Context: an optimization exercise on an open-source flow, tuned for small area and a short achievable clock period. The choices shown serve that exercise and are no tape-out recipe. Function was checked by simulation only, so behaviour that the tests miss may differ from the original. Some runs may be left out. An edit can pass the tests and still lose a function that they never use. Power figures rest on the tool's default switching activity, not on a simulated workload.

**Run 1: zoomed window**

Scale bar: 10 µm. Window x 115 to 145, y 376 to 406 µm. Cells in gray, sequential cells in the stronger gray; small squares are vias.
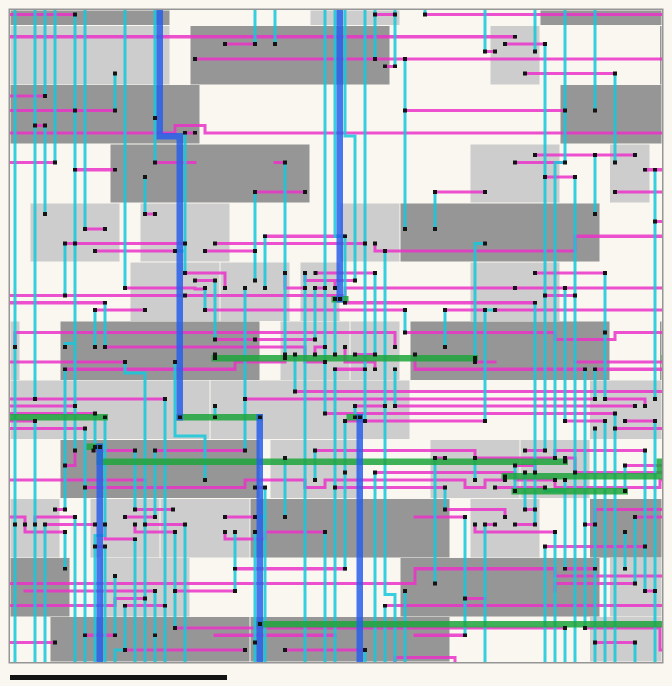
**Run 1: path with the least slack**

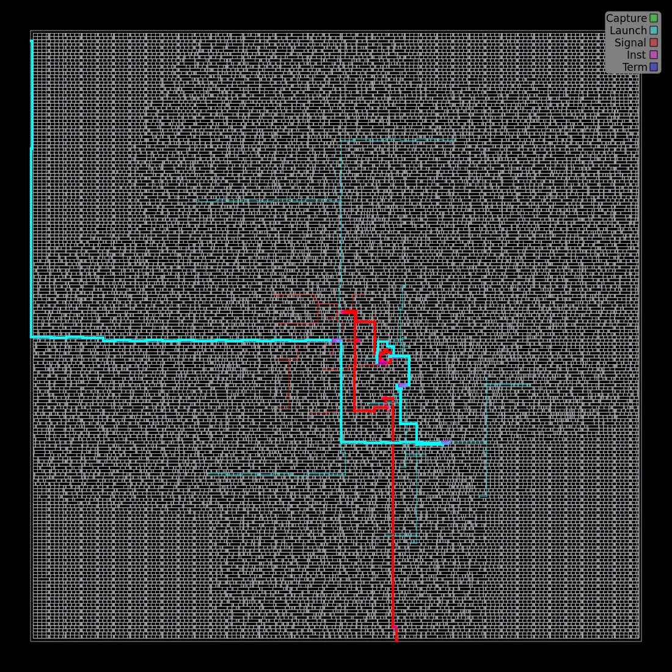
**Run 1: met3 routing**

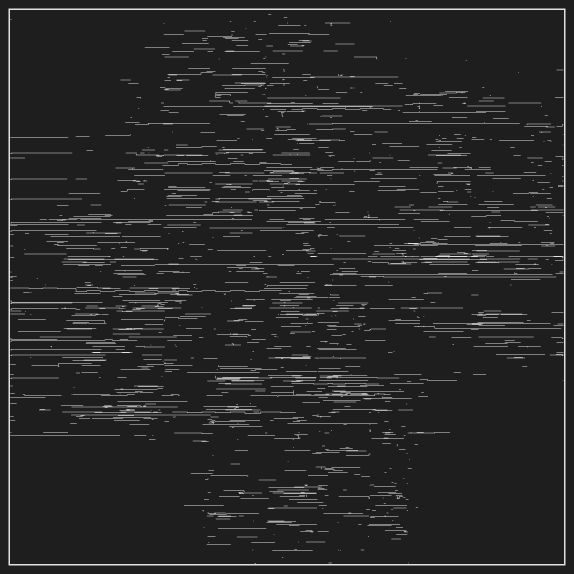
--- config.mk ---
export PLATFORM = sky130hd
export DESIGN_NAME = Nto1_sync_fifo
export DESIGN_NICKNAME = Nto1_sync_fifo
export VERILOG_FILES = /design/flow/design.v
export SDC_FILE = /design/flow/constraint.sdc
export NUM_CORES = 4
export LEC_CHECK = 0
export CAP_MARGIN = 20
export CORE_MARGIN = 2
export CORE_UTILIZATION = 40
export SLEW_MARGIN = 20
--- constraint.sdc ---
create_clock -name core_clock -period 6.0 [get_ports {clk_i}]
set_input_delay 1.2000 -clock core_clock [delete_from_list [all_inputs] [get_ports {clk_i}]]
set_output_delay 1.2000 -clock core_clock [all_outputs]
set_load 0.01 [all_outputs]
--- design.v ---
module sync_fifo #(parameter DATA_WIDTH  = 8,
                   parameter FIFO_DEPTH  = 32,
                   parameter FIFO_AF_CNT = 16,
                   parameter INIT_FIFO   = 0)(
input   logic                  clk, 
input   logic                  rst_n,
input   logic [DATA_WIDTH-1:0] data_in,
input   logic                  rd_en,
input   logic                  wr_en,
output  logic [DATA_WIDTH-1:0] data_out,
output  logic                  empty,
output  logic                  afull,
output  logic                  full
);    
localparam ADDR_WIDTH = $clog2(FIFO_DEPTH);
typedef logic [DATA_WIDTH-1:0] DATA_VEC;
logic [DATA_WIDTH-1:0] fifo_data [0:FIFO_DEPTH-1];
logic [ADDR_WIDTH-1:0] wr_ptr;
logic [ADDR_WIDTH-1:0] rd_ptr;
logic [ADDR_WIDTH :0]  fill_cnt;
logic [DATA_WIDTH-1:0] data_ram ;
assign full    = (fill_cnt == FIFO_DEPTH);
assign empty   = (fill_cnt == 0);
assign afull   = (fill_cnt == FIFO_AF_CNT);
assign data_out = fifo_data[rd_ptr];
always_ff @ (posedge clk, negedge rst_n)
begin : wr_ptr_update
  if (!rst_n) begin
    wr_ptr <= 0;
  end else if (wr_en) begin
    if (!full)
      wr_ptr <= wr_ptr + 1;
  end
end
always_ff @ (posedge clk, negedge rst_n)
begin : rd_ptr_update
  if (!rst_n) begin
    rd_ptr <= 0;
  end else if (rd_en && !empty) begin
    rd_ptr <= rd_ptr + 1;
  end
end
always_ff @ (posedge clk, negedge rst_n)
begin : write_fifo
  if (!rst_n) begin
    for(int i=0;i<FIFO_DEPTH;i++) begin
      if (INIT_FIFO) begin
        fifo_data[i] <= i;
      end
      else begin
        fifo_data[i] <= '0;
      end
    end
  end 
  else begin
    if (wr_en && !full) fifo_data[wr_ptr] <= data_in;
  end
end
always_ff @ (posedge clk, negedge rst_n)
begin : fill_cnt_update
  if (!rst_n) begin
    if (INIT_FIFO)
      fill_cnt <= FIFO_DEPTH;
    else
      fill_cnt <= 0;
  end else if ((rd_en) && !(wr_en) && (fill_cnt != 0) || (rd_en && (fill_cnt == FIFO_DEPTH))) begin
    fill_cnt <= fill_cnt - 1;
  end else if ((wr_en) && !(rd_en) && (fill_cnt != FIFO_DEPTH) || (wr_en && (fill_cnt == 0))) begin
    fill_cnt <= fill_cnt + 1;
  end
end 
endmodule
 module Nto1_sync_fifo #(N = 4, DATA_WIDTH = 32, DEPTH = 16)
         (input logic clk_i,
          input logic rst_n_i,
          input logic [N*DATA_WIDTH-1:0] data_i,  
          input logic [N-1:0] wr_en_i,            
          input logic rd_en_i,
          output logic                   fifo_full_o,
          output logic                   fifo_empty_o,
          output logic [DATA_WIDTH-1:0]  data_o
         );
logic            fifo_rd_en;
logic [N-1:0] [DATA_WIDTH-1:0] infifo_data;
logic     outfifo_wr_en;
logic     outfifo_full;
logic [N-1:0] validfifo_data;
logic         validfifo_empty;
logic [$clog2(N+1)-1:0] fifo_sel;
logic [$clog2(N+1)-1:0] fifo_sel_reg;
generate
  for (genvar i=0; i<N; i++) begin
    sync_fifo #(
      .DATA_WIDTH  (DATA_WIDTH),
      .FIFO_DEPTH  (DEPTH), 
      .FIFO_AF_CNT (DEPTH-1), 
      .INIT_FIFO   (0))
    input_fifo (
      .clk       (clk_i), 
      .rst_n     (rst_n_i),
      .data_in   (data_i[i*DATA_WIDTH +: DATA_WIDTH]),
      .rd_en     (fifo_rd_en),
      .wr_en     (|wr_en_i),  
      .data_out  (infifo_data[i]),
      .empty     (),
      .afull     (),
      .full      ()
    );
  end
endgenerate
    sync_fifo #(
      .DATA_WIDTH  (N),
      .FIFO_DEPTH  (DEPTH), 
      .FIFO_AF_CNT (DEPTH-1), 
      .INIT_FIFO   (0))
    valid_fifo (
      .clk       (clk_i), 
      .rst_n     (rst_n_i),
      .data_in   (wr_en_i),
      .rd_en     (fifo_rd_en),
      .wr_en     (|wr_en_i),  
      .data_out  (validfifo_data),
      .empty     (validfifo_empty),
      .afull     (),
      .full      (fifo_full_o)
    );
logic valid_found;  
always_comb
begin
  fifo_rd_en       = 0;
  outfifo_wr_en    = 0;
  valid_found      = 0;  
  fifo_sel         = fifo_sel_reg;
  if (!validfifo_empty && !outfifo_full) begin
    fifo_rd_en       = 1;
    fifo_sel         = 0;
    fifo_rd_en       = 1;
    for (int i=N-1; i>=0; i--) begin
      if (i>=fifo_sel_reg) begin
        if (validfifo_data[i]) begin
          outfifo_wr_en    = 1;
          if (valid_found) begin
            fifo_rd_en    = 0;
            fifo_sel      = i;
          end
          else begin
            valid_found = 1;
            fifo_sel    = i;
          end
        end
      end
    end
  end
end
always_ff @(posedge clk_i) begin
  if (!rst_n_i) begin
    fifo_sel_reg <= 0;
  end
  else begin
    if (outfifo_wr_en) begin
      if (fifo_rd_en) begin
        fifo_sel_reg <= 0;
      end
      else begin
        fifo_sel_reg <= fifo_sel+1;
      end
    end
  end
end
    sync_fifo #(
      .DATA_WIDTH (DATA_WIDTH),
      .FIFO_DEPTH (DEPTH/2),  
      .INIT_FIFO  (0))
    output_fifo (
      .clk       (clk_i), 
      .rst_n     (rst_n_i),
      .data_in   (infifo_data[fifo_sel]),
      .rd_en     (rd_en_i),
      .wr_en     (outfifo_wr_en),
      .data_out  (data_o),
      .empty     (fifo_empty_o),
      .full      (outfifo_full)
    );
endmodule
--- run.sh ---
#!/bin/bash
# synth_recipe.tcl (not shown) runs the flow's synth.tcl, then flattens the netlist and writes it again
# the make line also repeats each setting of config.mk as NAME=value (left out here)
make -C /OpenROAD-flow-scripts/flow DESIGN_CONFIG=/design/flow/config.mk WORK_HOME=/design/flow/orfs CLKGATE_MAP_FILE= SYNTH_SCRIPT=/design/flow/synth_recipe.tcl finish
==> impl.org, run 1 <==
** Floorplan
- Cell row count :: 190
- The die is 521.9 µm tall.
- 169 I/O pins were placed.
- Initial Utilization :: 40.11%
- Area of the core :: 267400 µm²
- Die X :: 521.9 µm

** Worst setup path
- Endpoint required time on the critical path :: 4.80 ns
- STA classifies the critical path endpoint as an output port.
- The setup path with the least slack is of type reg2out.
- The number of buffers and inverters on the critical path is 3.
- Of all nets on the critical path, the largest fanout is 15.
- On the worst path, the slowest cell contributes a delay of 0.74 ns.
- The critical path starts at output_fifo.rd_ptr[1]$_DFFE_PN0P_.
- The cell family contributing the most delay on the critical path is buffers and inverters.
- Walking the worst path, the cells encountered are inv_1 -> ha_1 -> nor2b_2 -> buf_4 -> a22oi_1 -> a41oi_1 -> clkdlybuf4s50_1.
- Sort of element at the start of the critical path :: register
- The slowest stage of the critical path belongs to the cell sky130_fd_sc_hd__a41oi_1.
- FF-to-FF Start :: valid_fifo.rd_ptr[3]$_DFFE_PN0P_

** Placed design
- Placed wire-length estimate after detailed placement :: 209500 µm
- # port buffers :: 168
- Final weighted congestion in routability-driven placement :: 0.8193

** Clock network
- Post-CTS sizing :: 0
- Number of buffers on the longest clock path :: 4
- Hold-fix buffers at CTS :: 0
- Clock network latency to the later pin of the worst-skew pair :: 0.92 ns
- Number of post-CTS setup repair buffers :: 0
- Root Buffer :: sky130_fd_sc_hd__clkbuf_16
- For this design, the sink count on the clock tree is 2446.
- Clock-pin transition on the worst setup and hold timing paths :: 0.06 ns
- TritonCTS built the clock tree.

** Logic synthesis
- Share of the synthesized area in the top cell type :: 56.98%
- Sequential elements use 57.04% of the synthesized area.
- Number of flip-flops and latches in the synthesized netlist :: 2446
- Counting every net in the synthesized netlist gives 8031.
- Summed over all instances, the cell type with the most area after synthesis is sky130_fd_sc_hd__dfrtp_1.
- For this run, the leading register cell type out of synthesis is sky130_fd_sc_hd__dfrtp_1.
- After synthesis, the netlist uses 83 different library cells.
- Cell area after technology mapping :: 107300 µm²
- sky130_fd_sc_hd__dfrtp_1 is the most common cell in the netlist.
- Counting every instance in the synthesized netlist gives 7820.
- Counting flops with an async set or reset pin after synthesis yields a share of 99.88%.
- EDFF count, synth :: 0
- By count the netlist is led by sky130_fd_sc_hd__dfrtp_1, sky130_fd_sc_hd__mux2_2, sky130_fd_sc_hd__clkbuf_1.

** STA
- For the pin with the worst max-slew slack, the measured transition is 1.256 ns.
- The number of hold violations in the final report is 0.
- Max_slew headroom :: 16.28%
- Number of setup violations in the final report :: 0
- Worst Hold Margin :: 0.3431 ns
- Unrepaired setup endpoints after global routing :: false
- The number of pins with negative max-slew slack in the final report was 0.
- Portion of the clock cycle consumed by the worst path in the final layout :: 95.82%
- Peak Freq :: 173.9 MHz

** Global route
- Wire length of the first global-routing pass :: 511700 µm
- Entering global routing, the biggest net connects 166 pins.
- The number of global-route vias before repair was 73459.
- Aggregate global routing overflow :: 0
- Global routing consumed, over all layers together, 25.13% of the routing resources.
- Number of antenna violations at the first check in global routing :: 42

** Layout
- Area growth syn-to-layout :: 14.35%
- The layout has 23587 filler cells.
- The register with the most flip-flops in the layout has 2048 of them.
- Total number of nets in the final design :: 8101
- In the final layout, the registers with the most flip-flops are genblk1.input_fifo.fifo_data x2048, output_fifo.fifo_data x256, valid_fifo.fifo_data x64.
- Biggest register :: genblk1.input_fifo.fifo_data
- Register area :: 61190 µm²
- Multi-input gate area in the final layout :: 43790 µm²
- Of the cells placed in the final design, the portion with a size suffix greater than 1 is 40.02%.

** Detailed routing
- In the final routed layout, each cell accounts on average for 29.76 µm.
- Iteration count of the initial detailed-routing pass :: 8
- In this run the remaining antenna-violating nets after routing total 0.
- Using the TritonRoute via totals, the vias-per-cell ratio works out to 6.104.

** Pwr
- For this design the static power due to leakage is 0.05197 µW.
- Areal power density over the cells :: 672.5 nW/µm²
- Highest ir drop seen on vdd :: 0.6617 mV

** Worst hold path
- The path class of the tightest hold or removal check is in2async.

** Job
- Number of max-cap violations :: 0

** Status
- Status :: no timing/DRC/antenna violations
## Picture notes: 'zoomed window'
| color | layer |
|---|---|
| magenta | metal 1 |
| green | metal 3 |
| cyan | metal 2 |
| blue | metal 4 |
most frequent: dfrtp_1 (12), mux2_2 (10)
cells with their middle in the window: 37
netlist names of flops here include: `genblk1.input_fifo.fifo_data` (12)
sequential cells in the window: 12

## Picture notes: 'path with the least slack'
crit path time final: 5.749 ns
utilization after layout: 45.87%
Final TNS setup: 0 ns

## Picture notes: 'met3 routing'
wire length on this layer: 22.9 mm
nets with wire on the layer: 654
detailed-route wire length: 346800 µm
met3 capacity usage during global routing: 4.228%
routed vias: 71153

-- run 1: area by class of cell --
class                   count  share of cell area (%)
flip-flops and latches   2446                   49.88
inverters                  39                  0.1204
multi-input cells        4684                   35.70
clock buffers             399                   6.592
repair buffers            443                   3.343
diodes                     16                 0.03264
well taps                3552                   3.623
clock inverters            77                  0.7099
-- run 1: cell usage in the layout (no fill, tap or decap), types with 37 or more instances in the layout --
cell / synthesis / layout
sky130_fd_sc_hd__nand2_2: 5 / 52
sky130_fd_sc_hd__clkdlybuf4s50_1: 0 / 167
sky130_fd_sc_hd__xnor2_1: 43 / 43
sky130_fd_sc_hd__dfrtp_1: 2443 / 2443
sky130_fd_sc_hd__mux2_2: 2365 / 2365
sky130_fd_sc_hd__inv_1: 37 / 37
sky130_fd_sc_hd__clkbuf_8: 0 / 59
sky130_fd_sc_hd__a21oi_1: 163 / 163
sky130_fd_sc_hd__clkbuf_1: 429 / 58
sky130_fd_sc_hd__o21ai_0: 90 / 90
sky130_fd_sc_hd__clkbuf_16: 0 / 282
sky130_fd_sc_hd__a22oi_1: 418 / 418
sky130_fd_sc_hd__nand2_1: 210 / 162
sky130_fd_sc_hd__nand3_1: 100 / 96
sky130_fd_sc_hd__a22o_1: 241 / 241
sky130_fd_sc_hd__a222oi_1: 107 / 107
sky130_fd_sc_hd__a221oi_1: 209 / 209
sky130_fd_sc_hd__nand4_1: 113 / 113
sky130_fd_sc_hd__clkinv_2: 1 / 38
sky130_fd_sc_hd__buf_4: 15 / 248
sky130_fd_sc_hd__ha_1: 70 / 70
sky130_fd_sc_hd__nor2_1: 122 / 105
-- run 1: stage by stage --
stage	setup slack [ns]	utilization (%)	total power, µW	cell area [µm²]	cells
floorplan	1.859	-	50720	107300	7820
detailed placement	1.004	42.50	65650	113700	11164
CTS	0.2764	45.85	82580	122600	11640
global placement	0.7402	42.50	64270	113700	11164
global route	0.1658	45.87	86400	122700	11653
finish	0.2505	45.87	82500	122700	11656
-- run 1: per-layer routing --
layer | track usage, % | share of wire, % | vias to the layer above
li1 | - | - | 29638
met1 | 34.54 | 43 | 38341
met2 | 39.42 | 46 | 2463
met3 | 4.228 | 6.6 | 675
met4 | 10.40 | 4.4 | 36
met5 | 0 | 0.067 | -
-- run 1: final timing paths --
kind	endpoint	slack [ns]	depth (start not counted)
worst max-delay path	data_o[1]	0.25	7
worst min-delay path	genblk1[2].input_fifo.fifo_data[10][29]$_DFFE_PN0P_	0.34	1
worst max register to register	genblk1[2].input_fifo.fill_cnt[4]$_DFFE_PN0P_	0.90	15
worst min register to register	output_fifo.fifo_data[6][9]$_DFFE_PN0P_	0.48	2
max in group asynchronous	genblk1[3].input_fifo.fifo_data[5][4]$_DFFE_PN0P_	4.12	2
min in group core_clock	output_fifo.fifo_data[6][9]$_DFFE_PN0P_	0.48	2
-- run 1: cell families (layout without fill, tap and decap cells) --
group	count (synthesis)	after routing	share of synthesized area (%)
simple gates	697	697	3.287
fa+ha+maj	76	76	0.9284
xor+xnor	53	53	0.4327
buf+inv	690	958	2.532
other cells	0	16	0
compound gates	1457	1457	10.59
flops	2446	2446	57.04
mux	2401	2401	25.19
-- run 1: report_power, final --
group	internal [µW]	switching, µW	total [µW]	leakage [µW]
Clock	9740	7100	16800	0.00441
Combinational	15100	20800	35900	0.0182
Sequential	25100	4670	29700	0.0294
**Run 1: sequential cells grouped by signal name**

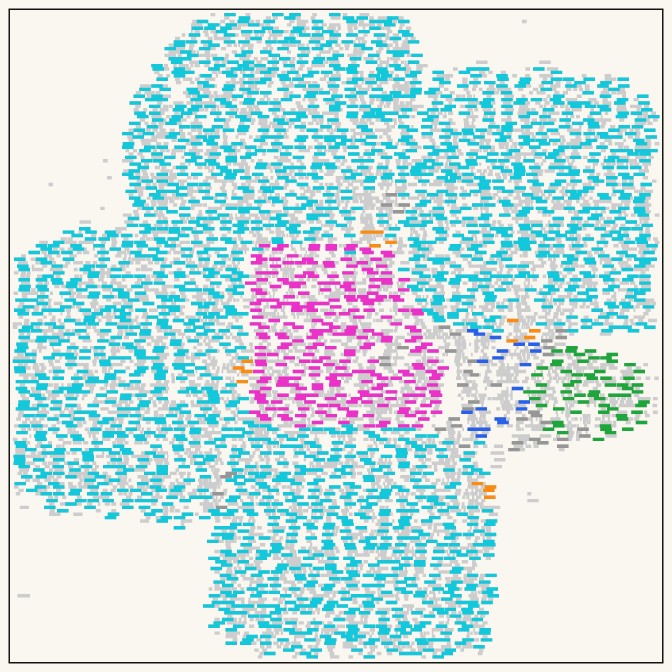

## Run 2: files that changed since run 1, shown whole
==> design.v <==
module Nto1_sync_fifo #(N = 4, DATA_WIDTH = 32, DEPTH = 16)
         (input logic clk_i,
          input logic rst_n_i,
          input logic [N*DATA_WIDTH-1:0] data_i,  
          input logic [N-1:0] wr_en_i,            
          input logic rd_en_i,
          output logic                   fifo_full_o,
          output logic                   fifo_empty_o,
          output logic [DATA_WIDTH-1:0]  data_o
         );
localparam AW  = $clog2(DEPTH);
localparam OD  = DEPTH/2;         
localparam BD  = OD-1;            
localparam BW  = $clog2(BD);
localparam OCW = $clog2(OD+1);
localparam ECW = $clog2(DEPTH+1);
logic [DATA_WIDTH-1:0] e_data [0:DEPTH-1][0:N-1];
logic [N-1:0]          e_mask [0:DEPTH-1];
logic [AW-1:0]    e_wp;
logic [DEPTH-1:0] e_rp;           
logic [ECW-1:0]   e_cnt;
logic             e_full, e_empty, e_one;
wire any_wr = |wr_en_i;
wire e_wr   = any_wr & ~e_full;
always_ff @(posedge clk_i) begin
  for (int k = 0; k < DEPTH; k++) begin
    for (int j = 0; j < N; j++)
      if (wr_en_i[j] && !e_full && e_wp == AW'(k))
        e_data[k][j] <= data_i[j*DATA_WIDTH +: DATA_WIDTH];
    if (any_wr && !e_full && e_wp == AW'(k))
      e_mask[k] <= wr_en_i;
  end
end
logic o_full, o_empty, o_one;
logic [N-1:0] h_rem;              
wire xfer = ~e_empty & ~o_full;
wire [N-1:0] lane = h_rem & ~(h_rem - 1'b1);    
wire         last = ((h_rem & ~lane) == '0);
wire         pop  = xfer & last;
logic [DATA_WIDTH-1:0] h_word [0:N-1];
logic [N-1:0]          n_mask;
always_comb begin
  for (int j = 0; j < N; j++) begin
    h_word[j] = '0;
    for (int k = 0; k < DEPTH; k++)
      if (e_rp[k]) h_word[j] = h_word[j] | e_data[k][j];
  end
  n_mask = '0;
  for (int k = 0; k < DEPTH; k++)
    if (e_rp[(k+DEPTH-1)%DEPTH]) n_mask = n_mask | e_mask[k];
end
logic [DATA_WIDTH-1:0] xword;
always_comb begin
  xword = '0;
  for (int j = 0; j < N; j++)
    if (lane[j]) xword = xword | h_word[j];
end
always_ff @(posedge clk_i) begin
  if (pop)          h_rem <= e_one ? wr_en_i : n_mask;
  else if (xfer)    h_rem <= h_rem & ~lane;
  else if (e_empty) h_rem <= wr_en_i;
end
always_ff @(posedge clk_i, negedge rst_n_i) begin
  if (!rst_n_i) begin
    e_wp    <= '0;
    e_rp    <= DEPTH'(1);
    e_cnt   <= '0;
    e_full  <= 1'b0;
    e_empty <= 1'b1;
    e_one   <= 1'b0;
  end else begin
    if (e_wr) e_wp <= e_wp + 1'b1;
    if (pop)  e_rp <= {e_rp[DEPTH-2:0], e_rp[DEPTH-1]};
    if (e_wr && !pop) begin
      e_cnt   <= e_cnt + 1'b1;
      e_empty <= 1'b0;
      e_one   <= e_empty;
      e_full  <= (e_cnt == ECW'(DEPTH-1));
    end else if (!e_wr && pop) begin
      e_cnt   <= e_cnt - 1'b1;
      e_full  <= 1'b0;
      e_one   <= (e_cnt == ECW'(2));
      e_empty <= e_one;
    end
  end
end
logic [DATA_WIDTH-1:0] o_head;
logic [DATA_WIDTH-1:0] o_buf [0:BD-1];
logic [BW-1:0]         b_wp, b_rp;
logic [OCW-1:0]        o_cnt;
wire o_rd     = rd_en_i & ~o_empty;
wire h_from_x = xfer & (o_empty | (o_rd & o_one));
wire h_from_b = o_rd & ~o_one;
wire b_push   = xfer & ~o_empty & ~(o_rd & o_one);
always_ff @(posedge clk_i) begin
  if (h_from_x)      o_head <= xword;
  else if (h_from_b) o_head <= o_buf[b_rp];
  for (int k = 0; k < BD; k++)
    if (b_push && b_wp == BW'(k)) o_buf[k] <= xword;
end
always_ff @(posedge clk_i, negedge rst_n_i) begin
  if (!rst_n_i) begin
    b_wp    <= '0;
    b_rp    <= '0;
    o_cnt   <= '0;
    o_empty <= 1'b1;
    o_one   <= 1'b0;
    o_full  <= 1'b0;
  end else begin
    if (b_push)   b_wp <= (b_wp == BW'(BD-1)) ? '0 : b_wp + 1'b1;
    if (h_from_b) b_rp <= (b_rp == BW'(BD-1)) ? '0 : b_rp + 1'b1;
    if (xfer && !o_rd) begin
      o_cnt   <= o_cnt + 1'b1;
      o_empty <= 1'b0;
      o_one   <= o_empty;
      o_full  <= (o_cnt == OCW'(OD-1));
    end else if (!xfer && o_rd) begin
      o_cnt   <= o_cnt - 1'b1;
      o_full  <= 1'b0;
      o_one   <= (o_cnt == OCW'(2));
      o_empty <= o_one;
    end
  end
end
assign fifo_full_o  = e_full;
assign fifo_empty_o = o_empty;
assign data_o       = o_head;
endmodule
==> config.mk <==
export PLATFORM = sky130hd
export DESIGN_NAME = Nto1_sync_fifo
export DESIGN_NICKNAME = Nto1_sync_fifo
export VERILOG_FILES = /design/flow/design.v
export SDC_FILE = /design/flow/constraint.sdc
export NUM_CORES = 4
export LEC_CHECK = 0
export CAP_MARGIN = 35
export CORE_MARGIN = 2
export CORE_UTILIZATION = 60
export PLACE_DENSITY = 0.68
export SETUP_SLACK_MARGIN = 3.2
export SLEW_MARGIN = 30
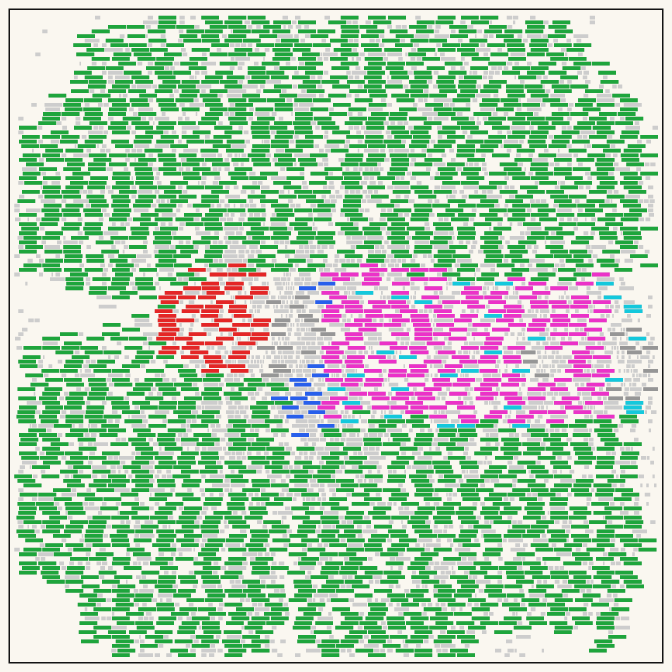
**Above:** run 2 (sequential cells grouped by signal name).
| color | netlist name | placed flops |
|---|---|---|
| magenta | `o_buf` | 224 |
| red | `e_mask` | 64 |
| blue | `e_rp` | 16 |
| green | `e_data` | 2048 |
| cyan | `o_head` | 32 |
sequential logic power: 21500 µW
register area: 72320 µm²
sequential fraction of total cell area: 70.78%
utilization after layout: 70.20%

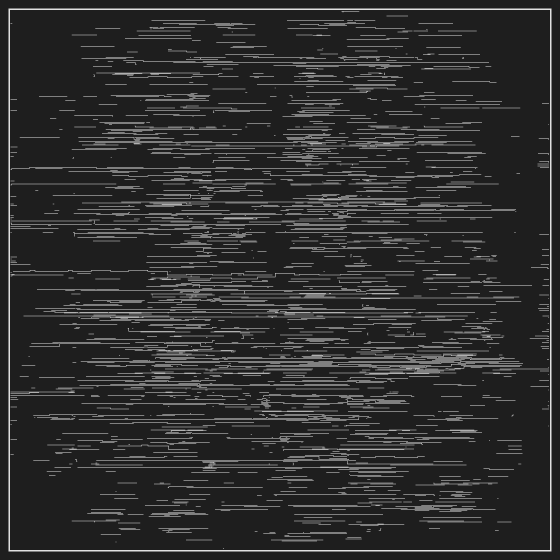
**Above:** run 2 (met3 routing).
wire length on this layer: 31.2 mm
longest straight run: 242 µm
nets with wire on the layer: 722
main direction: horizontal
routed vias: 49517
detailed-route wire length: 248500 µm

==> impl.org, run 2 <==
** Pwr
- Fraction of power spent switching nets :: 25.69% (-14 points)
- Areal power density over the cells :: 404.0 nW/µm² (-40%)
- The internal power is 30680 µW (-39%).
- Clock network power share :: 34.5% (+14 points)
- The register share of total power is 52.0% (+16 points).

** Layout
- The largest registers in the layout are e_data x2048, o_buf x224, e_mask x64.
- The area growth from synthesis to layout is 16.27%.
- Number of flip-flops under the largest register name :: 2048 (unchanged)
- The share of cells above drive strength 1 came to 18.00% (-22 points).
- Commonest non-fill, non-tap cell in the layout :: sky130_fd_sc_hd__edfxtp_1
- Biggest register :: e_data
- Filler cell count :: 8928 (-62%)

** Detailed routing
- The number of detailed-route iterations in the first pass was 6 (-2).
- The number of vias per cell after detailed routing was 7.079 (+16%).
- The post-detailed-route wirelength per cell is 35.52 µm (+19%).

** STA
- Setup repair after global routing could not meet its margin everywhere.
- Final hold vios :: 0 (unchanged)
- Final TNS setup :: 0 ns (unchanged)
- The worst slew slack as a fraction of its limit came to 30.00% (+14 points).
- Number of pins exceeding their max-slew limit in the final report :: 0 (unchanged)
- Portion of the clock cycle consumed by the worst path in the final layout :: 47.71% (-48 points)
- The actual slew at the worst max-slew pin is 1.047 ns (-0.2085 ns).
- Crit path time final :: 2.863 ns (-2.887 ns)

** Logic synthesis
- The post-synth design cell area is 87890 µm² (-18%).
- The most common cell in the synthesized netlist is sky130_fd_sc_hd__edfxtp_1.
- The most used flip-flop cell after synthesis is sky130_fd_sc_hd__edfxtp_1.
- The portion of the post-synthesis area used by sequential elements is 82.21% (+25 points).
- The count of distinct cell types in the synthesized netlist is 49 (-41%).
- Number of flip-flops and latches in the synthesized netlist :: 2413 (-1.3%)
- The count of flip-flops with a built-in enable after synthesis is 2372 (+2372).
- Async SR Flop Fraction :: 1.699% (-98 points)
- Most frequent cells after synthesis :: sky130_fd_sc_hd__edfxtp_1, sky130_fd_sc_hd__a221oi_1, sky130_fd_sc_hd__a22o_1
- Post-synth net total :: 4651 (-42%)
- Of all cell types, the one taking the most synthesized area is sky130_fd_sc_hd__edfxtp_1.
- Share of the synthesized area in the top cell type :: 81.04% (+24 points)

** Placed design
- The quantity of I/O buffers inserted on ports was 168 (unchanged).
- The minimum setup slack after placement is 1.678 ns (+0.6744 ns).
- Final weighted congestion in routability-driven placement :: 0.8395 (+2.5%)
- Placed wire-length estimate after detailed placement :: 135500 µm (-35%)

** Floorplan
- Area of the core :: 145600 µm² (-46%)
- Die Y-Extent :: 386.7 µm (-26%)
- Cell row count :: 140 (-26%)
- The floorplan die width came to 386.7 µm (-26%).
- Initial Utilization :: 60.38% (+20 points)
- Ports :: 169 (unchanged)

** Worst setup path
- Worst path depth :: 1 (-6)
- Buf/Inv on CP :: 1 (-2)
- Type of destination of the critical path :: output port
- Path type of the worst setup path :: reg2out
- The worst setup path is launched from a register.
- The slowest stage of the critical path is the sky130_fd_sc_hd__edfxtp_1 cell.
- The delay contributed by the slowest stage of the critical path is 0.60 ns (-0.14 ns).
- The slack of the worst reg-to-reg path came to 3.18 ns (+2.28 ns).
- The number of cells on the worst reg-to-reg path came to 5 (-10).

** Global route
- Maximum number of pins on one net before global-route repair :: 90 (-46%)
- Wire length of the first global-routing pass :: 347000 µm (-32%)
- Vias in the first global route :: 47228 (-36%)

** Clock network
- Number of buffers on the longest clock path :: 3 (-1)
- The register clock-pin slew on the reported worst setup and hold paths is 0.06 ns (about the same).
- TritonCTS clock tree :: built
- The clock latency reported for the late side of the worst-skew pair came to 0.84 ns (-0.08 ns).

** Status
- Status :: no timing/DRC/antenna violations
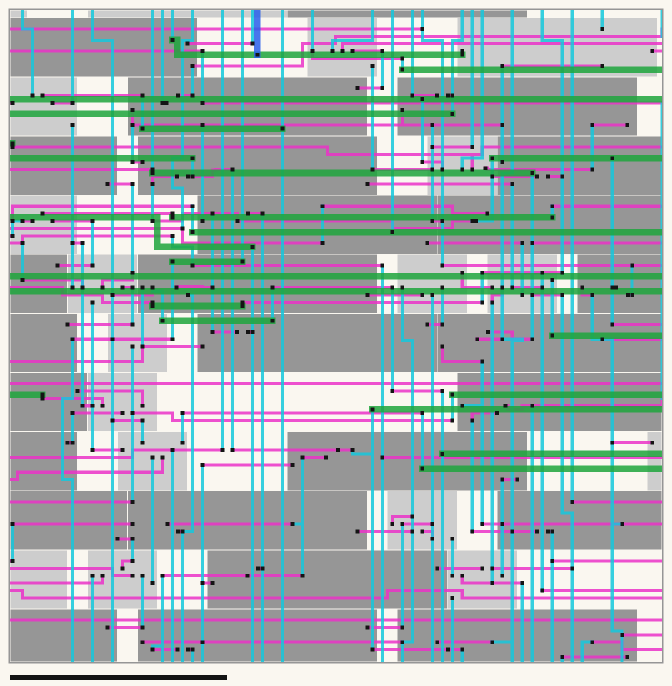
**Above:** run 2 (zoomed window).
Scale bar: 10 µm. Window x 82 to 112, y 275 to 305 µm. Cells in gray, sequential cells in the stronger gray; small squares are vias.
| color | layer |
|---|---|
| green | metal 3 |
| blue | metal 4 |
| magenta | metal 1 |
| cyan | metal 2 |
sequential cells in the window: 17
netlist names of flops here include: `e_data` (17)
most frequent: edfxtp_1 (17), a221oi_1 (6), a22o_1 (5)
cells with their middle in the window: 31

run 2: cell count changes after synthesis, moves of 272 or more:
cell / previous run / this run
sky130_fd_sc_hd__a221oi_1: 209 / 514
sky130_fd_sc_hd__dfrtp_1: 2443 / 38
sky130_fd_sc_hd__mux2_2: 2365 / 18
sky130_fd_sc_hd__a22o_1: 241 / 513
sky130_fd_sc_hd__edfxtp_1: 0 / 2372
sky130_fd_sc_hd__a22oi_1: 418 / 118
run 2: repair_timing:
action,in CTS,in global routing
hold buffers,0,0
setup endpoints to repair,2281,517
resized for setup,232,63
gates cloned,17,1
pin swaps,47,21
setup buffers,74,51
run 2: per-layer routing:
layer	global-route usage (%)	vias to the layer above	part of all wire [%]
met5	0	-	0.075
met4	11.14	28	3.2
met3	8.078	454	13
met2	48.98	3308	46
met1	47.88	25487	38
li1	-	20240	-
run 2: through the flow:
step | area, µm² | instances | power (µW)
floorplan | 88300 | 4501 | 24310
global placement | 92470 | 6403 | 26560
detailed placement | 92780 | 6416 | 26780
CTS | 101400 | 6930 | 41110
global route | 102200 | 6994 | 42390
finish | 102200 | 6995 | 41280
run 2: worst paths after layout:
| kind | endpoint | from |
|---|---|---|
| setup / recovery | data_o[6] | o_head[6]$_DFFE_PP_ |
| hold / removal | o_cnt[0]$_DFFE_PN0P_ | rst_n_i |
| setup reg to reg | o_buf[2][2]$_DFFE_PP_ | e_rp[10]$_DFFE_PN0P_ |
| hold reg to reg | o_cnt[3]$_DFFE_PN0P_ | o_cnt[3]$_DFFE_PN0P_ |
| max in group asynchronous | e_rp[13]$_DFFE_PN0P_ | rst_n_i |
| min in group core_clock | o_cnt[3]$_DFFE_PN0P_ | o_cnt[3]$_DFFE_PN0P_ |
run 2: cell type report:
class | instances | area, µm² | share of cell area [%]
clock inverter | 144 | 1351 | 1.322
inverter | 15 | 67.56 | 0.06612
tap | 1917 | 2399 | 2.347
timing repair buffer | 442 | 4471 | 4.375
antenna | 6 | 15.01 | 0.01469
sequential | 2413 | 72320 | 70.78
clock buffer | 279 | 6025 | 5.896
multi-input combinational | 1779 | 15530 | 15.20
run 2: power by group through the flow:
| stage | combinational (µW) | sequential (µW) | clock, µW |
|---|---|---|---|
| finish | 5560 | 21500 | 14200 |
| global route | 5820 | 21600 | 15000 |
| CTS | 5310 | 21500 | 14300 |
| detailed placement | 4970 | 21800 | 0 |
| global placement | 4800 | 21800 | 0 |
| floorplan | 2780 | 21500 | 0 |
run 2: cells by family (layout without fill, tap and decap cells):
| logic type | count (synthesis) | in the layout | synth area share [%] |
|---|---|---|---|
| other cells | 0 | 6 | 0 |
| flops | 2413 | 2413 | 82.21 |
| mux | 18 | 18 | 0.2306 |
| compound gates | 1352 | 1353 | 13.32 |
| simple gates | 366 | 380 | 2.342 |
| fa+ha+maj | 16 | 16 | 0.2420 |
| buf+inv | 324 | 880 | 1.533 |
| xor+xnor | 12 | 12 | 0.1196 |
**Run 2: selected gate families**

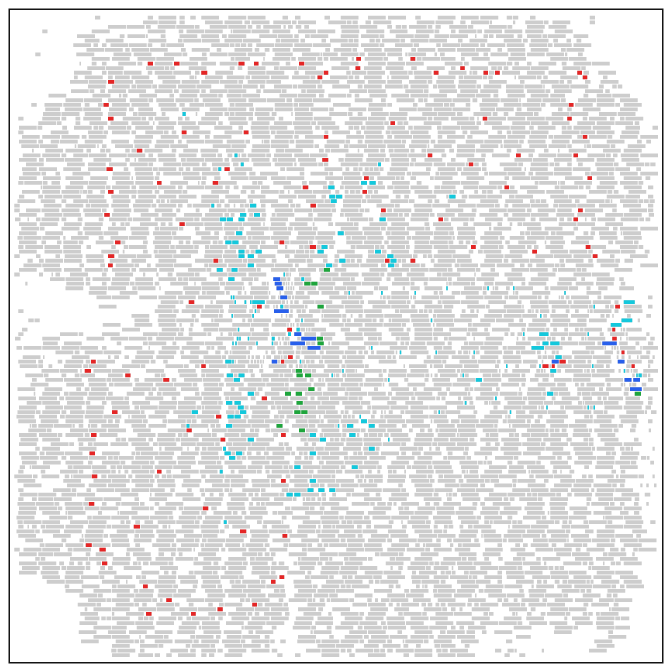

==> run 3: changes to the inputs <==
--- a/config.mk
+++ b/config.mk
@@ -9,5 +9,4 @@
 export CORE_MARGIN = 2
 export CORE_UTILIZATION = 60
 export PLACE_DENSITY = 0.68
-export SETUP_SLACK_MARGIN = 3.2
 export SLEW_MARGIN = 30
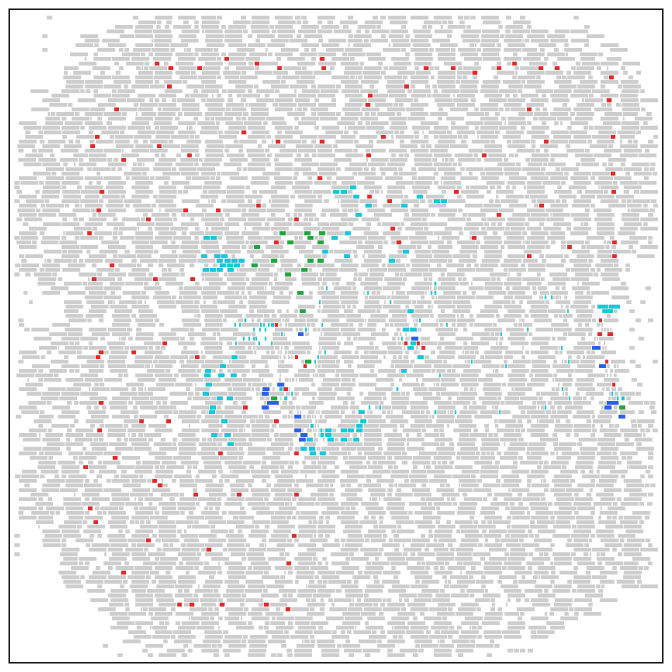
**Above:** run 3 (selected gate families).
| color | family | cells | most used |
|---|---|---|---|
| blue | adder and majority cells | 16 | ha_1 |
| red | AND and OR gates | 108 | and4_1 |
| green | multiplexers | 18 | mux2_2 |
| cyan | NOR gates | 136 | nor2_4 |
commonest non-fill, non-tap cell in the layout: sky130_fd_sc_hd__edfxtp_1
multi-input gate share of the layout cell area: 14.83%
count of placed standard cells in the final layout, fillers left out: 6861

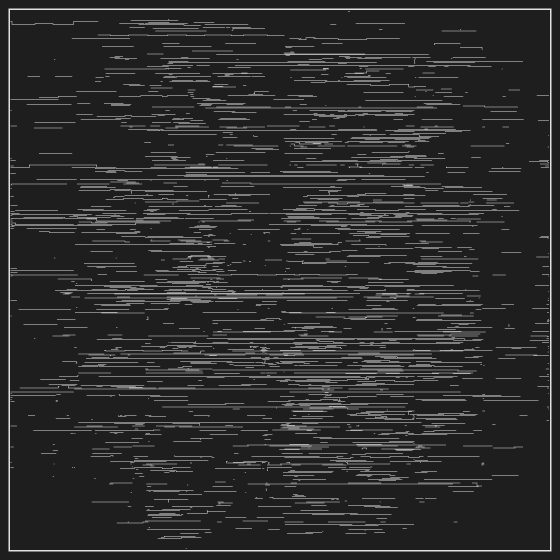
**Above:** run 3 (met3 routing).
share of all routed wire: 12%
longest straight run: 246 µm
wire length on this layer: 28.4 mm
main direction: horizontal
met3 capacity usage during global routing: 8.267%
routed vias: 48458
detailed-route wire length: 242100 µm

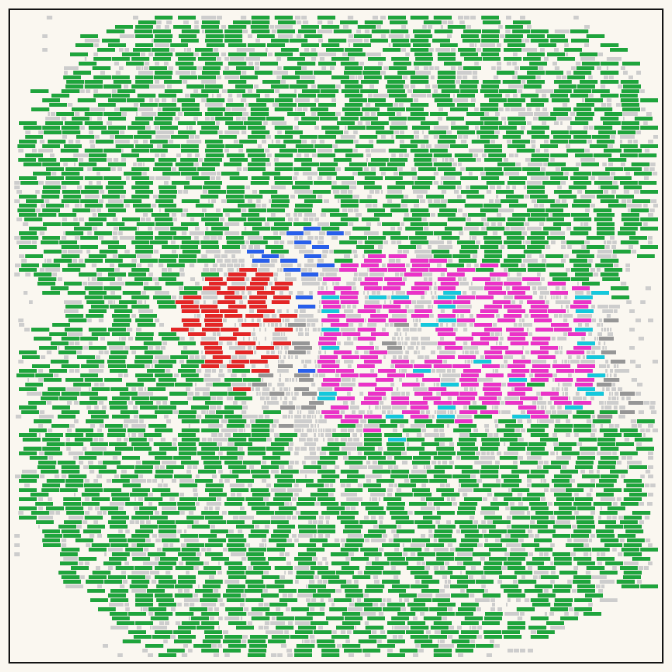
**Above:** run 3 (sequential cells grouped by signal name).
| color | netlist name | placed flops |
|---|---|---|
| cyan | `o_head` | 32 |
| red | `e_mask` | 64 |
| green | `e_data` | 2048 |
| blue | `e_rp` | 16 |
| magenta | `o_buf` | 224 |
not colored: 29
utilization after layout: 68.80%
register area: 72320 µm²
sequential fraction of total cell area: 72.21%

==> impl.org, run 3 <==
** Placed design
- The weighted congestion reported at the end of routability-driven placement came to 0.8556 (+1.9%).
- Placed wire-length estimate after detailed placement :: 139400 µm (+2.9%)
- The instance area at placement is 92840 µm² (about the same).

** Floorplan
- Total Die Area :: 149600 µm²
- The core area came to 145600 µm² (unchanged).
- The number of top-level design ports is 169 (unchanged).
- Cell row count :: 140 (unchanged)
- The floorplan die width was 386.7 µm (unchanged).
- Initial Utilization :: 60.38% (unchanged)
- Die Y-Extent :: 386.7 µm (unchanged)

** Clock network
- Post-CTS sizing :: 0 (-100%)
- Number of buffers on the longest clock path :: 3 (unchanged)
- TritonCTS clock tree :: built
- The clock latency reported for the late side of the worst-skew pair was 0.85 ns (about the same).
- Number of post-CTS setup repair buffers :: 0 (-100%)
- Clock-pin transition on the worst setup and hold timing paths :: 0.06 ns (about the same)
- The quantity of hold-fixing buffers added after cts is 0 (unchanged).

** Detailed routing
- After the first detailed-routing iteration, the DRC count stood at 6746.
- Average routed wire per standard cell :: 35.29 µm (-0.65%)
- Via density :: 7.063 (-0.23%)
- The number of detailed-route iterations in the first pass is 6 (unchanged).

** Layout
- Filler cell count :: 9112 (+2.1%)
- Biggest register :: e_data
- Post-Layout Inst Area :: 100100 µm² (-2.0%)
- The flip-flop count of the largest register, all copies and words added came to 2048 (unchanged).
- Commonest cells after routing, fill and taps aside :: sky130_fd_sc_hd__edfxtp_1, sky130_fd_sc_hd__a221oi_1, sky130_fd_sc_hd__a22o_1, sky130_fd_sc_hd__clkbuf_16, sky130_fd_sc_hd__clkdlybuf4s50_1
- The largest registers in the layout are e_data x2048, o_buf x224, e_mask x64.

** Logic synthesis
- The share of the synthesized area in the top cell type is 81.04% (unchanged).
- Most frequent cells after synthesis :: sky130_fd_sc_hd__edfxtp_1, sky130_fd_sc_hd__a221oi_1, sky130_fd_sc_hd__a22o_1
- The post-synthesis simple-gate area fraction was 2.342% (unchanged).
- The count of distinct cell types in the synthesized netlist was 49 (unchanged).
- Async SR Flop Fraction :: 1.699% (unchanged)
- Post-synth net total :: 4651 (unchanged)
- Sequential cell area fraction in the yosys report :: 82.21% (unchanged)
- Cell area after technology mapping :: 87890 µm² (unchanged)
- Dominant cell by count in the synthesized netlist :: sky130_fd_sc_hd__edfxtp_1
- Leading area contributor after synthesis :: sky130_fd_sc_hd__edfxtp_1
- The synthesized-area fraction occupied by ao, oa, aoi and oai cells came to 13.32% (unchanged).
- A synthesized cell averages 19.53 µm².
- Main combinational cell family by area after synthesis :: compound AO/OA/AOI/OAI gates
- The fraction of synthesized area in multiplexers is 0.2306% (unchanged).
- Post-synth top flop :: sky130_fd_sc_hd__edfxtp_1
- Share of the synthesized netlist area taken by xor and xnor gates :: 0.1196% (unchanged)
- The count of flip-flops with a built-in enable after synthesis came to 2372 (unchanged).
- Number of flip-flops and latches in the synthesized netlist :: 2413 (unchanged)

** STA
- The final critical path time including I/O delays and setup was 3.755 ns (+0.8920 ns).
- Portion of the clock cycle consumed by the worst path in the final layout :: 62.58% (+15 points)
- The number of pins with negative max-slew slack in the final report came to 0 (unchanged).
- Transition time of the tightest slew-check pin :: 0.9725 ns (-0.07494 ns)
- The worst slew slack as a fraction of its limit is 35.17% (+5.2 points).
- Final TNS setup :: 0 ns (unchanged)

** Global route
- The pin count of the biggest net entering global routing came to 94 (+4.4%).
- Vias in the first global route :: 47336 (+0.23%)
- The first-pass GRT wire length was 343400 µm (-1.1%).

** Pwr
- Clock network power share :: 34.4% (about the same)
- Areal power density over the cells :: 403.5 nW/µm² (-0.10%)
- The register share of total power was 53.2% (+1.2 points).
- Fraction of power spent switching nets :: 25.39% (-0.30 points)

** Worst setup path
- The number of cells on the worst reg-to-reg path was 6 (+1).
- FF-to-FF Start :: e_rp[15]$_DFFE_PN0P_
- The endpoint identified for the worst register-to-register timing path is o_buf[2][9]$_DFFE_PP_.
- Path type of the worst setup path :: in2reg
- STA classifies the critical path startpoint as an input port.
- The worst setup path is captured at a register.

** Status
- The run finished with no timing, DRC or antenna violations.
-- run 3: how the worst max path moves through the flow --
stage                                   endpoint  startpoint  slack (ns)
final                       e_cnt[4]$_DFFE_PN0P_  wr_en_i[2]        2.25
after detailed placement    e_cnt[4]$_DFFE_PN0P_  wr_en_i[2]        1.50
after CTS                  o_buf[5][1]$_DFFE_PP_     rd_en_i        2.35
after global routing        e_cnt[4]$_DFFE_PN0P_  wr_en_i[2]        2.12
after floorplan            o_buf[0][0]$_DFFE_PP_     rd_en_i        0.80
after global placement    e_data[6][3]$_DFFE_PP_  wr_en_i[2]        1.40
-- run 3: critical path, cell delays in order --
cell and delay [ns]:
sky130_fd_sc_hd__clkdlybuf4s50_1 0.62, sky130_fd_sc_hd__buf_4 0.30, sky130_fd_sc_hd__nor4_1 0.08, sky130_fd_sc_hd__or2_2 0.42, sky130_fd_sc_hd__inv_1 0.25, sky130_fd_sc_hd__ha_1 0.31, sky130_fd_sc_hd__inv_1 0.14, sky130_fd_sc_hd__fa_1 0.43
sky130_fd_sc_hd__a21o_1 0.18, sky130_fd_sc_hd__a21oi_1 0.18, sky130_fd_sc_hd__xnor2_1 0.13, sky130_fd_sc_hd__nor2_1 0.06, sky130_fd_sc_hd__xor2_1 0.15
-- run 3: cells by family (layout without fill, tap and decap cells) --
group,after synthesis,after routing
AOI/OAI and AO/OA,1352,1352
muxes,18,18
buffers and inverters,324,762
DFF,2413,2413
other,0,5
and+or+nand+nor,366,366
xor gates and xnor gates,12,12
adders and majority gates,16,16
-- run 3: layout make-up --
cell class                 instances  area (µm²)  share of cell area, %
sequential                      2413       72320                  72.21
multi-input combinational       1764       14850                  14.83
clock buffer                     291        6057                  6.048
timing repair buffer             333        3361                  3.356
tap                             1917        2399                  2.395
clock inverter                   123        1089                  1.087
inverter                          15       56.30                0.05622
antenna                            5       12.51                0.01249
-- run 3: layer usage --
layer	wire [µm]	global-route usage, %
met5	173	0
met4	7993	10.80
met3	28370	8.267
met2	111600	48.80
met1	94000	46.55
-- run 3: power by group through the flow --
stage          combinational (µW)  clock [µW]  sequential, µW
3_3_place_gp                 4790           0           21700
2_1_floorplan                2620           0           21600
4_1_cts                      4970       14000           21500
3_5_place_dp                 4950           0           21800
6_report                     5040       13900           21500
5_1_grt                      5320       14600           21600
-- run 3: per-stage QoR --
step                      hold WS [ns]  total power (µW)  instances  utilization, %  setup WS (ns)
final                           0.4635             40410       6861           68.80          2.245
after CTS                       0.4468             40410       6850           68.69          2.352
after global routing            0.4897             41530       6860           68.80          2.122
after detailed placement        0.4613             26760       6436           63.78          1.501
after floorplan                 0.4423             24180       4501               -         0.7958
after global placement          0.4574             26530       6424           63.58          1.396
**Run 3: zoomed window**

Scale bar: 10 µm. Window x 82 to 112, y 275 to 305 µm. Cells in gray, sequential cells in the stronger gray; small squares are vias.
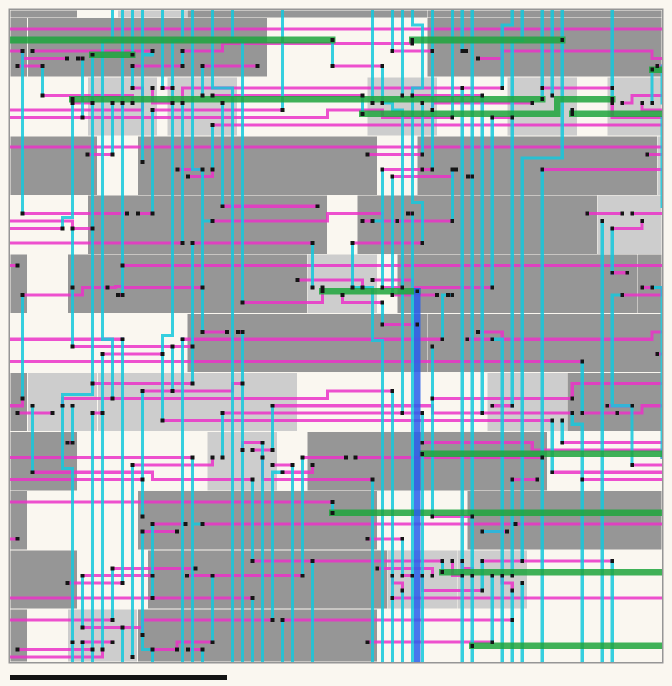

==> run 4: changes to the inputs <==
--- a/design.v
+++ b/design.v
@@ -8,7 +8,6 @@
           output logic                   fifo_empty_o,
           output logic [DATA_WIDTH-1:0]  data_o
          );
-localparam AW  = $clog2(DEPTH);
 localparam OD  = DEPTH/2;         
 localparam BD  = OD-1;            
 localparam BW  = $clog2(BD);
@@ -16,8 +15,7 @@
 localparam ECW = $clog2(DEPTH+1);
 logic [DATA_WIDTH-1:0] e_data [0:DEPTH-1][0:N-1];
 logic [N-1:0]          e_mask [0:DEPTH-1];
-logic [AW-1:0]    e_wp;
-logic [DEPTH-1:0] e_rp;           
+logic [DEPTH-1:0] e_wp, e_rp;     
 logic [ECW-1:0]   e_cnt;
 logic             e_full, e_empty, e_one;
 wire any_wr = |wr_en_i;
@@ -25,9 +23,9 @@
 always_ff @(posedge clk_i) begin
   for (int k = 0; k < DEPTH; k++) begin
     for (int j = 0; j < N; j++)
-      if (wr_en_i[j] && !e_full && e_wp == AW'(k))
+      if (wr_en_i[j] && !e_full && e_wp[k])
         e_data[k][j] <= data_i[j*DATA_WIDTH +: DATA_WIDTH];
-    if (any_wr && !e_full && e_wp == AW'(k))
+    if (any_wr && !e_full && e_wp[k])
       e_mask[k] <= wr_en_i;
   end
 end
@@ -62,14 +60,14 @@
 end
 always_ff @(posedge clk_i, negedge rst_n_i) begin
   if (!rst_n_i) begin
-    e_wp    <= '0;
+    e_wp    <= DEPTH'(1);
     e_rp    <= DEPTH'(1);
     e_cnt   <= '0;
     e_full  <= 1'b0;
     e_empty <= 1'b1;
     e_one   <= 1'b0;
   end else begin
-    if (e_wr) e_wp <= e_wp + 1'b1;
+    if (e_wr) e_wp <= {e_wp[DEPTH-2:0], e_wp[DEPTH-1]};
     if (pop)  e_rp <= {e_rp[DEPTH-2:0], e_rp[DEPTH-1]};
     if (e_wr && !pop) begin
       e_cnt   <= e_cnt + 1'b1;
@@ -92,9 +90,12 @@
 wire h_from_x = xfer & (o_empty | (o_rd & o_one));
 wire h_from_b = o_rd & ~o_one;
 wire b_push   = xfer & ~o_empty & ~(o_rd & o_one);
+always_ff @(posedge clk_i, negedge rst_n_i) begin
+  if (!rst_n_i)      o_head <= '0;
+  else if (h_from_x) o_head <= xword;
+  else if (h_from_b) o_head <= o_buf[b_rp];
+end
 always_ff @(posedge clk_i) begin
-  if (h_from_x)      o_head <= xword;
-  else if (h_from_b) o_head <= o_buf[b_rp];
   for (int k = 0; k < BD; k++)
     if (b_push && b_wp == BW'(k)) o_buf[k] <= xword;
 end
--- a/config.mk
+++ b/config.mk
@@ -8,5 +8,8 @@
 export CAP_MARGIN = 35
 export CORE_MARGIN = 2
 export CORE_UTILIZATION = 60
+export CTS_BUF_LIST = sky130_fd_sc_hd__clkbuf_8 sky130_fd_sc_hd__clkbuf_4
+export CTS_CLUSTER_SIZE = 30
 export PLACE_DENSITY = 0.68
+export SETUP_SLACK_MARGIN = 3.4
 export SLEW_MARGIN = 30
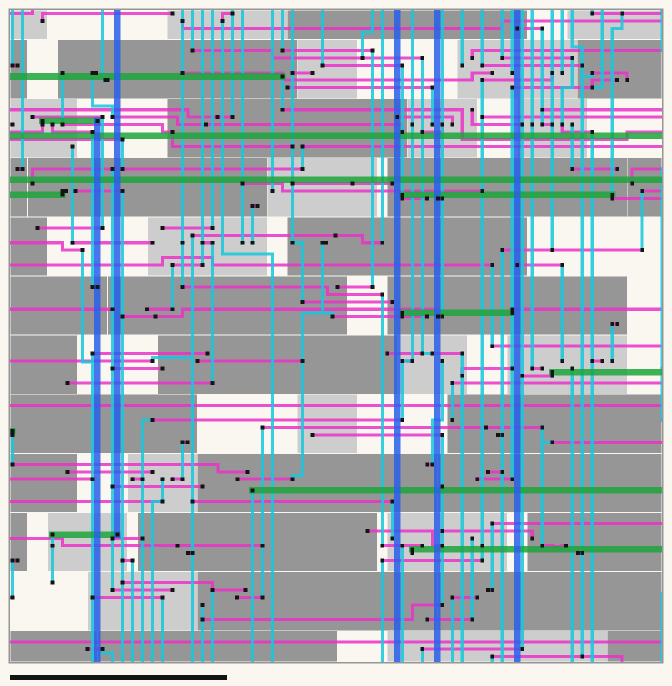
**Above:** run 4 (zoomed window).
Scale bar: 10 µm. Window x 82 to 112, y 276 to 306 µm. Cells in gray, sequential cells in the stronger gray; small squares are vias.
| color | layer |
|---|---|
| magenta | metal 1 |
| green | metal 3 |
| cyan | metal 2 |
| blue | metal 4 |
cells with their middle in the window: 32
most frequent: edfxtp_1 (17), a22o_1 (4), a221oi_2 (4)
netlist names of flops here include: `e_data` (17)
sequential cells in the window: 17

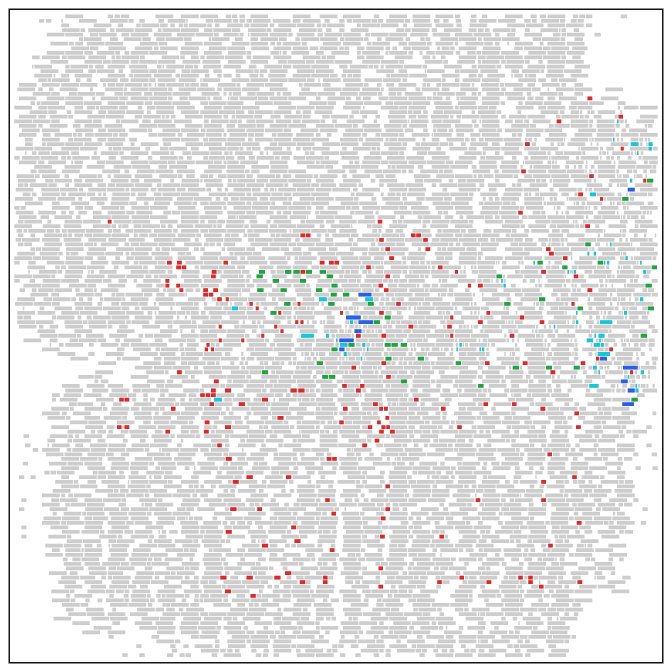
**Above:** run 4 (selected gate families).
| color | family | cells | most used |
|---|---|---|---|
| blue | adder and majority cells | 12 | ha_1 |
| cyan | NOR gates | 58 | nor2_1 |
| red | AND and OR gates | 192 | and2_4 |
| green | multiplexers | 53 | mux2_2 |
multi-input gate share of the layout cell area: 16.94%
count of placed standard cells in the final layout, fillers left out: 7358

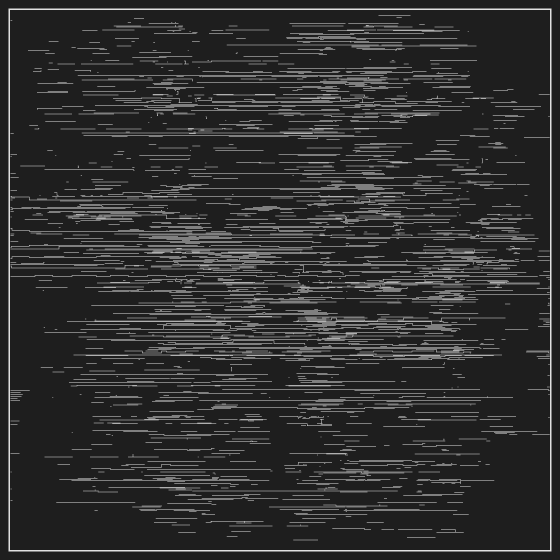
**Above:** run 4 (met3 routing).
longest straight run: 220 µm
main direction: horizontal
share of all routed wire: 13%
detailed-route wire length: 259500 µm
routed vias: 51081
met3 capacity usage during global routing: 9.964%

==> impl.org, run 4 <==
** Status
- Status :: no timing/DRC/antenna violations

** Pwr
- The register share of total power came to 52.5% (-0.7 points).
- Fraction of power spent switching nets :: 24.60% (-0.79 points)

** Floorplan
- Die Y-Extent :: 388.7 µm (+0.50%)
- The number of top-level design ports was 169 (unchanged).
- The count of standard-cell rows was 141 (+0.71%).
- The floorplan die width came to 388.7 µm (+0.50%).
- Initial Utilization :: 60.27% (-0.11 points)

** Logic synthesis
- Post-Synthesis Mean Instance Area :: 19.04 µm² (-2.5%)
- Cell area after technology mapping :: 88780 µm² (+1.0%)
- Dominant cell by count in the synthesized netlist :: sky130_fd_sc_hd__edfxtp_1
- Post-synth cell types :: 56 (+14%)
- The post-synthesis simple-gate area fraction is 3.039% (+0.70 points).
- Async SR Flop Fraction :: 3.505% (+1.8 points)
- Sequential cell area fraction in the yosys report :: 81.55% (-0.66 points)
- EDFF count, synth :: 2340 (-1.3%)
- The fraction of synthesized area in multiplexers was 0.6596% (+0.43 points).
- Post-synthesis compound-gate area fraction :: 12.72% (-0.59 points)
- Share of the synthesized area in the top cell type :: 79.15% (-1.9 points)
- Main combinational cell family by area after synthesis :: compound AO/OA/AOI/OAI gates
- The synthesized net count came to 4808 (+3.4%).

** Global route
- The first-pass GRT wire length came to 361300 µm (+5.2%).
- Vias in the first global route :: 49497 (+4.6%)

** Worst setup path
- In this design, the largest share of critical-path delay is due to flip-flops.
- Largest stage delay on the critical path :: 0.55 ns (-0.07 ns)
- Type of destination of the critical path :: output port
- The largest individual stage delay along the critical path comes from the cell sky130_fd_sc_hd__dfrtp_4.
- Buf/Inv on CP :: 1 (-3)
- The worst setup path is launched from a register.
- Path type of the worst setup path :: reg2out

** Layout
- The largest registers in the layout are e_data x2048, o_buf x224, e_mask x64.
- Number of flip-flops under the largest register name :: 2048 (unchanged)
- The library cell used most frequently in the layout, excluding fill and tap cells, is sky130_fd_sc_hd__edfxtp_1.
- Utilization after layout :: 71.73% (+2.9 points)
- Commonest cells after routing, fill and taps aside :: sky130_fd_sc_hd__edfxtp_1, sky130_fd_sc_hd__a22o_1, sky130_fd_sc_hd__clkbuf_8, sky130_fd_sc_hd__a221oi_1, sky130_fd_sc_hd__a221oi_2

** Placed design
- Placed wire-length estimate after detailed placement :: 139700 µm (+0.19%)
- Final weighted congestion in routability-driven placement :: 0.8419 (-1.6%)

** STA
- The final clock period utilization by the worst path was 49.21% (-13 points).
- The final critical path time including I/O delays and setup was 2.953 ns (-0.8022 ns).
- The number of pins with negative max-slew slack in the final report came to 0 (unchanged).
- Final TNS setup :: 0 ns (unchanged)

** Clock network
- TritonCTS built the clock tree.
- Clock-pin transition on the worst setup and hold timing paths :: 0.06 ns (about the same)

** Detailed routing
- Average routed wire per standard cell :: 35.27 µm (about the same)
- Via density :: 6.942 (-1.7%)
- The number of detailed-route iterations in the first pass came to 6 (unchanged).
-- run 4: cell types whose count changed after synthesis, sizes merged, moves of 43 or more --
cell / before / now
and2: 2 / 88
nand3: 9 / 57
nor2: 124 / 32
o21ai: 15 / 75
dfrtp: 38 / 81
a22oi: 118 / 38
-- run 4: power by group through the flow --
stage               logic [µW]  registers (µW)  clock network, µW
CTS                       3600           19300              13700
floorplan                 1930           19500                  0
global placement          3340           19600                  0
global route              3980           19300              14500
finish                    3790           19300              13700
detailed placement        3420           19600                  0
-- run 4: routing by layer --
| metal | global-route usage (%) | share of wire, % | vias to the layer above |
|---|---|---|---|
| li1 | - | - | 20979 |
| met1 | 48.95 | 38 | 26324 |
| met2 | 50.05 | 45 | 3331 |
| met3 | 9.964 | 13 | 437 |
| met4 | 12.22 | 3.6 | 10 |
| met5 | 0 | 0.037 | - |
-- run 4: cells by family after synthesis --
family	Yosys count
AO/OA/AOI/OAI	1368
multiplexers	53
flip-flops	2425
buffers and inverters	331
adder cells (fa/ha/maj)	12
XOR/XNOR	9
AND/OR/NAND/NOR	464
-- run 4: cell type report --
class                   count  area [µm²]
flip-flops and latches   2425       72480
fillers                  8571       41640
multi-input cells        1907       17900
clock buffers             543        6585
repair buffers            421        5453
well taps                1930        2415
clock inverters           111       759.5
inverters                  10       43.79
diodes                     11       27.53
-- run 4: final timing paths --
path | from | endpoint | slack (ns) | cells past startpoint
worst max-delay path | e_full$_DFFE_PN0P_ | fifo_full_o | 3.05 | 1
worst min-delay path | rst_n_i | o_cnt[1]$_DFFE_PN0P_ | 0.20 | 1
worst max register to register | e_rp[3]$_DFFE_PN0P_ | o_buf[5][26]$_DFFE_PP_ | 3.06 | 8
worst min register to register | o_cnt[3]$_DFFE_PN0P_ | o_cnt[3]$_DFFE_PN0P_ | 0.47 | 1
max in group asynchronous | rst_n_i | e_rp[9]$_DFFE_PN0P_ | 4.58 | 2
min in group core_clock | o_cnt[3]$_DFFE_PN0P_ | o_cnt[3]$_DFFE_PN0P_ | 0.47 | 1
-- run 4: what timing repair did --
item | 4_1_cts | 5_1_grt
resized for setup | 732 | 102
buffers inserted | 120 | 30
setup endpoints to repair | 2532 | 421
pin swaps | 85 | 79
cloned | 28 | 2
-- run 4: stage by stage --
stage / hold slack, ns / area (µm²) / setup slack [ns]
after CTS: 0.1388 / 104800 / 3.003
final: 0.1971 / 105700 / 3.047
after global routing: 0.1975 / 105600 / 3.018
after global placement: 0.4563 / 92200 / 1.686
after floorplan: 0.4390 / 89020 / 2.980
after detailed placement: 0.4587 / 92530 / 1.585
**Run 4: path with the least slack**

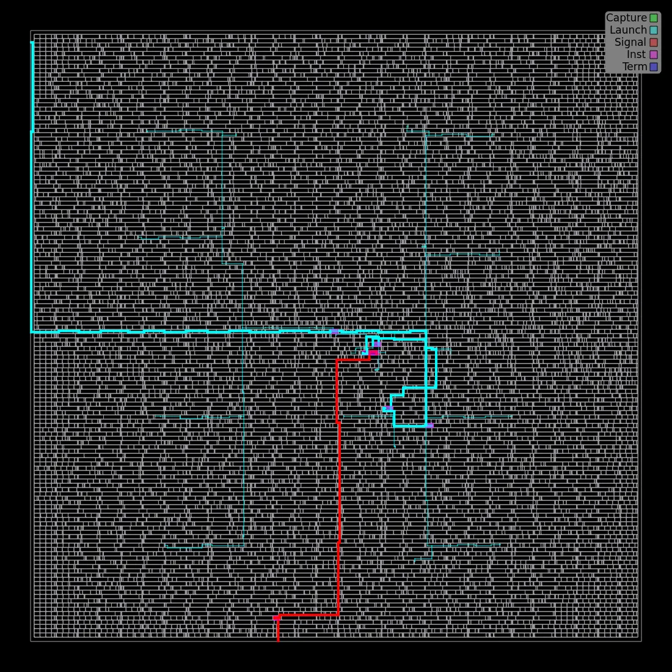

==> run 5: changes to the inputs <==
--- a/config.mk
+++ b/config.mk
@@ -8,8 +8,8 @@
 export CAP_MARGIN = 35
 export CORE_MARGIN = 2
 export CORE_UTILIZATION = 60
-export CTS_BUF_LIST = sky130_fd_sc_hd__clkbuf_8 sky130_fd_sc_hd__clkbuf_4
+export CTS_CLUSTER_DIAMETER = 100
 export CTS_CLUSTER_SIZE = 30
 export PLACE_DENSITY = 0.68
-export SETUP_SLACK_MARGIN = 3.4
+export SETUP_SLACK_MARGIN = 3.2
 export SLEW_MARGIN = 30
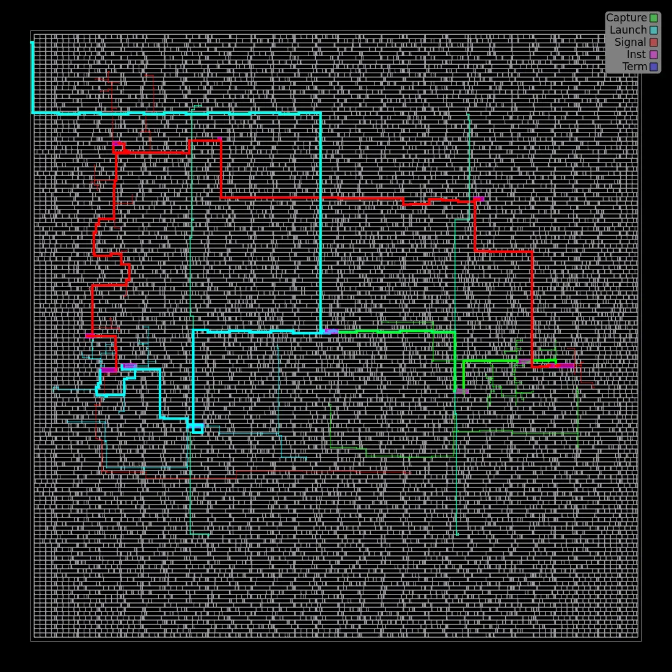
**Above:** run 5 (path with the least slack).
crit path time final: 2.888 ns
final critical-path setup slack: 3.112 ns

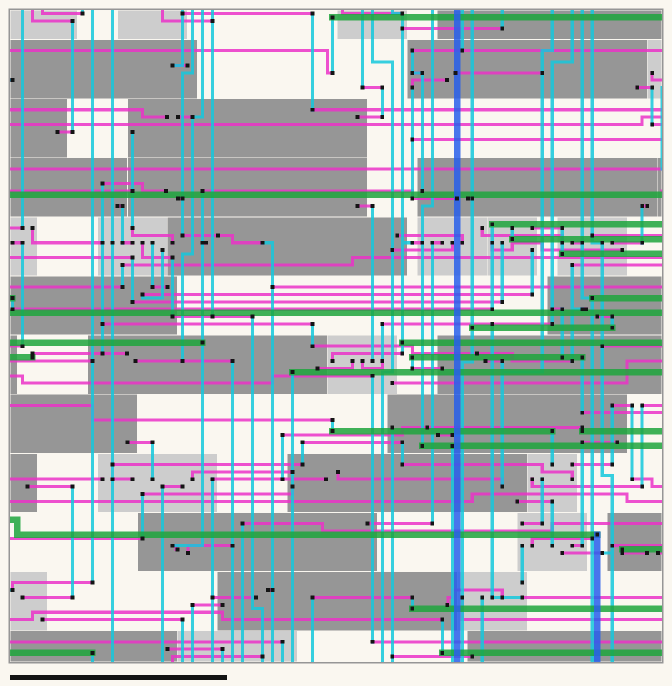
**Above:** run 5 (zoomed window).
Scale bar: 10 µm. Window x 82 to 112, y 276 to 306 µm. Cells in gray, sequential cells in the stronger gray; small squares are vias.
| color | layer |
|---|---|
| magenta | metal 1 |
| blue | metal 4 |
| cyan | metal 2 |
| green | metal 3 |
netlist names of flops here include: `e_data` (16)
most frequent: edfxtp_1 (16), a22o_1 (4), a221oi_1 (3)
sequential cells in the window: 16
cells with their middle in the window: 27

==> impl.org, run 5 <==
** Logic synthesis
- By count the netlist is led by sky130_fd_sc_hd__edfxtp_1, sky130_fd_sc_hd__a22o_1, sky130_fd_sc_hd__a221oi_1.
- The share of synthesized registers carrying an async set or reset was 3.505% (unchanged).
- Post-synth cell types :: 56 (unchanged)
- EDFF count, synth :: 2340 (unchanged)
- The post-synth design cell area came to 88780 µm² (unchanged).
- Dominant cell by count in the synthesized netlist :: sky130_fd_sc_hd__edfxtp_1
- The synthesized net count came to 4808 (unchanged).
- The portion of the post-synthesis area used by sequential elements came to 81.55% (unchanged).
- Post-Synthesis Mean Instance Area :: 19.04 µm² (unchanged)
- The share of the synthesized area in the top cell type was 79.15% (unchanged).

** Layout
- The flip-flop count of the largest register, all copies and words added came to 2048 (unchanged).
- The post-route netlist has 13.47% of its cells at a drive strength greater than 1.
- The largest registers in the layout are e_data x2048, o_buf x224, e_mask x64.
- The library cell used most frequently in the layout, excluding fill and tap cells, is sky130_fd_sc_hd__edfxtp_1.
- Multi-input gate area in the final layout :: 16410 µm² (-8.3%)
- The sequential cell area was 72480 µm² (about the same).
- The post-layout instance area came to 98150 µm² (-7.1%).
- Biggest register :: e_data
- Commonest cells after routing, fill and taps aside :: sky130_fd_sc_hd__edfxtp_1, sky130_fd_sc_hd__a22o_1, sky130_fd_sc_hd__a221oi_1, sky130_fd_sc_hd__clkdlybuf4s50_1, sky130_fd_sc_hd__a221oi_2
- The layout filler cell count came to 9519 (+11%).

** STA
- At the pin with the least slew margin, the transition time is 0.9656 ns.
- The total negative setup slack came to 0 ns (unchanged).
- Unrepaired setup endpoints after global routing :: true
- The final clock period utilization by the worst path is 48.13% (-1.1 points).
- Setup violations remaining at the end of the flow were counted as 0.
- The number of pins with negative max-slew slack in the final report came to 0 (unchanged).

** Placed design
- The weighted congestion reported at the end of routability-driven placement came to 0.8703 (+3.4%).
- Port buffering added 168 buffers.
- The instance area at placement came to 92870 µm² (+0.38%).
- Placed wire-length estimate after detailed placement :: 141000 µm (+0.93%)

** Worst setup path
- STA classifies the critical path startpoint as a register.
- The critical path is of the reg2reg type.
- Crit-path max FO :: 35
- Type of destination of the critical path :: register

** Clock network
- After clock tree synthesis, the flow added hold-fix buffers numbering 0.
- Number of buffers on the longest clock path :: 3
- Clock-pin transition on the worst setup and hold timing paths :: 0.11 ns (+0.05 ns)
- TritonCTS built the clock tree.
- CTS placed an instance of sky130_fd_sc_hd__clkbuf_16 at the clock tree root.

** Status
- The flow ran to the end and the layout has no timing, DRC or antenna violations.

** Global route
- Vias in the first global route :: 45210 (-8.7%)
- The global routing usage on met1 is 49.24% (+0.28 points).
- Met2 layer usage reported by global route :: 45.39% (-4.7 points)
- Global-route layer with the greatest usage :: met1
- Wire length of the first global-routing pass :: 336700 µm (-6.8%)

** Pwr
- Reported leakage power :: 0.03056 µW
- Highest ir drop seen on vdd :: 0.2058 mV

** Floorplan
- The initial core utilization came to 60.27% (unchanged).
- Ports :: 169 (unchanged)
- Die X :: 388.7 µm (unchanged)
- The count of standard-cell rows was 141 (unchanged).
- Die Y-Extent :: 388.7 µm (unchanged)

** Detailed routing
- Iteration count of the initial detailed-routing pass :: 10 (+4)
- Via density :: 7.192 (+3.6%)
- Average routed wire per standard cell :: 35.69 µm (+1.2%)

** Job
- Number of max-cap violations :: 0
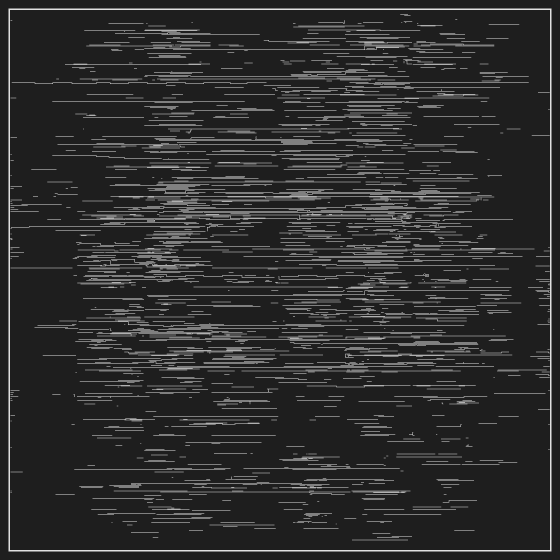
**Above:** run 5 (met3 routing).
longest straight run: 250 µm
main direction: horizontal
nets with wire on the layer: 726
wire length on this layer: 30.1 mm
routed vias: 48523
detailed-route wire length: 240800 µm
met3 capacity usage during global routing: 6.621%

run 5: power by group:
part | leakage (µW) | switching, µW | internal (µW)
clock | 0.00122 | 4780 | 2950
combinational | 0.00692 | 2470 | 1130
sequential | 0.0224 | 280 | 19000
run 5: worst max-delay path, cell delays in order (launching register included):
cell and delay [ns]:
sky130_fd_sc_hd__dfrtp_4 0.62, sky130_fd_sc_hd__buf_8 0.26, sky130_fd_sc_hd__a221oi_2 0.46, sky130_fd_sc_hd__nand4_1 0.51
sky130_fd_sc_hd__a22o_4 0.45, sky130_fd_sc_hd__or2_4 0.27
run 5: path summary, 6_finish.rpt:
| path | start | endpoint | slack (ns) | cells after the start |
|---|---|---|---|---|
| min | e_cnt[4]$_DFFE_PN0P_ | e_cnt[4]$_DFFE_PN0P_ | 0.48 | 1 |
| max reg2reg | e_rp[6]$_DFFE_PN0P_ | o_buf[1][12]$_DFFE_PP_ | 3.11 | 5 |
| min in group asynchronous | rst_n_i | o_head[12]$_DFFE_PN0P_ | 0.51 | 1 |
| min reg2reg | e_cnt[4]$_DFFE_PN0P_ | e_cnt[4]$_DFFE_PN0P_ | 0.48 | 1 |
| max | e_rp[6]$_DFFE_PN0P_ | o_buf[1][12]$_DFFE_PP_ | 3.11 | 5 |
| max in group asynchronous | rst_n_i | e_rp[14]$_DFFE_PN0P_ | 4.32 | 2 |
run 5: metal layers:
layer / vias up / share of wire, %
met2: 3114 / 44
li1: 19990 / -
met4: 12 / 2.6
met3: 279 / 12
met5: - / 0.033
met1: 25128 / 40
run 5: repair_timing:
| action | CTS | global route |
|---|---|---|
| endpoints found under the hold margin | 0 | 0 |
| pin swaps | 39 | 33 |
| gates resized for setup | 285 | 99 |
| setup buffers | 50 | 17 |
| endpoints found under the setup margin | 2012 | 668 |
| cloned | 7 | 3 |
run 5: area by class of cell:
| type | count | area share, % |
|---|---|---|
| timing repair buffer | 338 | 4.347 |
| inverter | 10 | 0.04462 |
| tap | 1930 | 2.460 |
| antenna | 5 | 0.01275 |
| sequential | 2425 | 73.85 |
| clock inverter | 2 | 0.01402 |
| multi-input combinational | 1906 | 16.72 |
| clock buffer | 131 | 2.560 |
run 5: per-stage QoR:
step,setup WS [ns],utilization (%),std cells,hold WS (ns),power (µW)
after floorplan,2.978,-,4662,0.4390,21440
after global placement,1.610,62.65,6507,0.4567,22990
after detailed placement,1.456,63.05,6528,0.4595,23060
after CTS,3.041,66.10,6718,0.4829,30480
after global routing,3.126,66.62,6742,0.4932,31350
final,3.112,66.63,6747,0.4813,30580
run 5: cell families (layout without fill, tap and decap cells):
kind of cell,Yosys count,in the layout,share of synthesized area [%]
fa+ha+maj,12,12,0.1832
other cells,0,5,0
mux,53,53,0.6596
simple gates,464,464,3.039
xor+xnor,9,9,0.08879
compound gates,1368,1368,12.72
flops,2425,2425,81.55
buf+inv,331,481,1.756
**Run 5: selected gate families**

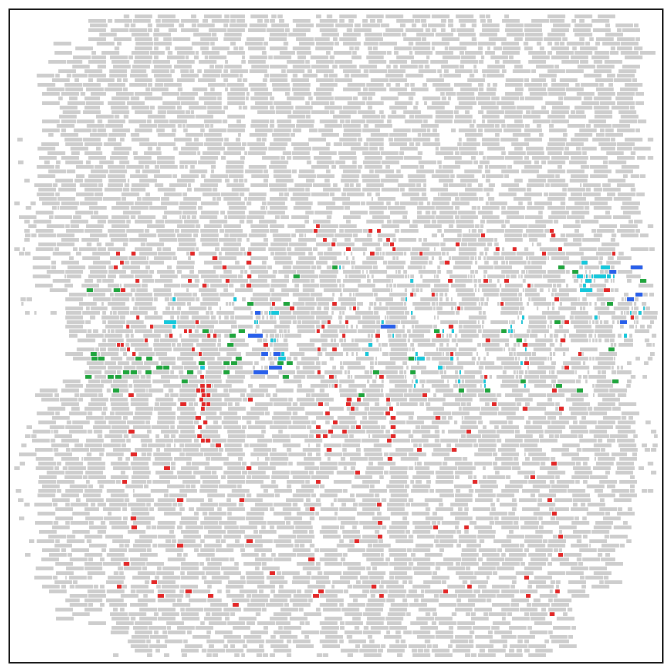

==> run 6: changes to the inputs <==
--- a/config.mk
+++ b/config.mk
@@ -5,11 +5,10 @@
 export SDC_FILE = /design/flow/constraint.sdc
 export NUM_CORES = 4
 export LEC_CHECK = 0
+export ABC_CLOCK_PERIOD_IN_PS = 2000
 export CAP_MARGIN = 35
 export CORE_MARGIN = 2
 export CORE_UTILIZATION = 60
-export CTS_CLUSTER_DIAMETER = 100
-export CTS_CLUSTER_SIZE = 30
 export PLACE_DENSITY = 0.68
 export SETUP_SLACK_MARGIN = 3.2
 export SLEW_MARGIN = 30
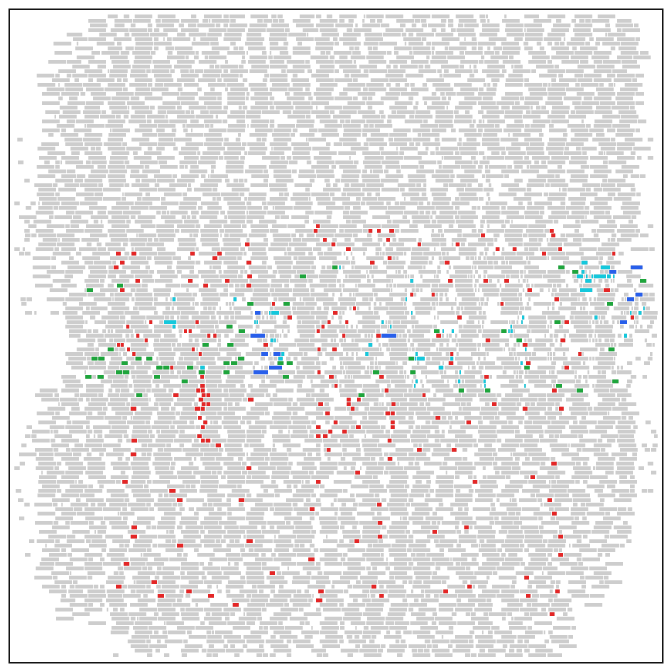
**Above:** run 6 (selected gate families).
| color | family | cells | most used |
|---|---|---|---|
| green | multiplexers | 53 | mux2_2 |
| blue | adder and majority cells | 12 | ha_1 |
| cyan | NOR gates | 58 | nor2_1 |
| red | AND and OR gates | 191 | and2_2 |
count of placed standard cells in the final layout, fillers left out: 7057
multi-input gate share of the layout cell area: 16.04%

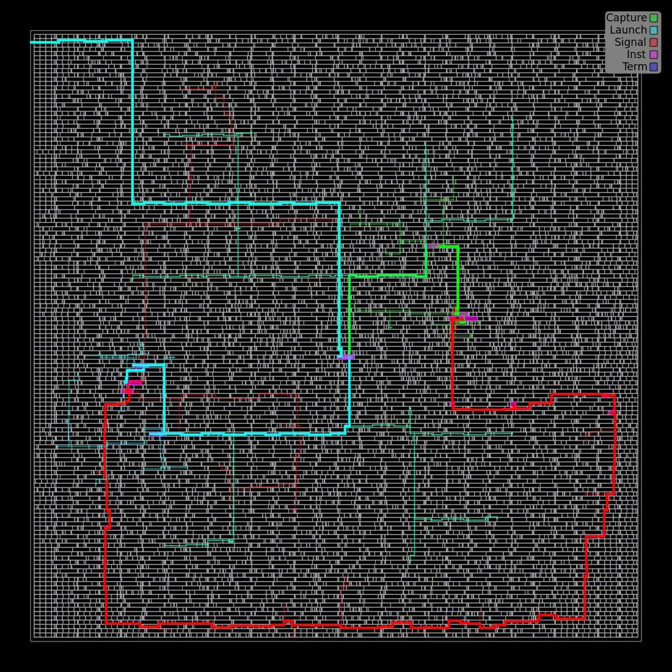
**Above:** run 6 (path with the least slack).
utilization after layout: 69.92%
crit path time final: 2.874 ns
final critical-path setup slack: 3.126 ns

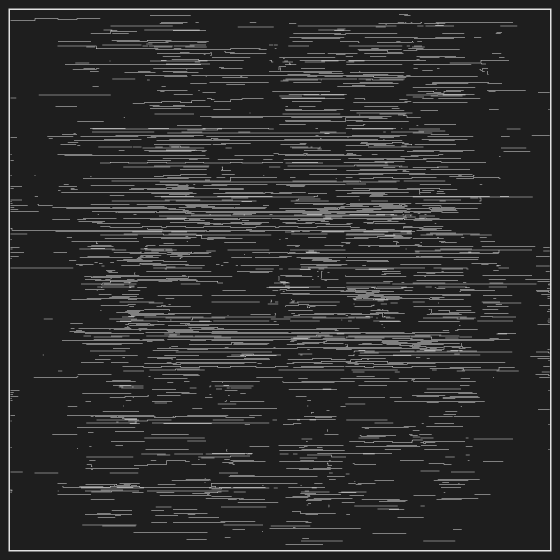
**Above:** run 6 (met3 routing).
longest straight run: 204 µm
main direction: horizontal
nets with wire on the layer: 766
wire length on this layer: 31.5 mm
detailed-route wire length: 245600 µm
met3 capacity usage during global routing: 7.700%
routed vias: 49799

==> impl.org, run 6 <==
** Clock network
- Clock-pin transition on the worst setup and hold timing paths :: 0.07 ns (-0.04 ns)
- The tree is rooted in a sky130_fd_sc_hd__clkbuf_16.
- TritonCTS built the clock tree.
- Number of buffers on the longest clock path :: 3 (unchanged)

** Logic synthesis
- Post-synth cell types :: 56 (unchanged)
- Share of the synthesized area in the top cell type :: 79.15% (unchanged)
- The post-synth design cell area came to 88780 µm² (unchanged).
- Gate count of the mapped netlist :: 4662
- The share of synthesized registers carrying an async set or reset came to 3.505% (unchanged).
- Sorting the synthesized cells by how often they occur yields sky130_fd_sc_hd__edfxtp_1, sky130_fd_sc_hd__a22o_1, sky130_fd_sc_hd__a221oi_1.

** Worst setup path
- Flop2flop setup slack :: 3.13 ns (about the same)
- Critical register-to-register path endpoint :: o_buf[0][15]$_DFFE_PP_
- FF-to-FF Start :: e_rp[1]$_DFFE_PN0P_
- Crit path from :: e_rp[1]$_DFFE_PN0P_
- Path type of the worst setup path :: reg2reg
- STA classifies the critical path endpoint as a register.
- The worst setup path is launched from a register.
- The most critical setup path has its endpoint at o_buf[0][15]$_DFFE_PP_.
- Crit-path max FO :: 64 (+83%)
- R2r worst-path depth :: 6 (+1)

** Pwr
- Post-layout power :: 36780 µW (+20%)
- The leakage power was 0.03292 µW (+7.7%).
- The worst IR drop on VDD is 0.3495 mV (+70%).

** Status
- Status :: no timing/DRC/antenna violations

** STA
- The final-report setup violation count is 0 (unchanged).
- Number of pins exceeding their max-slew limit in the final report :: 0 (unchanged)
- Setup repair after global routing could not meet its margin everywhere.
- The actual slew at the worst max-slew pin was 0.9448 ns (-0.02072 ns).
- Final TNS setup :: 0 ns (unchanged)
- Portion of the clock cycle consumed by the worst path in the final layout :: 47.90% (-0.23 points)

** Floorplan
- Ports :: 169 (unchanged)
- Cell row count :: 141 (unchanged)
- Initial Utilization :: 60.27% (unchanged)
- Die X :: 388.7 µm (unchanged)

** Detailed routing
- The post-detailed-route wirelength per cell came to 34.80 µm (-2.5%).
- Via density :: 7.057 (-1.9%)
- Iteration count of the initial detailed-routing pass :: 6 (-4)

** Layout
- The flip-flop count of the largest register, all copies and words added came to 2048 (unchanged).
- Leading registers by flop count :: e_data x2048, o_buf x224, e_mask x64
- The layout filler cell count was 8966 (-5.8%).
- The share of cells above drive strength 1 was 17.74% (+4.3 points).
- Biggest register :: e_data
- Post-Layout Inst Area :: 103000 µm² (+4.9%)
- Commonest cells after routing, fill and taps aside :: sky130_fd_sc_hd__edfxtp_1, sky130_fd_sc_hd__a22o_1, sky130_fd_sc_hd__a221oi_1, sky130_fd_sc_hd__clkbuf_16, sky130_fd_sc_hd__clkdlybuf4s50_1
- Commonest non-fill, non-tap cell in the layout :: sky130_fd_sc_hd__edfxtp_1

** Global route
- Wire length of the first global-routing pass :: 342200 µm (+1.6%)
- The number of global-route vias before repair was 46856 (+3.6%).

** Placed design
- # port buffers :: 168 (unchanged)
- Placed wire-length estimate after detailed placement :: 141000 µm (unchanged)
- Total placed instance area :: 92870 µm² (unchanged)

** Job
- Number of max-cap violations :: 0 (unchanged)
run 6: area by class of cell:
cell class | instances | area [µm²] | share of cell area, %
Antenna cell | 13 | 32.53 | 0.03158
Tap cell | 1930 | 2415 | 2.345
Multi-Input combinational cell | 1906 | 16520 | 16.04
Sequential cell | 2425 | 72480 | 70.37
Timing Repair Buffer | 342 | 4303 | 4.178
Clock buffer | 309 | 6299 | 6.115
Inverter | 10 | 43.79 | 0.04252
Clock inverter | 122 | 905.9 | 0.8795
run 6: critical path: stages (launching register included):
cell and delay [ns]:
sky130_fd_sc_hd__dfrtp_4 0.63, sky130_fd_sc_hd__buf_12 0.27, sky130_fd_sc_hd__a22o_1 0.30, sky130_fd_sc_hd__a221oi_1 0.46
sky130_fd_sc_hd__and4_1 0.33, sky130_fd_sc_hd__o22ai_1 0.15, sky130_fd_sc_hd__or2_4 0.34
run 6: cell families (layout without fill, tap and decap cells):
| kind of cell | Yosys count | in the layout | share of synthesized area (%) |
|---|---|---|---|
| other cells | 0 | 13 | 0 |
| flops | 2425 | 2425 | 81.55 |
| xor+xnor | 9 | 9 | 0.08879 |
| compound gates | 1368 | 1368 | 12.72 |
| mux | 53 | 53 | 0.6596 |
| buf+inv | 331 | 783 | 1.756 |
| fa+ha+maj | 12 | 12 | 0.1832 |
| simple gates | 464 | 464 | 3.039 |
run 6: worst min path at each step:
stage	startpoint	slack, ns	end
final	rst_n_i	0.42	o_head[13]$_DFFE_PN0P_
after global placement	o_cnt[3]$_DFFE_PN0P_	0.46	o_cnt[3]$_DFFE_PN0P_
after global routing	rst_n_i	0.46	o_head[13]$_DFFE_PN0P_
after detailed placement	o_cnt[3]$_DFFE_PN0P_	0.46	o_cnt[3]$_DFFE_PN0P_
after CTS	rst_n_i	0.43	o_head[13]$_DFFE_PN0P_
after floorplan	e_cnt[4]$_DFFE_PN0P_	0.44	e_cnt[4]$_DFFE_PN0P_
run 6: routing by layer:
layer | wire [µm] | track usage, %
met4 | 6635 | 9.416
met2 | 109500 | 45.81
met5 | 240 | 0
met3 | 31480 | 7.700
met1 | 97730 | 49.25
run 6: what timing repair did:
item	CTS	global route
setup endpoints to repair	2005	1045
cloned	5	3
hold buffers	0	0
endpoints found under the hold margin	0	0
resized for setup	320	141
pin swaps	22	39
buffers inserted	47	21
run 6: stage by stage:
stage                     cells  hold slack (ns)
after global placement     6507           0.4567
after detailed placement   6528           0.4595
after CTS                  7011           0.4266
after floorplan            4662           0.4390
after global routing       7047           0.4560
final                      7057           0.4156
run 6: power breakdown:
| part | internal [µW] | switching [µW] |
|---|---|---|
| clock | 7800 | 6080 |
| combinational | 1130 | 2480 |
| sequential | 19000 | 284 |
**Run 6: zoomed window**

Scale bar: 10 µm. Window x 82 to 112, y 276 to 306 µm. Cells in gray, sequential cells in the stronger gray; small squares are vias.
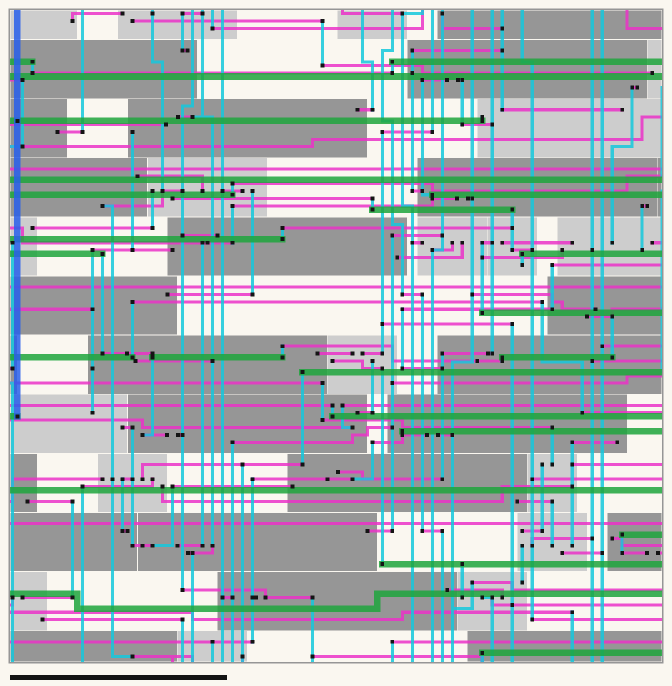

==> run 7: changes to the inputs <==
--- a/config.mk
+++ b/config.mk
@@ -5,10 +5,9 @@
 export SDC_FILE = /design/flow/constraint.sdc
 export NUM_CORES = 4
 export LEC_CHECK = 0
-export ABC_CLOCK_PERIOD_IN_PS = 2000
 export CAP_MARGIN = 35
 export CORE_MARGIN = 2
 export CORE_UTILIZATION = 60
 export PLACE_DENSITY = 0.68
-export SETUP_SLACK_MARGIN = 3.2
+export SETUP_SLACK_MARGIN = 3.4
 export SLEW_MARGIN = 30
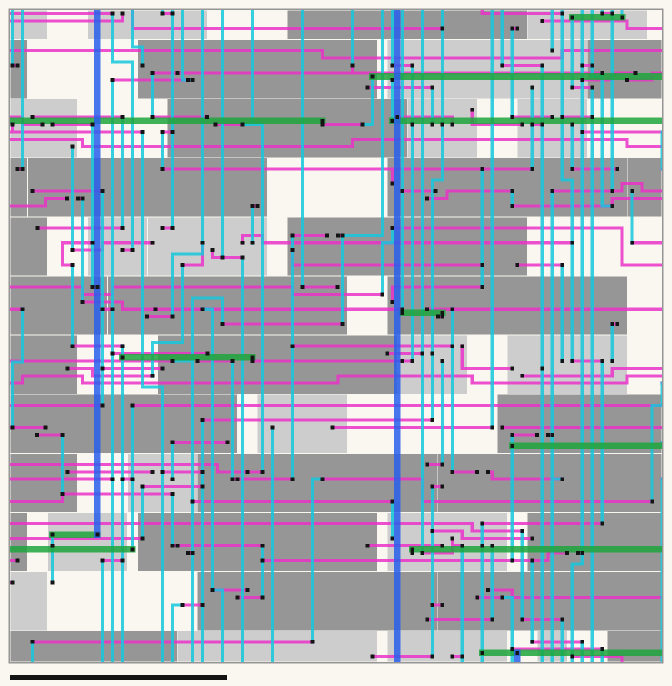
**Above:** run 7 (zoomed window).
Scale bar: 10 µm. Window x 82 to 112, y 276 to 306 µm. Cells in gray, sequential cells in the stronger gray; small squares are vias.
| color | layer |
|---|---|
| green | metal 3 |
| magenta | metal 1 |
| cyan | metal 2 |
| blue | metal 4 |
cells with their middle in the window: 32
most frequent: edfxtp_1 (17), a22o_1 (4), a221oi_2 (4)
netlist names of flops here include: `e_data` (17)
sequential cells in the window: 17

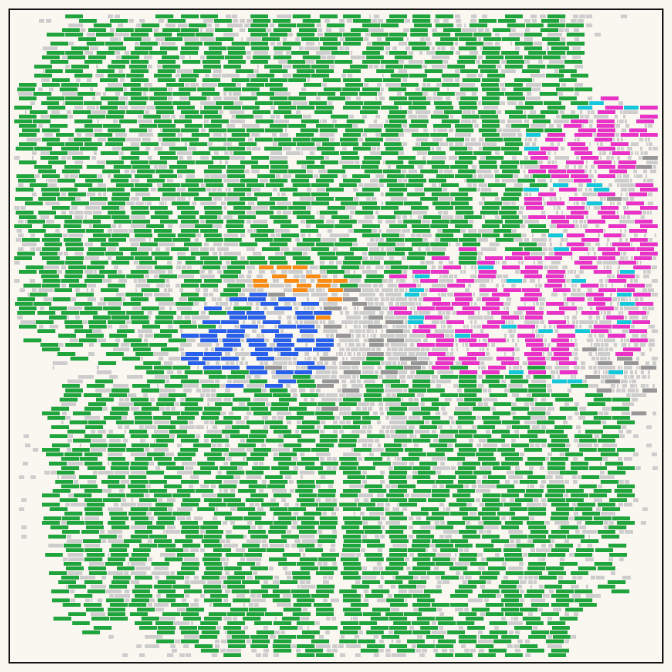
**Above:** run 7 (sequential cells grouped by signal name).
| color | netlist name | placed flops |
|---|---|---|
| green | `e_data` | 2048 |
| magenta | `o_buf` | 224 |
| cyan | `o_head` | 32 |
| orange | `e_wp` | 16 |
| blue | `e_mask` | 64 |
not colored: 41
register area: 72480 µm²
sequential logic power: 19300 µW
sequential fraction of total cell area: 69.08%

==> impl.org, run 7 <==
** Pwr
- Sequential share of power :: 52.1% (-0.3 points)
- The worst IR drop on VDD was 0.2923 mV (-16%).
- Combinational group share of total power :: 10.1% (+0.3 points)
- The switching fraction of total power was 24.30% (+0.23 points).
- The leakage power was 0.03369 µW (+2.3%).
- The switching power total came to 8992 µW (+1.6%).

** Detailed routing
- Max Used Layer :: met5
- Routed vias :: 50111 (+0.63%)
- Average routed wire per standard cell :: 36.15 µm (+3.9%)

** Floorplan
- Initial Utilization :: 60.27% (unchanged)
- Cell row count :: 141 (unchanged)
- Ports :: 169 (unchanged)

** Layout
- Post-Layout Inst Area :: 104900 µm² (+1.9%)
- The area taken by multi-input logic gates is 17880 µm² (+8.3%).
- Share of post-route cells with drive strength above 1 :: 21.61% (+3.9 points)
- Biggest register :: e_data
- Number of flip-flops under the largest register name :: 2048 (unchanged)
- Utilization after layout :: 71.23% (+1.3 points)
- Leading registers by flop count :: e_data x2048, o_buf x224, e_mask x64
- Leaving out fill and tap cells, the most frequent cell in the layout is sky130_fd_sc_hd__edfxtp_1.

** STA
- The number of pins with negative max-slew slack in the final report is 0 (unchanged).
- Transition time of the tightest slew-check pin :: 0.9101 ns (-0.03469 ns)
- The total negative setup slack is 0 ns (unchanged).
- Number of setup violations in the final report :: 0 (unchanged)
- Setup repair after global routing could not meet its margin everywhere.
- The final critical path time including I/O delays and setup came to 2.958 ns (+0.08398 ns).

** Worst setup path
- Path type of the worst setup path :: reg2reg
- The worst setup path is launched from a register.
- Crit path from :: e_rp[6]$_DFFE_PN0P_
- STA classifies the critical path endpoint as a register.
- The number of cells on the worst reg-to-reg path was 5 (-1).
- FF-to-FF Start :: e_rp[6]$_DFFE_PN0P_

** Job
- The max-capacitance violation count came to 0 (unchanged).

** Global route
- The number of global-route vias before repair came to 47680 (+1.8%).

** Clock network
- TritonCTS clock tree :: built
- Root Buffer :: sky130_fd_sc_hd__clkbuf_16
- The register clock-pin slew on the reported worst setup and hold paths is 0.06 ns (about the same).

** Logic synthesis
- The share of synthesized registers carrying an async set or reset was 3.505% (unchanged).
- Most frequent cells after synthesis :: sky130_fd_sc_hd__edfxtp_1, sky130_fd_sc_hd__a22o_1, sky130_fd_sc_hd__a221oi_1
- Gate count of the mapped netlist :: 4662 (unchanged)

** Placed design
- The instance area at placement is 92530 µm² (-0.38%).

** Status
- The flow ran to the end and the layout has no timing, DRC or antenna violations.
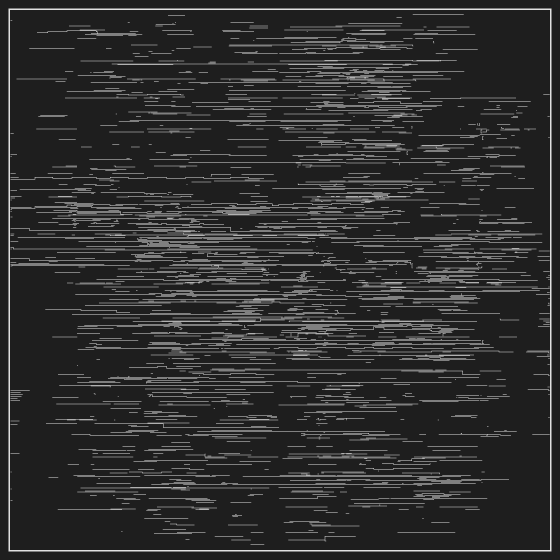
**Above:** run 7 (met3 routing).
nets with wire on the layer: 794
longest straight run: 202 µm
main direction: horizontal
met3 capacity usage during global routing: 9.346%
detailed-route wire length: 256000 µm

## run 7: per-stage QoR
stage,cells,total power (µW)
floorplan,4662,21460
global placement,6497,22940
detailed placement,6511,23040
CTS,7041,36880
global route,7077,37930
finish,7081,37000
## run 7: path summary, 6_finish.rpt
kind | slack [ns] | to
setup / recovery | 3.04 | o_buf[0][30]$_DFFE_PP_
hold / removal | 0.36 | o_cnt[1]$_DFFE_PN0P_
setup reg to reg | 3.04 | o_buf[0][30]$_DFFE_PP_
hold reg to reg | 0.47 | o_cnt[3]$_DFFE_PN0P_
max in group asynchronous | 4.41 | e_rp[12]$_DFFE_PN0P_
min in group core_clock | 0.47 | o_cnt[3]$_DFFE_PN0P_
## run 7: critical path, stage by stage (launching register included)
cell and delay [ns]:
sky130_fd_sc_hd__dfrtp_4 0.54, sky130_fd_sc_hd__buf_16 0.20, sky130_fd_sc_hd__a221oi_2 0.45, sky130_fd_sc_hd__nand4_1 0.53, sky130_fd_sc_hd__a22o_4 0.48, sky130_fd_sc_hd__or2_4 0.28
## run 7: logic make-up (layout without fill, tap and decap cells)
family                     Yosys count  in the layout  share of synthesized area, %
xor gates and xnor gates             9              9                       0.08879
other                                0              6                             0
muxes                               53             53                        0.6596
buffers and inverters              331            813                         1.756
adders and majority gates           12             12                        0.1832
AOI/OAI and AO/OA                 1368           1368                         12.72
and+or+nand+nor                    464            465                         3.039
DFF                               2425           2425                         81.55
## run 7: timing repair
action | 4_1_cts | 5_1_grt
resized for setup | 661 | 159
pin swaps | 71 | 89
gates cloned | 20 | 7
setup endpoints to repair | 2591 | 291
buffers inserted | 85 | 25
## run 7: per-layer routing
layer  vias to the layer above  GRT usage (%)
li1                      20585              -
met1                     25925          48.47
met2                      3196          49.44
met3                       395          9.346
met4                        10          9.820
met5                         -              0
## run 7: layout make-up
| type | instances | area share (%) |
|---|---|---|
| Antenna cell | 6 | 0.01431 |
| Clock buffer | 294 | 5.720 |
| Clock inverter | 131 | 1.140 |
| Inverter | 10 | 0.04174 |
| Multi-Input combinational cell | 1907 | 17.04 |
| Sequential cell | 2425 | 69.08 |
| Tap cell | 1930 | 2.302 |
| Timing Repair Buffer | 378 | 4.657 |
## run 7: power by group through the flow
stage	Combinational, µW	Clock [µW]	Sequential, µW
after floorplan	1930	0	19500
after global placement	3340	0	19600
after detailed placement	3420	0	19600
after CTS	3580	14000	19300
after global routing	3950	14700	19300
final	3750	14000	19300
**Run 7: path with the least slack**

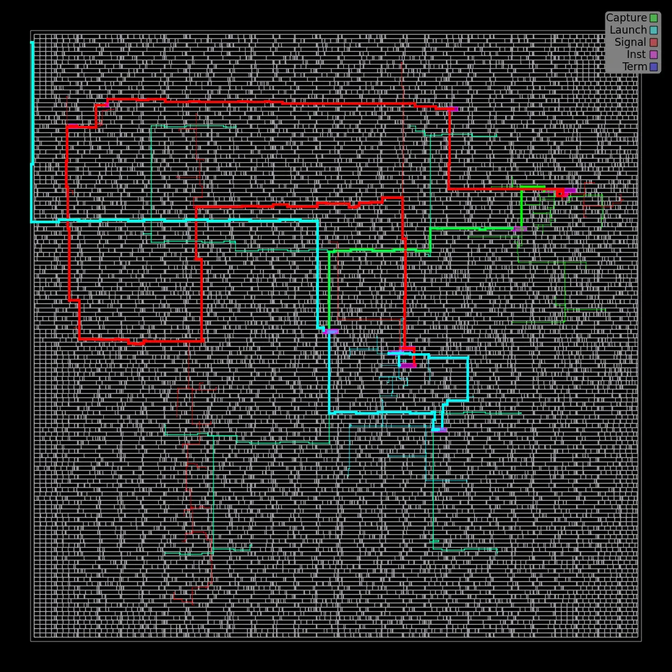

==> run 8: a larger rewrite; changed files in full <==
==> design.v <==
module Nto1_sync_fifo #(N = 4, DATA_WIDTH = 32, DEPTH = 16)
         (input logic clk_i,
          input logic rst_n_i,
          input logic [N*DATA_WIDTH-1:0] data_i,  
          input logic [N-1:0] wr_en_i,            
          input logic rd_en_i,
          output logic                   fifo_full_o,
          output logic                   fifo_empty_o,
          output logic [DATA_WIDTH-1:0]  data_o
         );
localparam RD  = DEPTH-1;         
localparam OD  = DEPTH/2;         
localparam BD  = OD-1;            
localparam OCW = $clog2(OD+1);
localparam ECW = $clog2(DEPTH+1);
logic [DATA_WIDTH-1:0] r_data [0:RD-1][0:N-1];
logic [N-1:0]          r_mask [0:RD-1];
logic [RD-1:0]         r_wp, r_rp;      
logic [DATA_WIDTH-1:0] h_data [0:N-1];
logic [N-1:0]          h_rem;
logic [ECW-1:0] e_cnt;
logic           e_nfull, e_nempty, e_one;
logic           e_full;                 
logic           o_nfull, o_nempty, o_one;
logic           o_empty;                
wire any_wr = |wr_en_i;
wire e_wr   = any_wr & e_nfull;
wire xfer   = e_nempty & o_nfull;
wire [N-1:0] lane = h_rem & ~(h_rem - 1'b1);    
wire         last = ((h_rem & ~lane) == '0);
wire         pop  = xfer & last;
wire h_from_in   = ~e_nempty | (pop & e_one);
wire h_from_ring = pop & ~e_one;
wire r_push      = e_wr & ~h_from_in;
logic [DATA_WIDTH-1:0] r_word [0:N-1];
logic [N-1:0]          r_hmask;
always_comb begin
  for (int j = 0; j < N; j++) begin
    r_word[j] = '0;
    for (int k = 0; k < RD; k++)
      if (r_rp[k]) r_word[j] = r_word[j] | r_data[k][j];
  end
  r_hmask = '0;
  for (int k = 0; k < RD; k++)
    if (r_rp[k]) r_hmask = r_hmask | r_mask[k];
end
always_ff @(posedge clk_i) begin
  for (int k = 0; k < RD; k++) begin
    for (int j = 0; j < N; j++)
      if (r_push && wr_en_i[j] && r_wp[k])
        r_data[k][j] <= data_i[j*DATA_WIDTH +: DATA_WIDTH];
    if (r_push && r_wp[k])
      r_mask[k] <= wr_en_i;
  end
  for (int j = 0; j < N; j++)
    if (h_from_ring)                 h_data[j] <= r_word[j];
    else if (h_from_in && e_wr)      h_data[j] <= data_i[j*DATA_WIDTH +: DATA_WIDTH];
  if (h_from_ring)    h_rem <= r_hmask;
  else if (h_from_in) h_rem <= wr_en_i;
  else if (xfer)      h_rem <= h_rem & ~lane;
end
always_ff @(posedge clk_i, negedge rst_n_i) begin
  if (!rst_n_i) begin
    r_wp     <= RD'(1);
    r_rp     <= RD'(1);
    e_cnt    <= '0;
    e_nfull  <= 1'b1;
    e_full   <= 1'b0;
    e_nempty <= 1'b0;
    e_one    <= 1'b0;
  end else begin
    if (r_push)      r_wp <= {r_wp[RD-2:0], r_wp[RD-1]};
    if (h_from_ring) r_rp <= {r_rp[RD-2:0], r_rp[RD-1]};
    if (e_wr && !pop) begin
      e_cnt    <= e_cnt + 1'b1;
      e_nempty <= 1'b1;
      e_one    <= ~e_nempty;
      e_nfull  <= (e_cnt != ECW'(DEPTH-1));
      e_full   <= (e_cnt == ECW'(DEPTH-1));
    end else if (!e_wr && pop) begin
      e_cnt    <= e_cnt - 1'b1;
      e_nfull  <= 1'b1;
      e_full   <= 1'b0;
      e_one    <= (e_cnt == ECW'(2));
      e_nempty <= ~e_one;
    end
  end
end
logic [DATA_WIDTH-1:0] xword;
always_comb begin
  xword = '0;
  for (int j = 0; j < N; j++)
    if (lane[j]) xword = xword | h_data[j];
end
logic [DATA_WIDTH-1:0] o_head;
logic [DATA_WIDTH-1:0] o_buf [0:BD-1];
logic [BD-1:0]         b_wp, b_rp;      
logic [OCW-1:0]        o_cnt;
wire o_rd     = rd_en_i & o_nempty;
wire h_from_x = xfer & (~o_nempty | (o_rd & o_one));
wire h_from_b = o_rd & ~o_one;
wire b_push   = xfer & o_nempty & ~(o_rd & o_one);
logic [DATA_WIDTH-1:0] b_word;
always_comb begin
  b_word = '0;
  for (int k = 0; k < BD; k++)
    if (b_rp[k]) b_word = b_word | o_buf[k];
end
always_ff @(posedge clk_i, negedge rst_n_i) begin
  if (!rst_n_i)      o_head <= '0;
  else if (h_from_x) o_head <= xword;
  else if (h_from_b) o_head <= b_word;
end
always_ff @(posedge clk_i) begin
  for (int k = 0; k < BD; k++)
    if (b_push && b_wp[k]) o_buf[k] <= xword;
end
always_ff @(posedge clk_i, negedge rst_n_i) begin
  if (!rst_n_i) begin
    b_wp     <= BD'(1);
    b_rp     <= BD'(1);
    o_cnt    <= '0;
    o_nempty <= 1'b0;
    o_empty  <= 1'b1;
    o_one    <= 1'b0;
    o_nfull  <= 1'b1;
  end else begin
    if (b_push)   b_wp <= {b_wp[BD-2:0], b_wp[BD-1]};
    if (h_from_b) b_rp <= {b_rp[BD-2:0], b_rp[BD-1]};
    if (xfer && !o_rd) begin
      o_cnt    <= o_cnt + 1'b1;
      o_nempty <= 1'b1;
      o_empty  <= 1'b0;
      o_one    <= ~o_nempty;
      o_nfull  <= (o_cnt != OCW'(OD-1));
    end else if (!xfer && o_rd) begin
      o_cnt    <= o_cnt - 1'b1;
      o_nfull  <= 1'b1;
      o_one    <= (o_cnt == OCW'(2));
      o_nempty <= ~o_one;
      o_empty  <= o_one;
    end
  end
end
assign fifo_full_o  = e_full;
assign fifo_empty_o = o_empty;
assign data_o       = o_head;
endmodule
==> config.mk <==
export PLATFORM = sky130hd
export DESIGN_NAME = Nto1_sync_fifo
export DESIGN_NICKNAME = Nto1_sync_fifo
export VERILOG_FILES = /design/flow/design.v
export SDC_FILE = /design/flow/constraint.sdc
export NUM_CORES = 4
export LEC_CHECK = 0
export CAP_MARGIN = 35
export CORE_MARGIN = 2
export CORE_UTILIZATION = 60
export CTS_CLUSTER_DIAMETER = 80
export CTS_CLUSTER_SIZE = 24
export PLACE_DENSITY = 0.68
export SETUP_SLACK_MARGIN = 3.5
export SLEW_MARGIN = 30
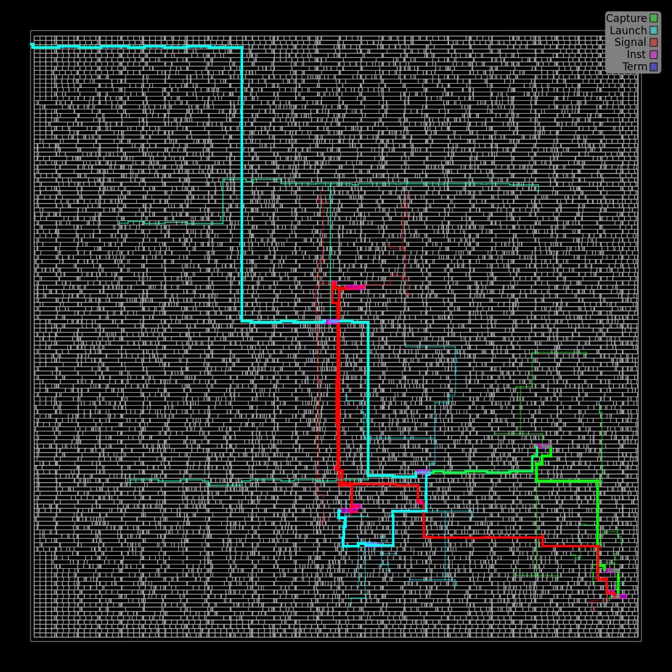
**Above:** run 8 (path with the least slack).
count of placed standard cells in the final layout, fillers left out: 7202
final critical-path setup slack: 3.379 ns

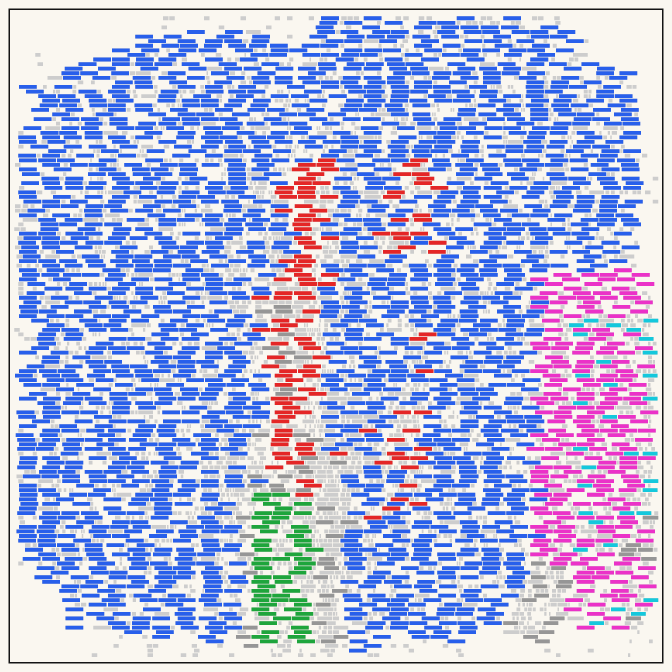
**Above:** run 8 (sequential cells grouped by signal name).
| color | netlist name | placed flops |
|---|---|---|
| magenta | `o_buf` | 224 |
| green | `r_mask` | 60 |
| blue | `r_data` | 1920 |
| red | `h_data` | 128 |
| cyan | `o_head` | 32 |
utilization after layout: 67.83%
sequential fraction of total cell area: 73.39%

==> impl.org, run 8 <==
** Detailed routing
- Via density :: 7.173
- The first TritonRoute pass finished after 8 iterations.
- Detailed router's first-iteration violation count :: 8830
- The post-detailed-route wirelength per cell was 35.71 µm (-1.2%).

** Logic synthesis
- Among all flip-flop cells after synthesis, the most frequent one is sky130_fd_sc_hd__edfxtp_1.
- The post-synthesis simple-gate area fraction was 3.863% (+0.82 points).
- After synthesis the cells add up to 88040 µm².
- By area, the combinational part of the netlist is dominated by compound AO/OA/AOI/OAI gates.
- The post-synthesis adder-cell area fraction was 0.1450% (-0.038 points).
- Multiplexer area fraction after synthesis :: 0.5855% (-0.074 points)
- Sorting the synthesized cells by how often they occur yields sky130_fd_sc_hd__edfxtp_1, sky130_fd_sc_hd__a22oi_1, sky130_fd_sc_hd__nand2_1.
- Post-synthesis compound-gate area fraction :: 11.46% (-1.3 points)
- The cell count after synthesis is 4878 (+4.6%).
- Yosys printed 6 warnings.
- Share of the synthesized netlist area taken by xor and xnor gates :: 0.04974% (-0.039 points)
- Leading area contributor after synthesis :: sky130_fd_sc_hd__edfxtp_1
- The share of synthesized registers carrying an async set or reset was 3.829% (+0.32 points).

** Job
- The max-capacitance violation count was 0 (unchanged).

** Worst setup path
- For the worst setup path, the data required time is 6.65 ns.
- In this design, the critical path's most frequently occurring cell is sky130_fd_sc_hd__buf_4.
- The worst setup path is launched from a register.
- STA classifies the critical path endpoint as a register.
- Path type of the worst setup path :: reg2reg
- Largest stage delay on the critical path :: 0.54 ns (about the same)
- Critical-path cell with the highest stage delay :: sky130_fd_sc_hd__a22oi_1
- The signal on the critical path passes through buf_4 -> buf_4 -> bufbuf_16 -> a22oi_1 -> o211ai_1 -> buf_4 -> a221o_1.

** Clock network
- TritonCTS clock tree :: built
- Clock network latency to the later pin of the worst-skew pair :: 0.78 ns
- The tree is rooted in a sky130_fd_sc_hd__clkbuf_16.
- The clock passes through at most 3 buffers.
- Clock-pin transition on the worst setup and hold timing paths :: 0.09 ns (+0.03 ns)

** Floorplan
- Area of the core :: 145700 µm²
- Die Y-Extent :: 387.1 µm
- Cell row count :: 140 (-0.71%)
- The number of top-level design ports is 169 (unchanged).
- The die covers 149800 µm².
- The initial core utilization was 60.41% (+0.14 points).

** Layout
- The area taken by multi-input logic gates came to 15010 µm² (-16%).
- Register area :: 72550 µm² (about the same)
- The share of cells above drive strength 1 came to 13.59% (-8.0 points).
- The flip-flop count of the largest register, all copies and words added was 1920 (-6.3%).
- Biggest register :: r_data
- Leading registers by flop count :: r_data x1920, o_buf x224, h_data x128
- Leaving out fill and tap cells, the most frequent cell in the layout is sky130_fd_sc_hd__edfxtp_1.

** Pwr
- Sequential share of power :: 57.0% (+4.9 points)
- The leakage power came to 0.03150 µW (-6.5%).
- The clock network is responsible for 24.5% of the overall power.
- Combinational group share of total power :: 18.6% (+8.5 points)
- The switching power total came to 9909 µW (+10%).
- The switching fraction of total power is 27.90% (+3.6 points).
- Highest ir drop seen on vdd :: 0.4812 mV (+65%)

** STA
- The actual slew at the worst max-slew pin was 0.9411 ns (+0.03099 ns).
- The final critical path time including I/O delays and setup came to 2.621 ns (-0.3372 ns).
- Final hold vios :: 0
- Number of setup violations in the final report :: 0 (unchanged)
- The final critical path takes up 43.68% of the cycle.
- Final TNS setup :: 0 ns (unchanged)
- Unrepaired setup endpoints after global routing :: true
- The number of pins with negative max-slew slack in the final report was 0 (unchanged).
- In this run the tightest slew margin relative to its limit is 37.11%.

** Placed design
- Before CTS, the worst setup slack after placement is 1.465 ns.
- At the end of routability-driven placement, the weighted congestion stood at 0.8735.

** Global route
- Maximum number of pins on one net before global-route repair :: 124
- The number of global-route vias before repair came to 49034 (+2.8%).
- Wire length of the first global-routing pass :: 358200 µm
- The initial antenna violation count is 27.
- Global-route total usage across every layer :: 33.32%

** Status
- The run finished with no timing, DRC or antenna violations.
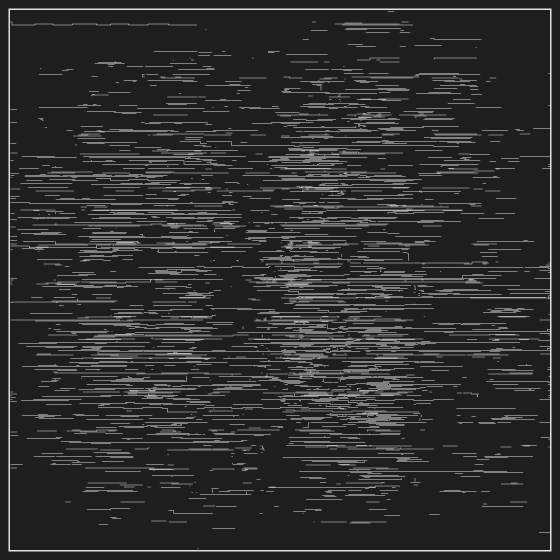
**Above:** run 8 (met3 routing).
nets with wire on the layer: 908
wire length on this layer: 32.6 mm
main direction: horizontal
share of all routed wire: 13%
routed vias: 51661
met3 capacity usage during global routing: 7.069%
detailed-route wire length: 257200 µm

-- run 8: kinds of logic (layout without fill, tap and decap cells) --
| kind of cell | Yosys count | in the layout |
|---|---|---|
| adders and majority gates | 9 | 9 |
| and+or+nand+nor | 732 | 739 |
| buffers and inverters | 336 | 726 |
| other | 0 | 10 |
| xor gates and xnor gates | 5 | 5 |
| muxes | 41 | 41 |
| DFF | 2429 | 2429 |
| AOI/OAI and AO/OA | 1326 | 1326 |
-- run 8: what timing repair did --
| item | CTS | global route |
|---|---|---|
| pin swaps | 77 | 19 |
| cloned | 11 | 5 |
| setup endpoints to repair | 2714 | 1116 |
| gates resized for setup | 241 | 48 |
| buffers inserted | 157 | 50 |
-- run 8: metrics by stage --
stage / util [%] / instance area, µm² / power [µW] / std cells / hold slack (ns)
2_1_floorplan: - / 88320 / 23010 / 4878 / 0.4415
3_3_place_gp: 63.50 / 92550 / 25500 / 6767 / 0.4507
3_5_place_dp: 63.71 / 92850 / 25680 / 6783 / 0.4570
4_1_cts: 67.19 / 97930 / 34730 / 7135 / 0.4775
5_1_grt: 67.82 / 98850 / 36330 / 7199 / 0.5139
6_report: 67.83 / 98850 / 35510 / 7202 / 0.4801
-- run 8: worst paths after layout --
path	from	slack, ns	to	depth (start not counted)
setup / recovery	h_rem[1]$_DFFE_PP_	3.38	o_head[31]$_DFFE_PN0P_	7
hold / removal	b_wp[3]$_DFFE_PN0P_	0.48	b_wp[3]$_DFFE_PN0P_	1
setup reg to reg	h_rem[1]$_DFFE_PP_	3.38	o_head[31]$_DFFE_PN0P_	7
hold reg to reg	b_wp[3]$_DFFE_PN0P_	0.48	b_wp[3]$_DFFE_PN0P_	1
max in group asynchronous	rst_n_i	4.53	b_rp[6]$_DFFE_PN0P_	2
min in group asynchronous	rst_n_i	0.49	o_head[29]$_DFFE_PN0P_	1
-- run 8: metal layers --
layer	vias up	part of all wire [%]	GRT usage, %
met2	3869	46	51.00
met4	26	4.0	12.41
met1	26414	37	47.98
met3	511	13	7.069
li1	20841	-	-
met5	-	0.064	0
-- run 8: area by class of cell --
| type | count | area share [%] |
|---|---|---|
| flip-flops and latches | 2429 | 73.39 |
| clock buffers | 170 | 3.162 |
| inverters | 9 | 0.04936 |
| well taps | 1917 | 2.426 |
| multi-input cells | 2120 | 15.19 |
| repair buffers | 533 | 5.629 |
| diodes | 10 | 0.02531 |
| clock inverters | 14 | 0.1291 |
-- run 8: critical path, delay by kind of cell (launching register included) --
kind	cells	cell delay, ns
flops	1	0.46
compound gates	3	1.13
buf+inv	4	0.89
-- run 8: power groups by stage --
stage	clock network, µW	registers [µW]	logic (µW)
3_5_place_dp	0	20600	5050
4_1_cts	8740	20200	5760
5_1_grt	9290	20300	6770
2_1_floorplan	0	20500	2530
3_3_place_gp	0	20600	4870
6_report	8690	20200	6590
**Run 8: zoomed window**

Scale bar: 10 µm. Window x 82 to 112, y 275 to 305 µm. Cells in gray, sequential cells in the stronger gray; small squares are vias.
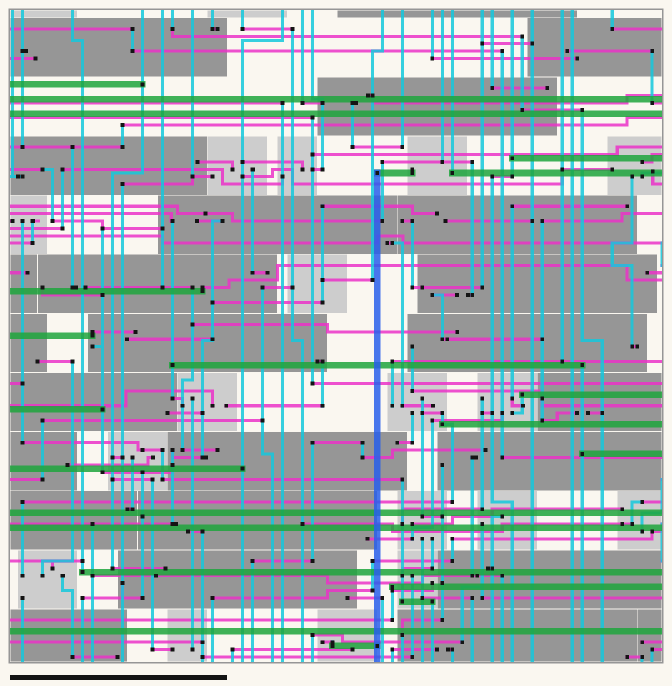

==> run 9: changes to the inputs <==
--- a/config.mk
+++ b/config.mk
@@ -11,5 +11,5 @@
 export CTS_CLUSTER_DIAMETER = 80
 export CTS_CLUSTER_SIZE = 24
 export PLACE_DENSITY = 0.68
-export SETUP_SLACK_MARGIN = 3.5
+export SETUP_SLACK_MARGIN = 3.2
 export SLEW_MARGIN = 30
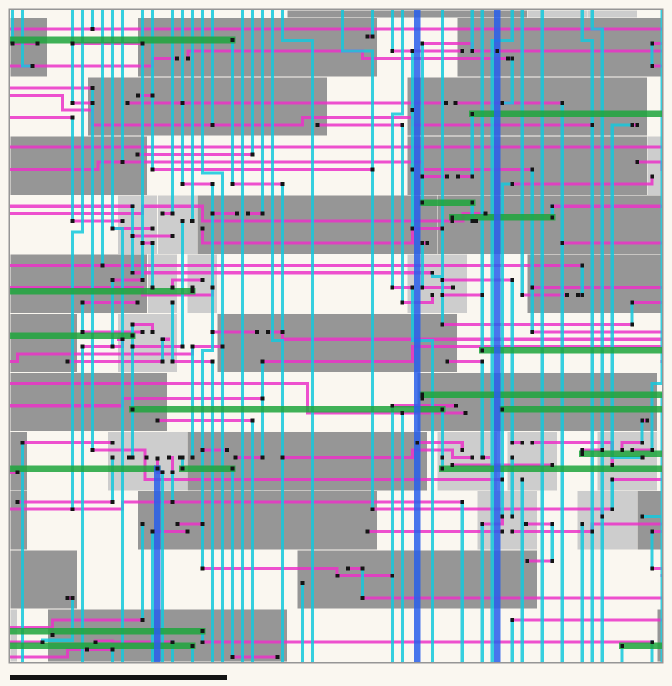
**Above:** run 9 (zoomed window).
Scale bar: 10 µm. Window x 82 to 112, y 275 to 305 µm. Cells in gray, sequential cells in the stronger gray; small squares are vias.
| color | layer |
|---|---|
| blue | metal 4 |
| cyan | metal 2 |
| green | metal 3 |
| magenta | metal 1 |
most frequent: edfxtp_1 (17), a22oi_1 (5), nand2_1 (2)
netlist names of flops here include: `r_data` (15), `h_data` (2)
sequential cells in the window: 17
cells with their middle in the window: 29

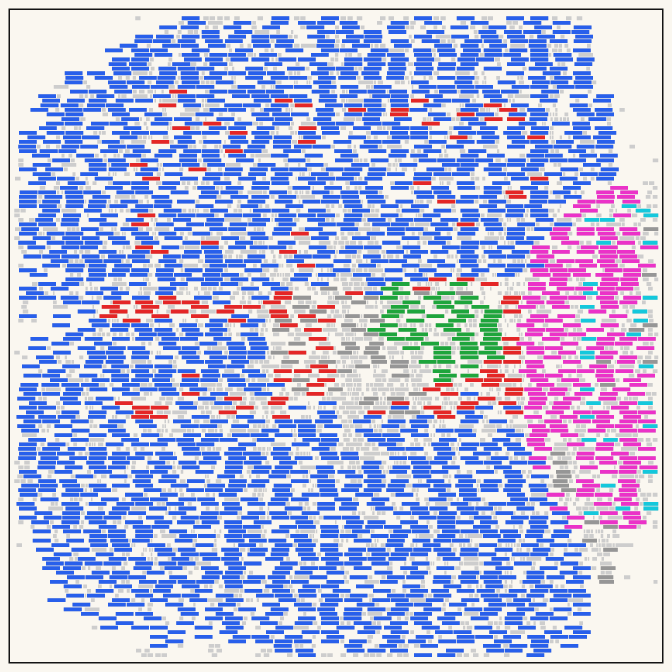
**Above:** run 9 (sequential cells grouped by signal name).
| color | netlist name | placed flops |
|---|---|---|
| magenta | `o_buf` | 224 |
| green | `r_mask` | 60 |
| blue | `r_data` | 1920 |
| cyan | `o_head` | 32 |
| red | `h_data` | 128 |
not colored: 65
register area: 72540 µm²
sequential logic power: 20400 µW
utilization after layout: 67.10%
sequential fraction of total cell area: 74.18%

==> impl.org, run 9 <==
** STA
- The number of pins with negative max-slew slack in the final report was 0 (unchanged).
- Portion of the clock cycle consumed by the worst path in the final layout :: 48.21% (+4.5 points)
- Setup repair after global routing could not meet its margin everywhere.
- Number of setup violations in the final report :: 0 (unchanged)
- The worst slew slack as a fraction of its limit came to 31.19% (-5.9 points).
- Final TNS setup :: 0 ns (unchanged)
- Final hold vios :: 0 (unchanged)
- The actual slew at the worst max-slew pin was 1.030 ns (+0.08850 ns).

** Worst setup path
- Family with the most delay on the worst path :: buffers and inverters
- The delay contributed by the slowest stage of the critical path came to 0.52 ns (-0.02 ns).
- Path type of the worst setup path :: in2reg
- The number of buffers and inverters on the critical path was 3 (-1).
- Sequence of cells on the critical path :: clkdlybuf4s50_1 -> buf_12 -> nor4_4 -> nor2_4 -> ha_4 -> inv_2 -> fa_1 -> a21o_1 -> a21oi_2 -> mux2i_1 -> o31ai_1
- FF-to-FF Start :: h_rem[1]$_DFFE_PP_
- Sort of element at the start of the critical path :: input port
- Critical-path cell with the highest stage delay :: sky130_fd_sc_hd__clkdlybuf4s50_1
- In this run the worst setup path begins at wr_en_i[2].
- STA classifies the critical path endpoint as a register.
- Endpoint required time on the critical path :: 6.67 ns (+0.02 ns)

** Layout
- The library cell used most frequently in the layout, excluding fill and tap cells, is sky130_fd_sc_hd__edfxtp_1.
- The flip-flop count of the largest register, all copies and words added came to 1920 (unchanged).
- The largest registers in the layout are r_data x1920, o_buf x224, h_data x128.
- r_data holds more flip-flops than any other register.
- Share of post-route cells with drive strength above 1 :: 11.46% (-2.1 points)

** Floorplan
- The count of standard-cell rows was 140 (unchanged).
- Total Die Area :: 149800 µm² (unchanged)
- The die span in y was 387.1 µm (unchanged).
- The initial core utilization was 60.41% (unchanged).
- Ports :: 169 (unchanged)
- Area of the core :: 145700 µm² (unchanged)

** Logic synthesis
- Post-synth top flop :: sky130_fd_sc_hd__edfxtp_1
- The cell count after synthesis is 4878 (unchanged).
- Synth Area in Simple Gates :: 3.863% (unchanged)
- Yosys warning total :: 6 (unchanged)
- The fraction of synthesized area in multiplexers came to 0.5855% (unchanged).
- Post-synthesis compound-gate area fraction :: 11.46% (unchanged)
- After synthesis, the largest family of logic cells by area is compound AO/OA/AOI/OAI gates.
- Leading area contributor after synthesis :: sky130_fd_sc_hd__edfxtp_1
- The post-synth design cell area was 88040 µm² (unchanged).
- Share of the synthesized area in the top cell type :: 79.67%
- Async SR Flop Fraction :: 3.829% (unchanged)
- Most frequent cells after synthesis :: sky130_fd_sc_hd__edfxtp_1, sky130_fd_sc_hd__a22oi_1, sky130_fd_sc_hd__nand2_1
- Synthesized-area fraction occupied by adder cells :: 0.1450% (unchanged)

** Clock network
- TritonCTS clock tree :: built
- The clock tree buffer depth was 3 (unchanged).
- Root Buffer :: sky130_fd_sc_hd__clkbuf_16
- The clock latency reported for the late side of the worst-skew pair was 0.79 ns (about the same).
- Clock-pin transition on the worst setup and hold timing paths :: 0.10 ns (about the same)

** Pwr
- The leakage power came to 0.03096 µW (-1.7%).
- Post-layout power :: 34420 µW (-3.1%)

** Detailed routing
- The number of vias per cell after detailed routing came to 7.134 (-0.54%).
- Routed vias :: 50638 (-2.0%)
- Detailed router's first-iteration violation count :: 8565 (-3.0%)
- The post-detailed-route wirelength per cell is 34.75 µm (-2.7%).
- Detailed-route wire length :: 246700 µm (-4.1%)

** Global route
- The pin count of the biggest net entering global routing is 135 (+8.9%).
- Global-route total usage across every layer :: 32.52% (-0.80 points)
- Wire length of the first global-routing pass :: 350300 µm (-2.2%)
- Number of antenna violations at the first check in global routing :: 8 (-70%)
- The number of global-route vias before repair was 48767 (-0.54%).

** Placed design
- Pre-CTS setup slack :: 1.568 ns (+0.1030 ns)
- The weighted congestion reported at the end of routability-driven placement was 0.8749 (+0.16%).
- Total placed instance area :: 92830 µm² (about the same)

** Status
- The flow ran to the end and the layout has no timing, DRC or antenna violations.

** Job
- Number of max-cap violations :: 0 (unchanged)
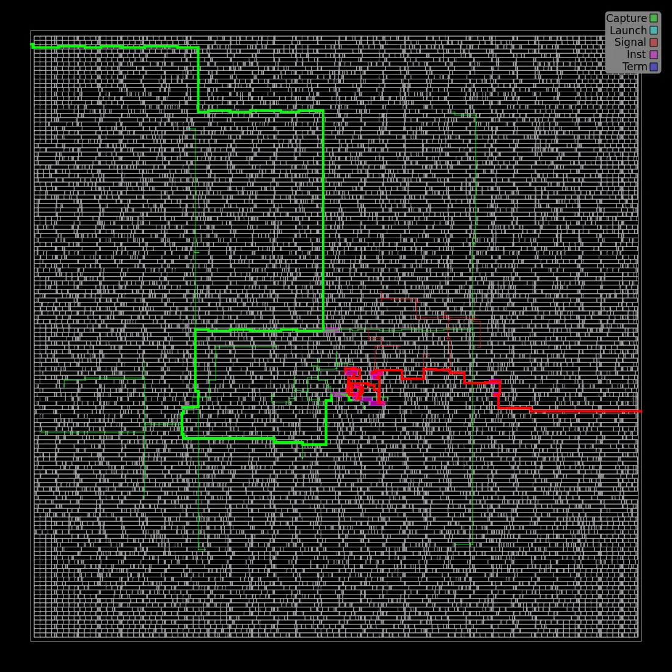
**Above:** run 9 (path with the least slack).
crit path time final: 2.892 ns
final critical-path setup slack: 3.108 ns
count of placed standard cells in the final layout, fillers left out: 7098

[run 9: cell counts after synthesis]
Identical to the previous run, type by type.
[run 9: cells by family (layout without fill, tap and decap cells)]
family | Yosys count | after routing
AOI/OAI and AO/OA | 1326 | 1326
adders and majority gates | 9 | 9
DFF | 2429 | 2429
other | 0 | 7
xor gates and xnor gates | 5 | 5
muxes | 41 | 41
and+or+nand+nor | 732 | 752
buffers and inverters | 336 | 612
[run 9: timing repair]
action,in CTS,in global routing
gates resized for setup,90,19
setup endpoints to repair,1792,533
gates cloned,20,0
pin swaps,53,28
buffers inserted,81,47
hold endpoints to repair,0,0
[run 9: path summary, 6_finish.rpt]
| path | end | slack (ns) | cells past startpoint |
|---|---|---|---|
| min | o_cnt[0]$_DFFE_PN0P_ | 0.48 | 1 |
| max reg2reg | e_cnt[4]$_DFFE_PN0P_ | 3.11 | 11 |
| min reg2reg | b_wp[2]$_DFFE_PN0P_ | 0.48 | 1 |
| max | e_cnt[4]$_DFFE_PN0P_ | 3.11 | 11 |
| min in group core_clock | b_wp[2]$_DFFE_PN0P_ | 0.48 | 1 |
| max in group asynchronous | r_rp[8]$_DFFE_PN0P_ | 4.29 | 2 |
[run 9: through the flow]
stage          util (%)  std cells  hold slack (ns)
2_1_floorplan         -       4878           0.4415
3_3_place_gp      63.36       6743           0.4503
3_5_place_dp      63.70       6766           0.4590
4_1_cts           66.63       7030           0.4798
5_1_grt           67.09       7093           0.4962
6_report          67.10       7098           0.4791
[run 9: cell type report]
type | instances | area [µm²]
multi-input cells | 2133 | 15040
clock buffers | 151 | 3043
well taps | 1917 | 2399
repair buffers | 440 | 4582
flip-flops and latches | 2429 | 72540
inverters | 9 | 37.54
clock inverters | 12 | 128.9
diodes | 7 | 17.52
fillers | 9550 | 47940
[run 9: report_power, final]
group	total, µW	switching (µW)	internal (µW)
sequential	20400	498	19900
combinational	5440	3930	1510
clock	8590	4950	3640
total	34400	9380	25000
[run 9: per-layer routing]
| metal | part of all wire [%] | vias up | GRT usage (%) |
|---|---|---|---|
| li1 | - | 20678 | - |
| met1 | 37 | 25888 | 46.34 |
| met2 | 47 | 3645 | 50.96 |
| met3 | 12 | 419 | 6.906 |
| met4 | 3.2 | 8 | 10.57 |
| met5 | 0.024 | - | 0 |

==> afterwards: timing with drivers on the ports <==
Ports are ideal in the flow. The routed layouts listed here were re-timed in OpenROAD.
Step 1, drivers: a clkbuf_16 drives clk_i and a buf_2 each remaining input, both assumed.
Step 2, shift: input delay + t, output delay - t, t = (earliest + latest rising clock arrival at the registers) / 2. This alone moves slack from input paths to output paths.
Slacks: ideal / step 1 / step 2; pairs: ideal / step 1.
| run | t, ns | setup slack, ns | hold WS [ns] | latest minus earliest clock arrival (ns) | worst data-port slew with drivers (ns) |
|---|---|---|---|---|---|
| run 1 | 0.975 | 0.251 / 0.156 / 0.897 | 0.343 / 0.354 / 0.482 | 0.070 / 0.071 | 0.18 |
| run 2 | 0.904 | 3.137 / 3.060 / 2.372 | 0.470 / 0.416 / 0.470 | 0.030 / 0.030 | 0.19 |
| run 3 | 0.930 | 2.245 / 2.308 / 1.378 | 0.463 / 0.429 / 0.482 | 0.033 / 0.033 | 0.19 |
| run 4 | 1.109 | 3.047 / 2.970 / 2.488 | 0.197 / 0.152 / 0.474 | 0.074 / 0.074 | 0.17 |
| run 5 | 0.826 | 3.112 / 3.112 / 2.421 | 0.481 / 0.453 / 0.481 | 0.031 / 0.030 | 0.18 |
| run 6 | 0.937 | 3.126 / 3.126 / 2.390 | 0.416 / 0.347 / 0.471 | 0.027 / 0.026 | 0.21 |
| run 7 | 0.941 | 3.042 / 3.042 / 2.488 | 0.361 / 0.313 / 0.473 | 0.037 / 0.037 | 0.18 |
| run 8 | 0.849 | 3.379 / 3.304 / 2.724 | 0.480 / 0.434 / 0.480 | 0.040 / 0.040 | 0.21 |
| run 9 | 0.853 | 3.108 / 3.071 / 2.218 | 0.479 / 0.428 / 0.479 | 0.044 / 0.044 | 0.18 |
After both steps setup and hold are still met in every run listed. The setup slack of run 9, which loses most, moves by -0.037 ns with the drivers and by -0.890 ns with both steps.
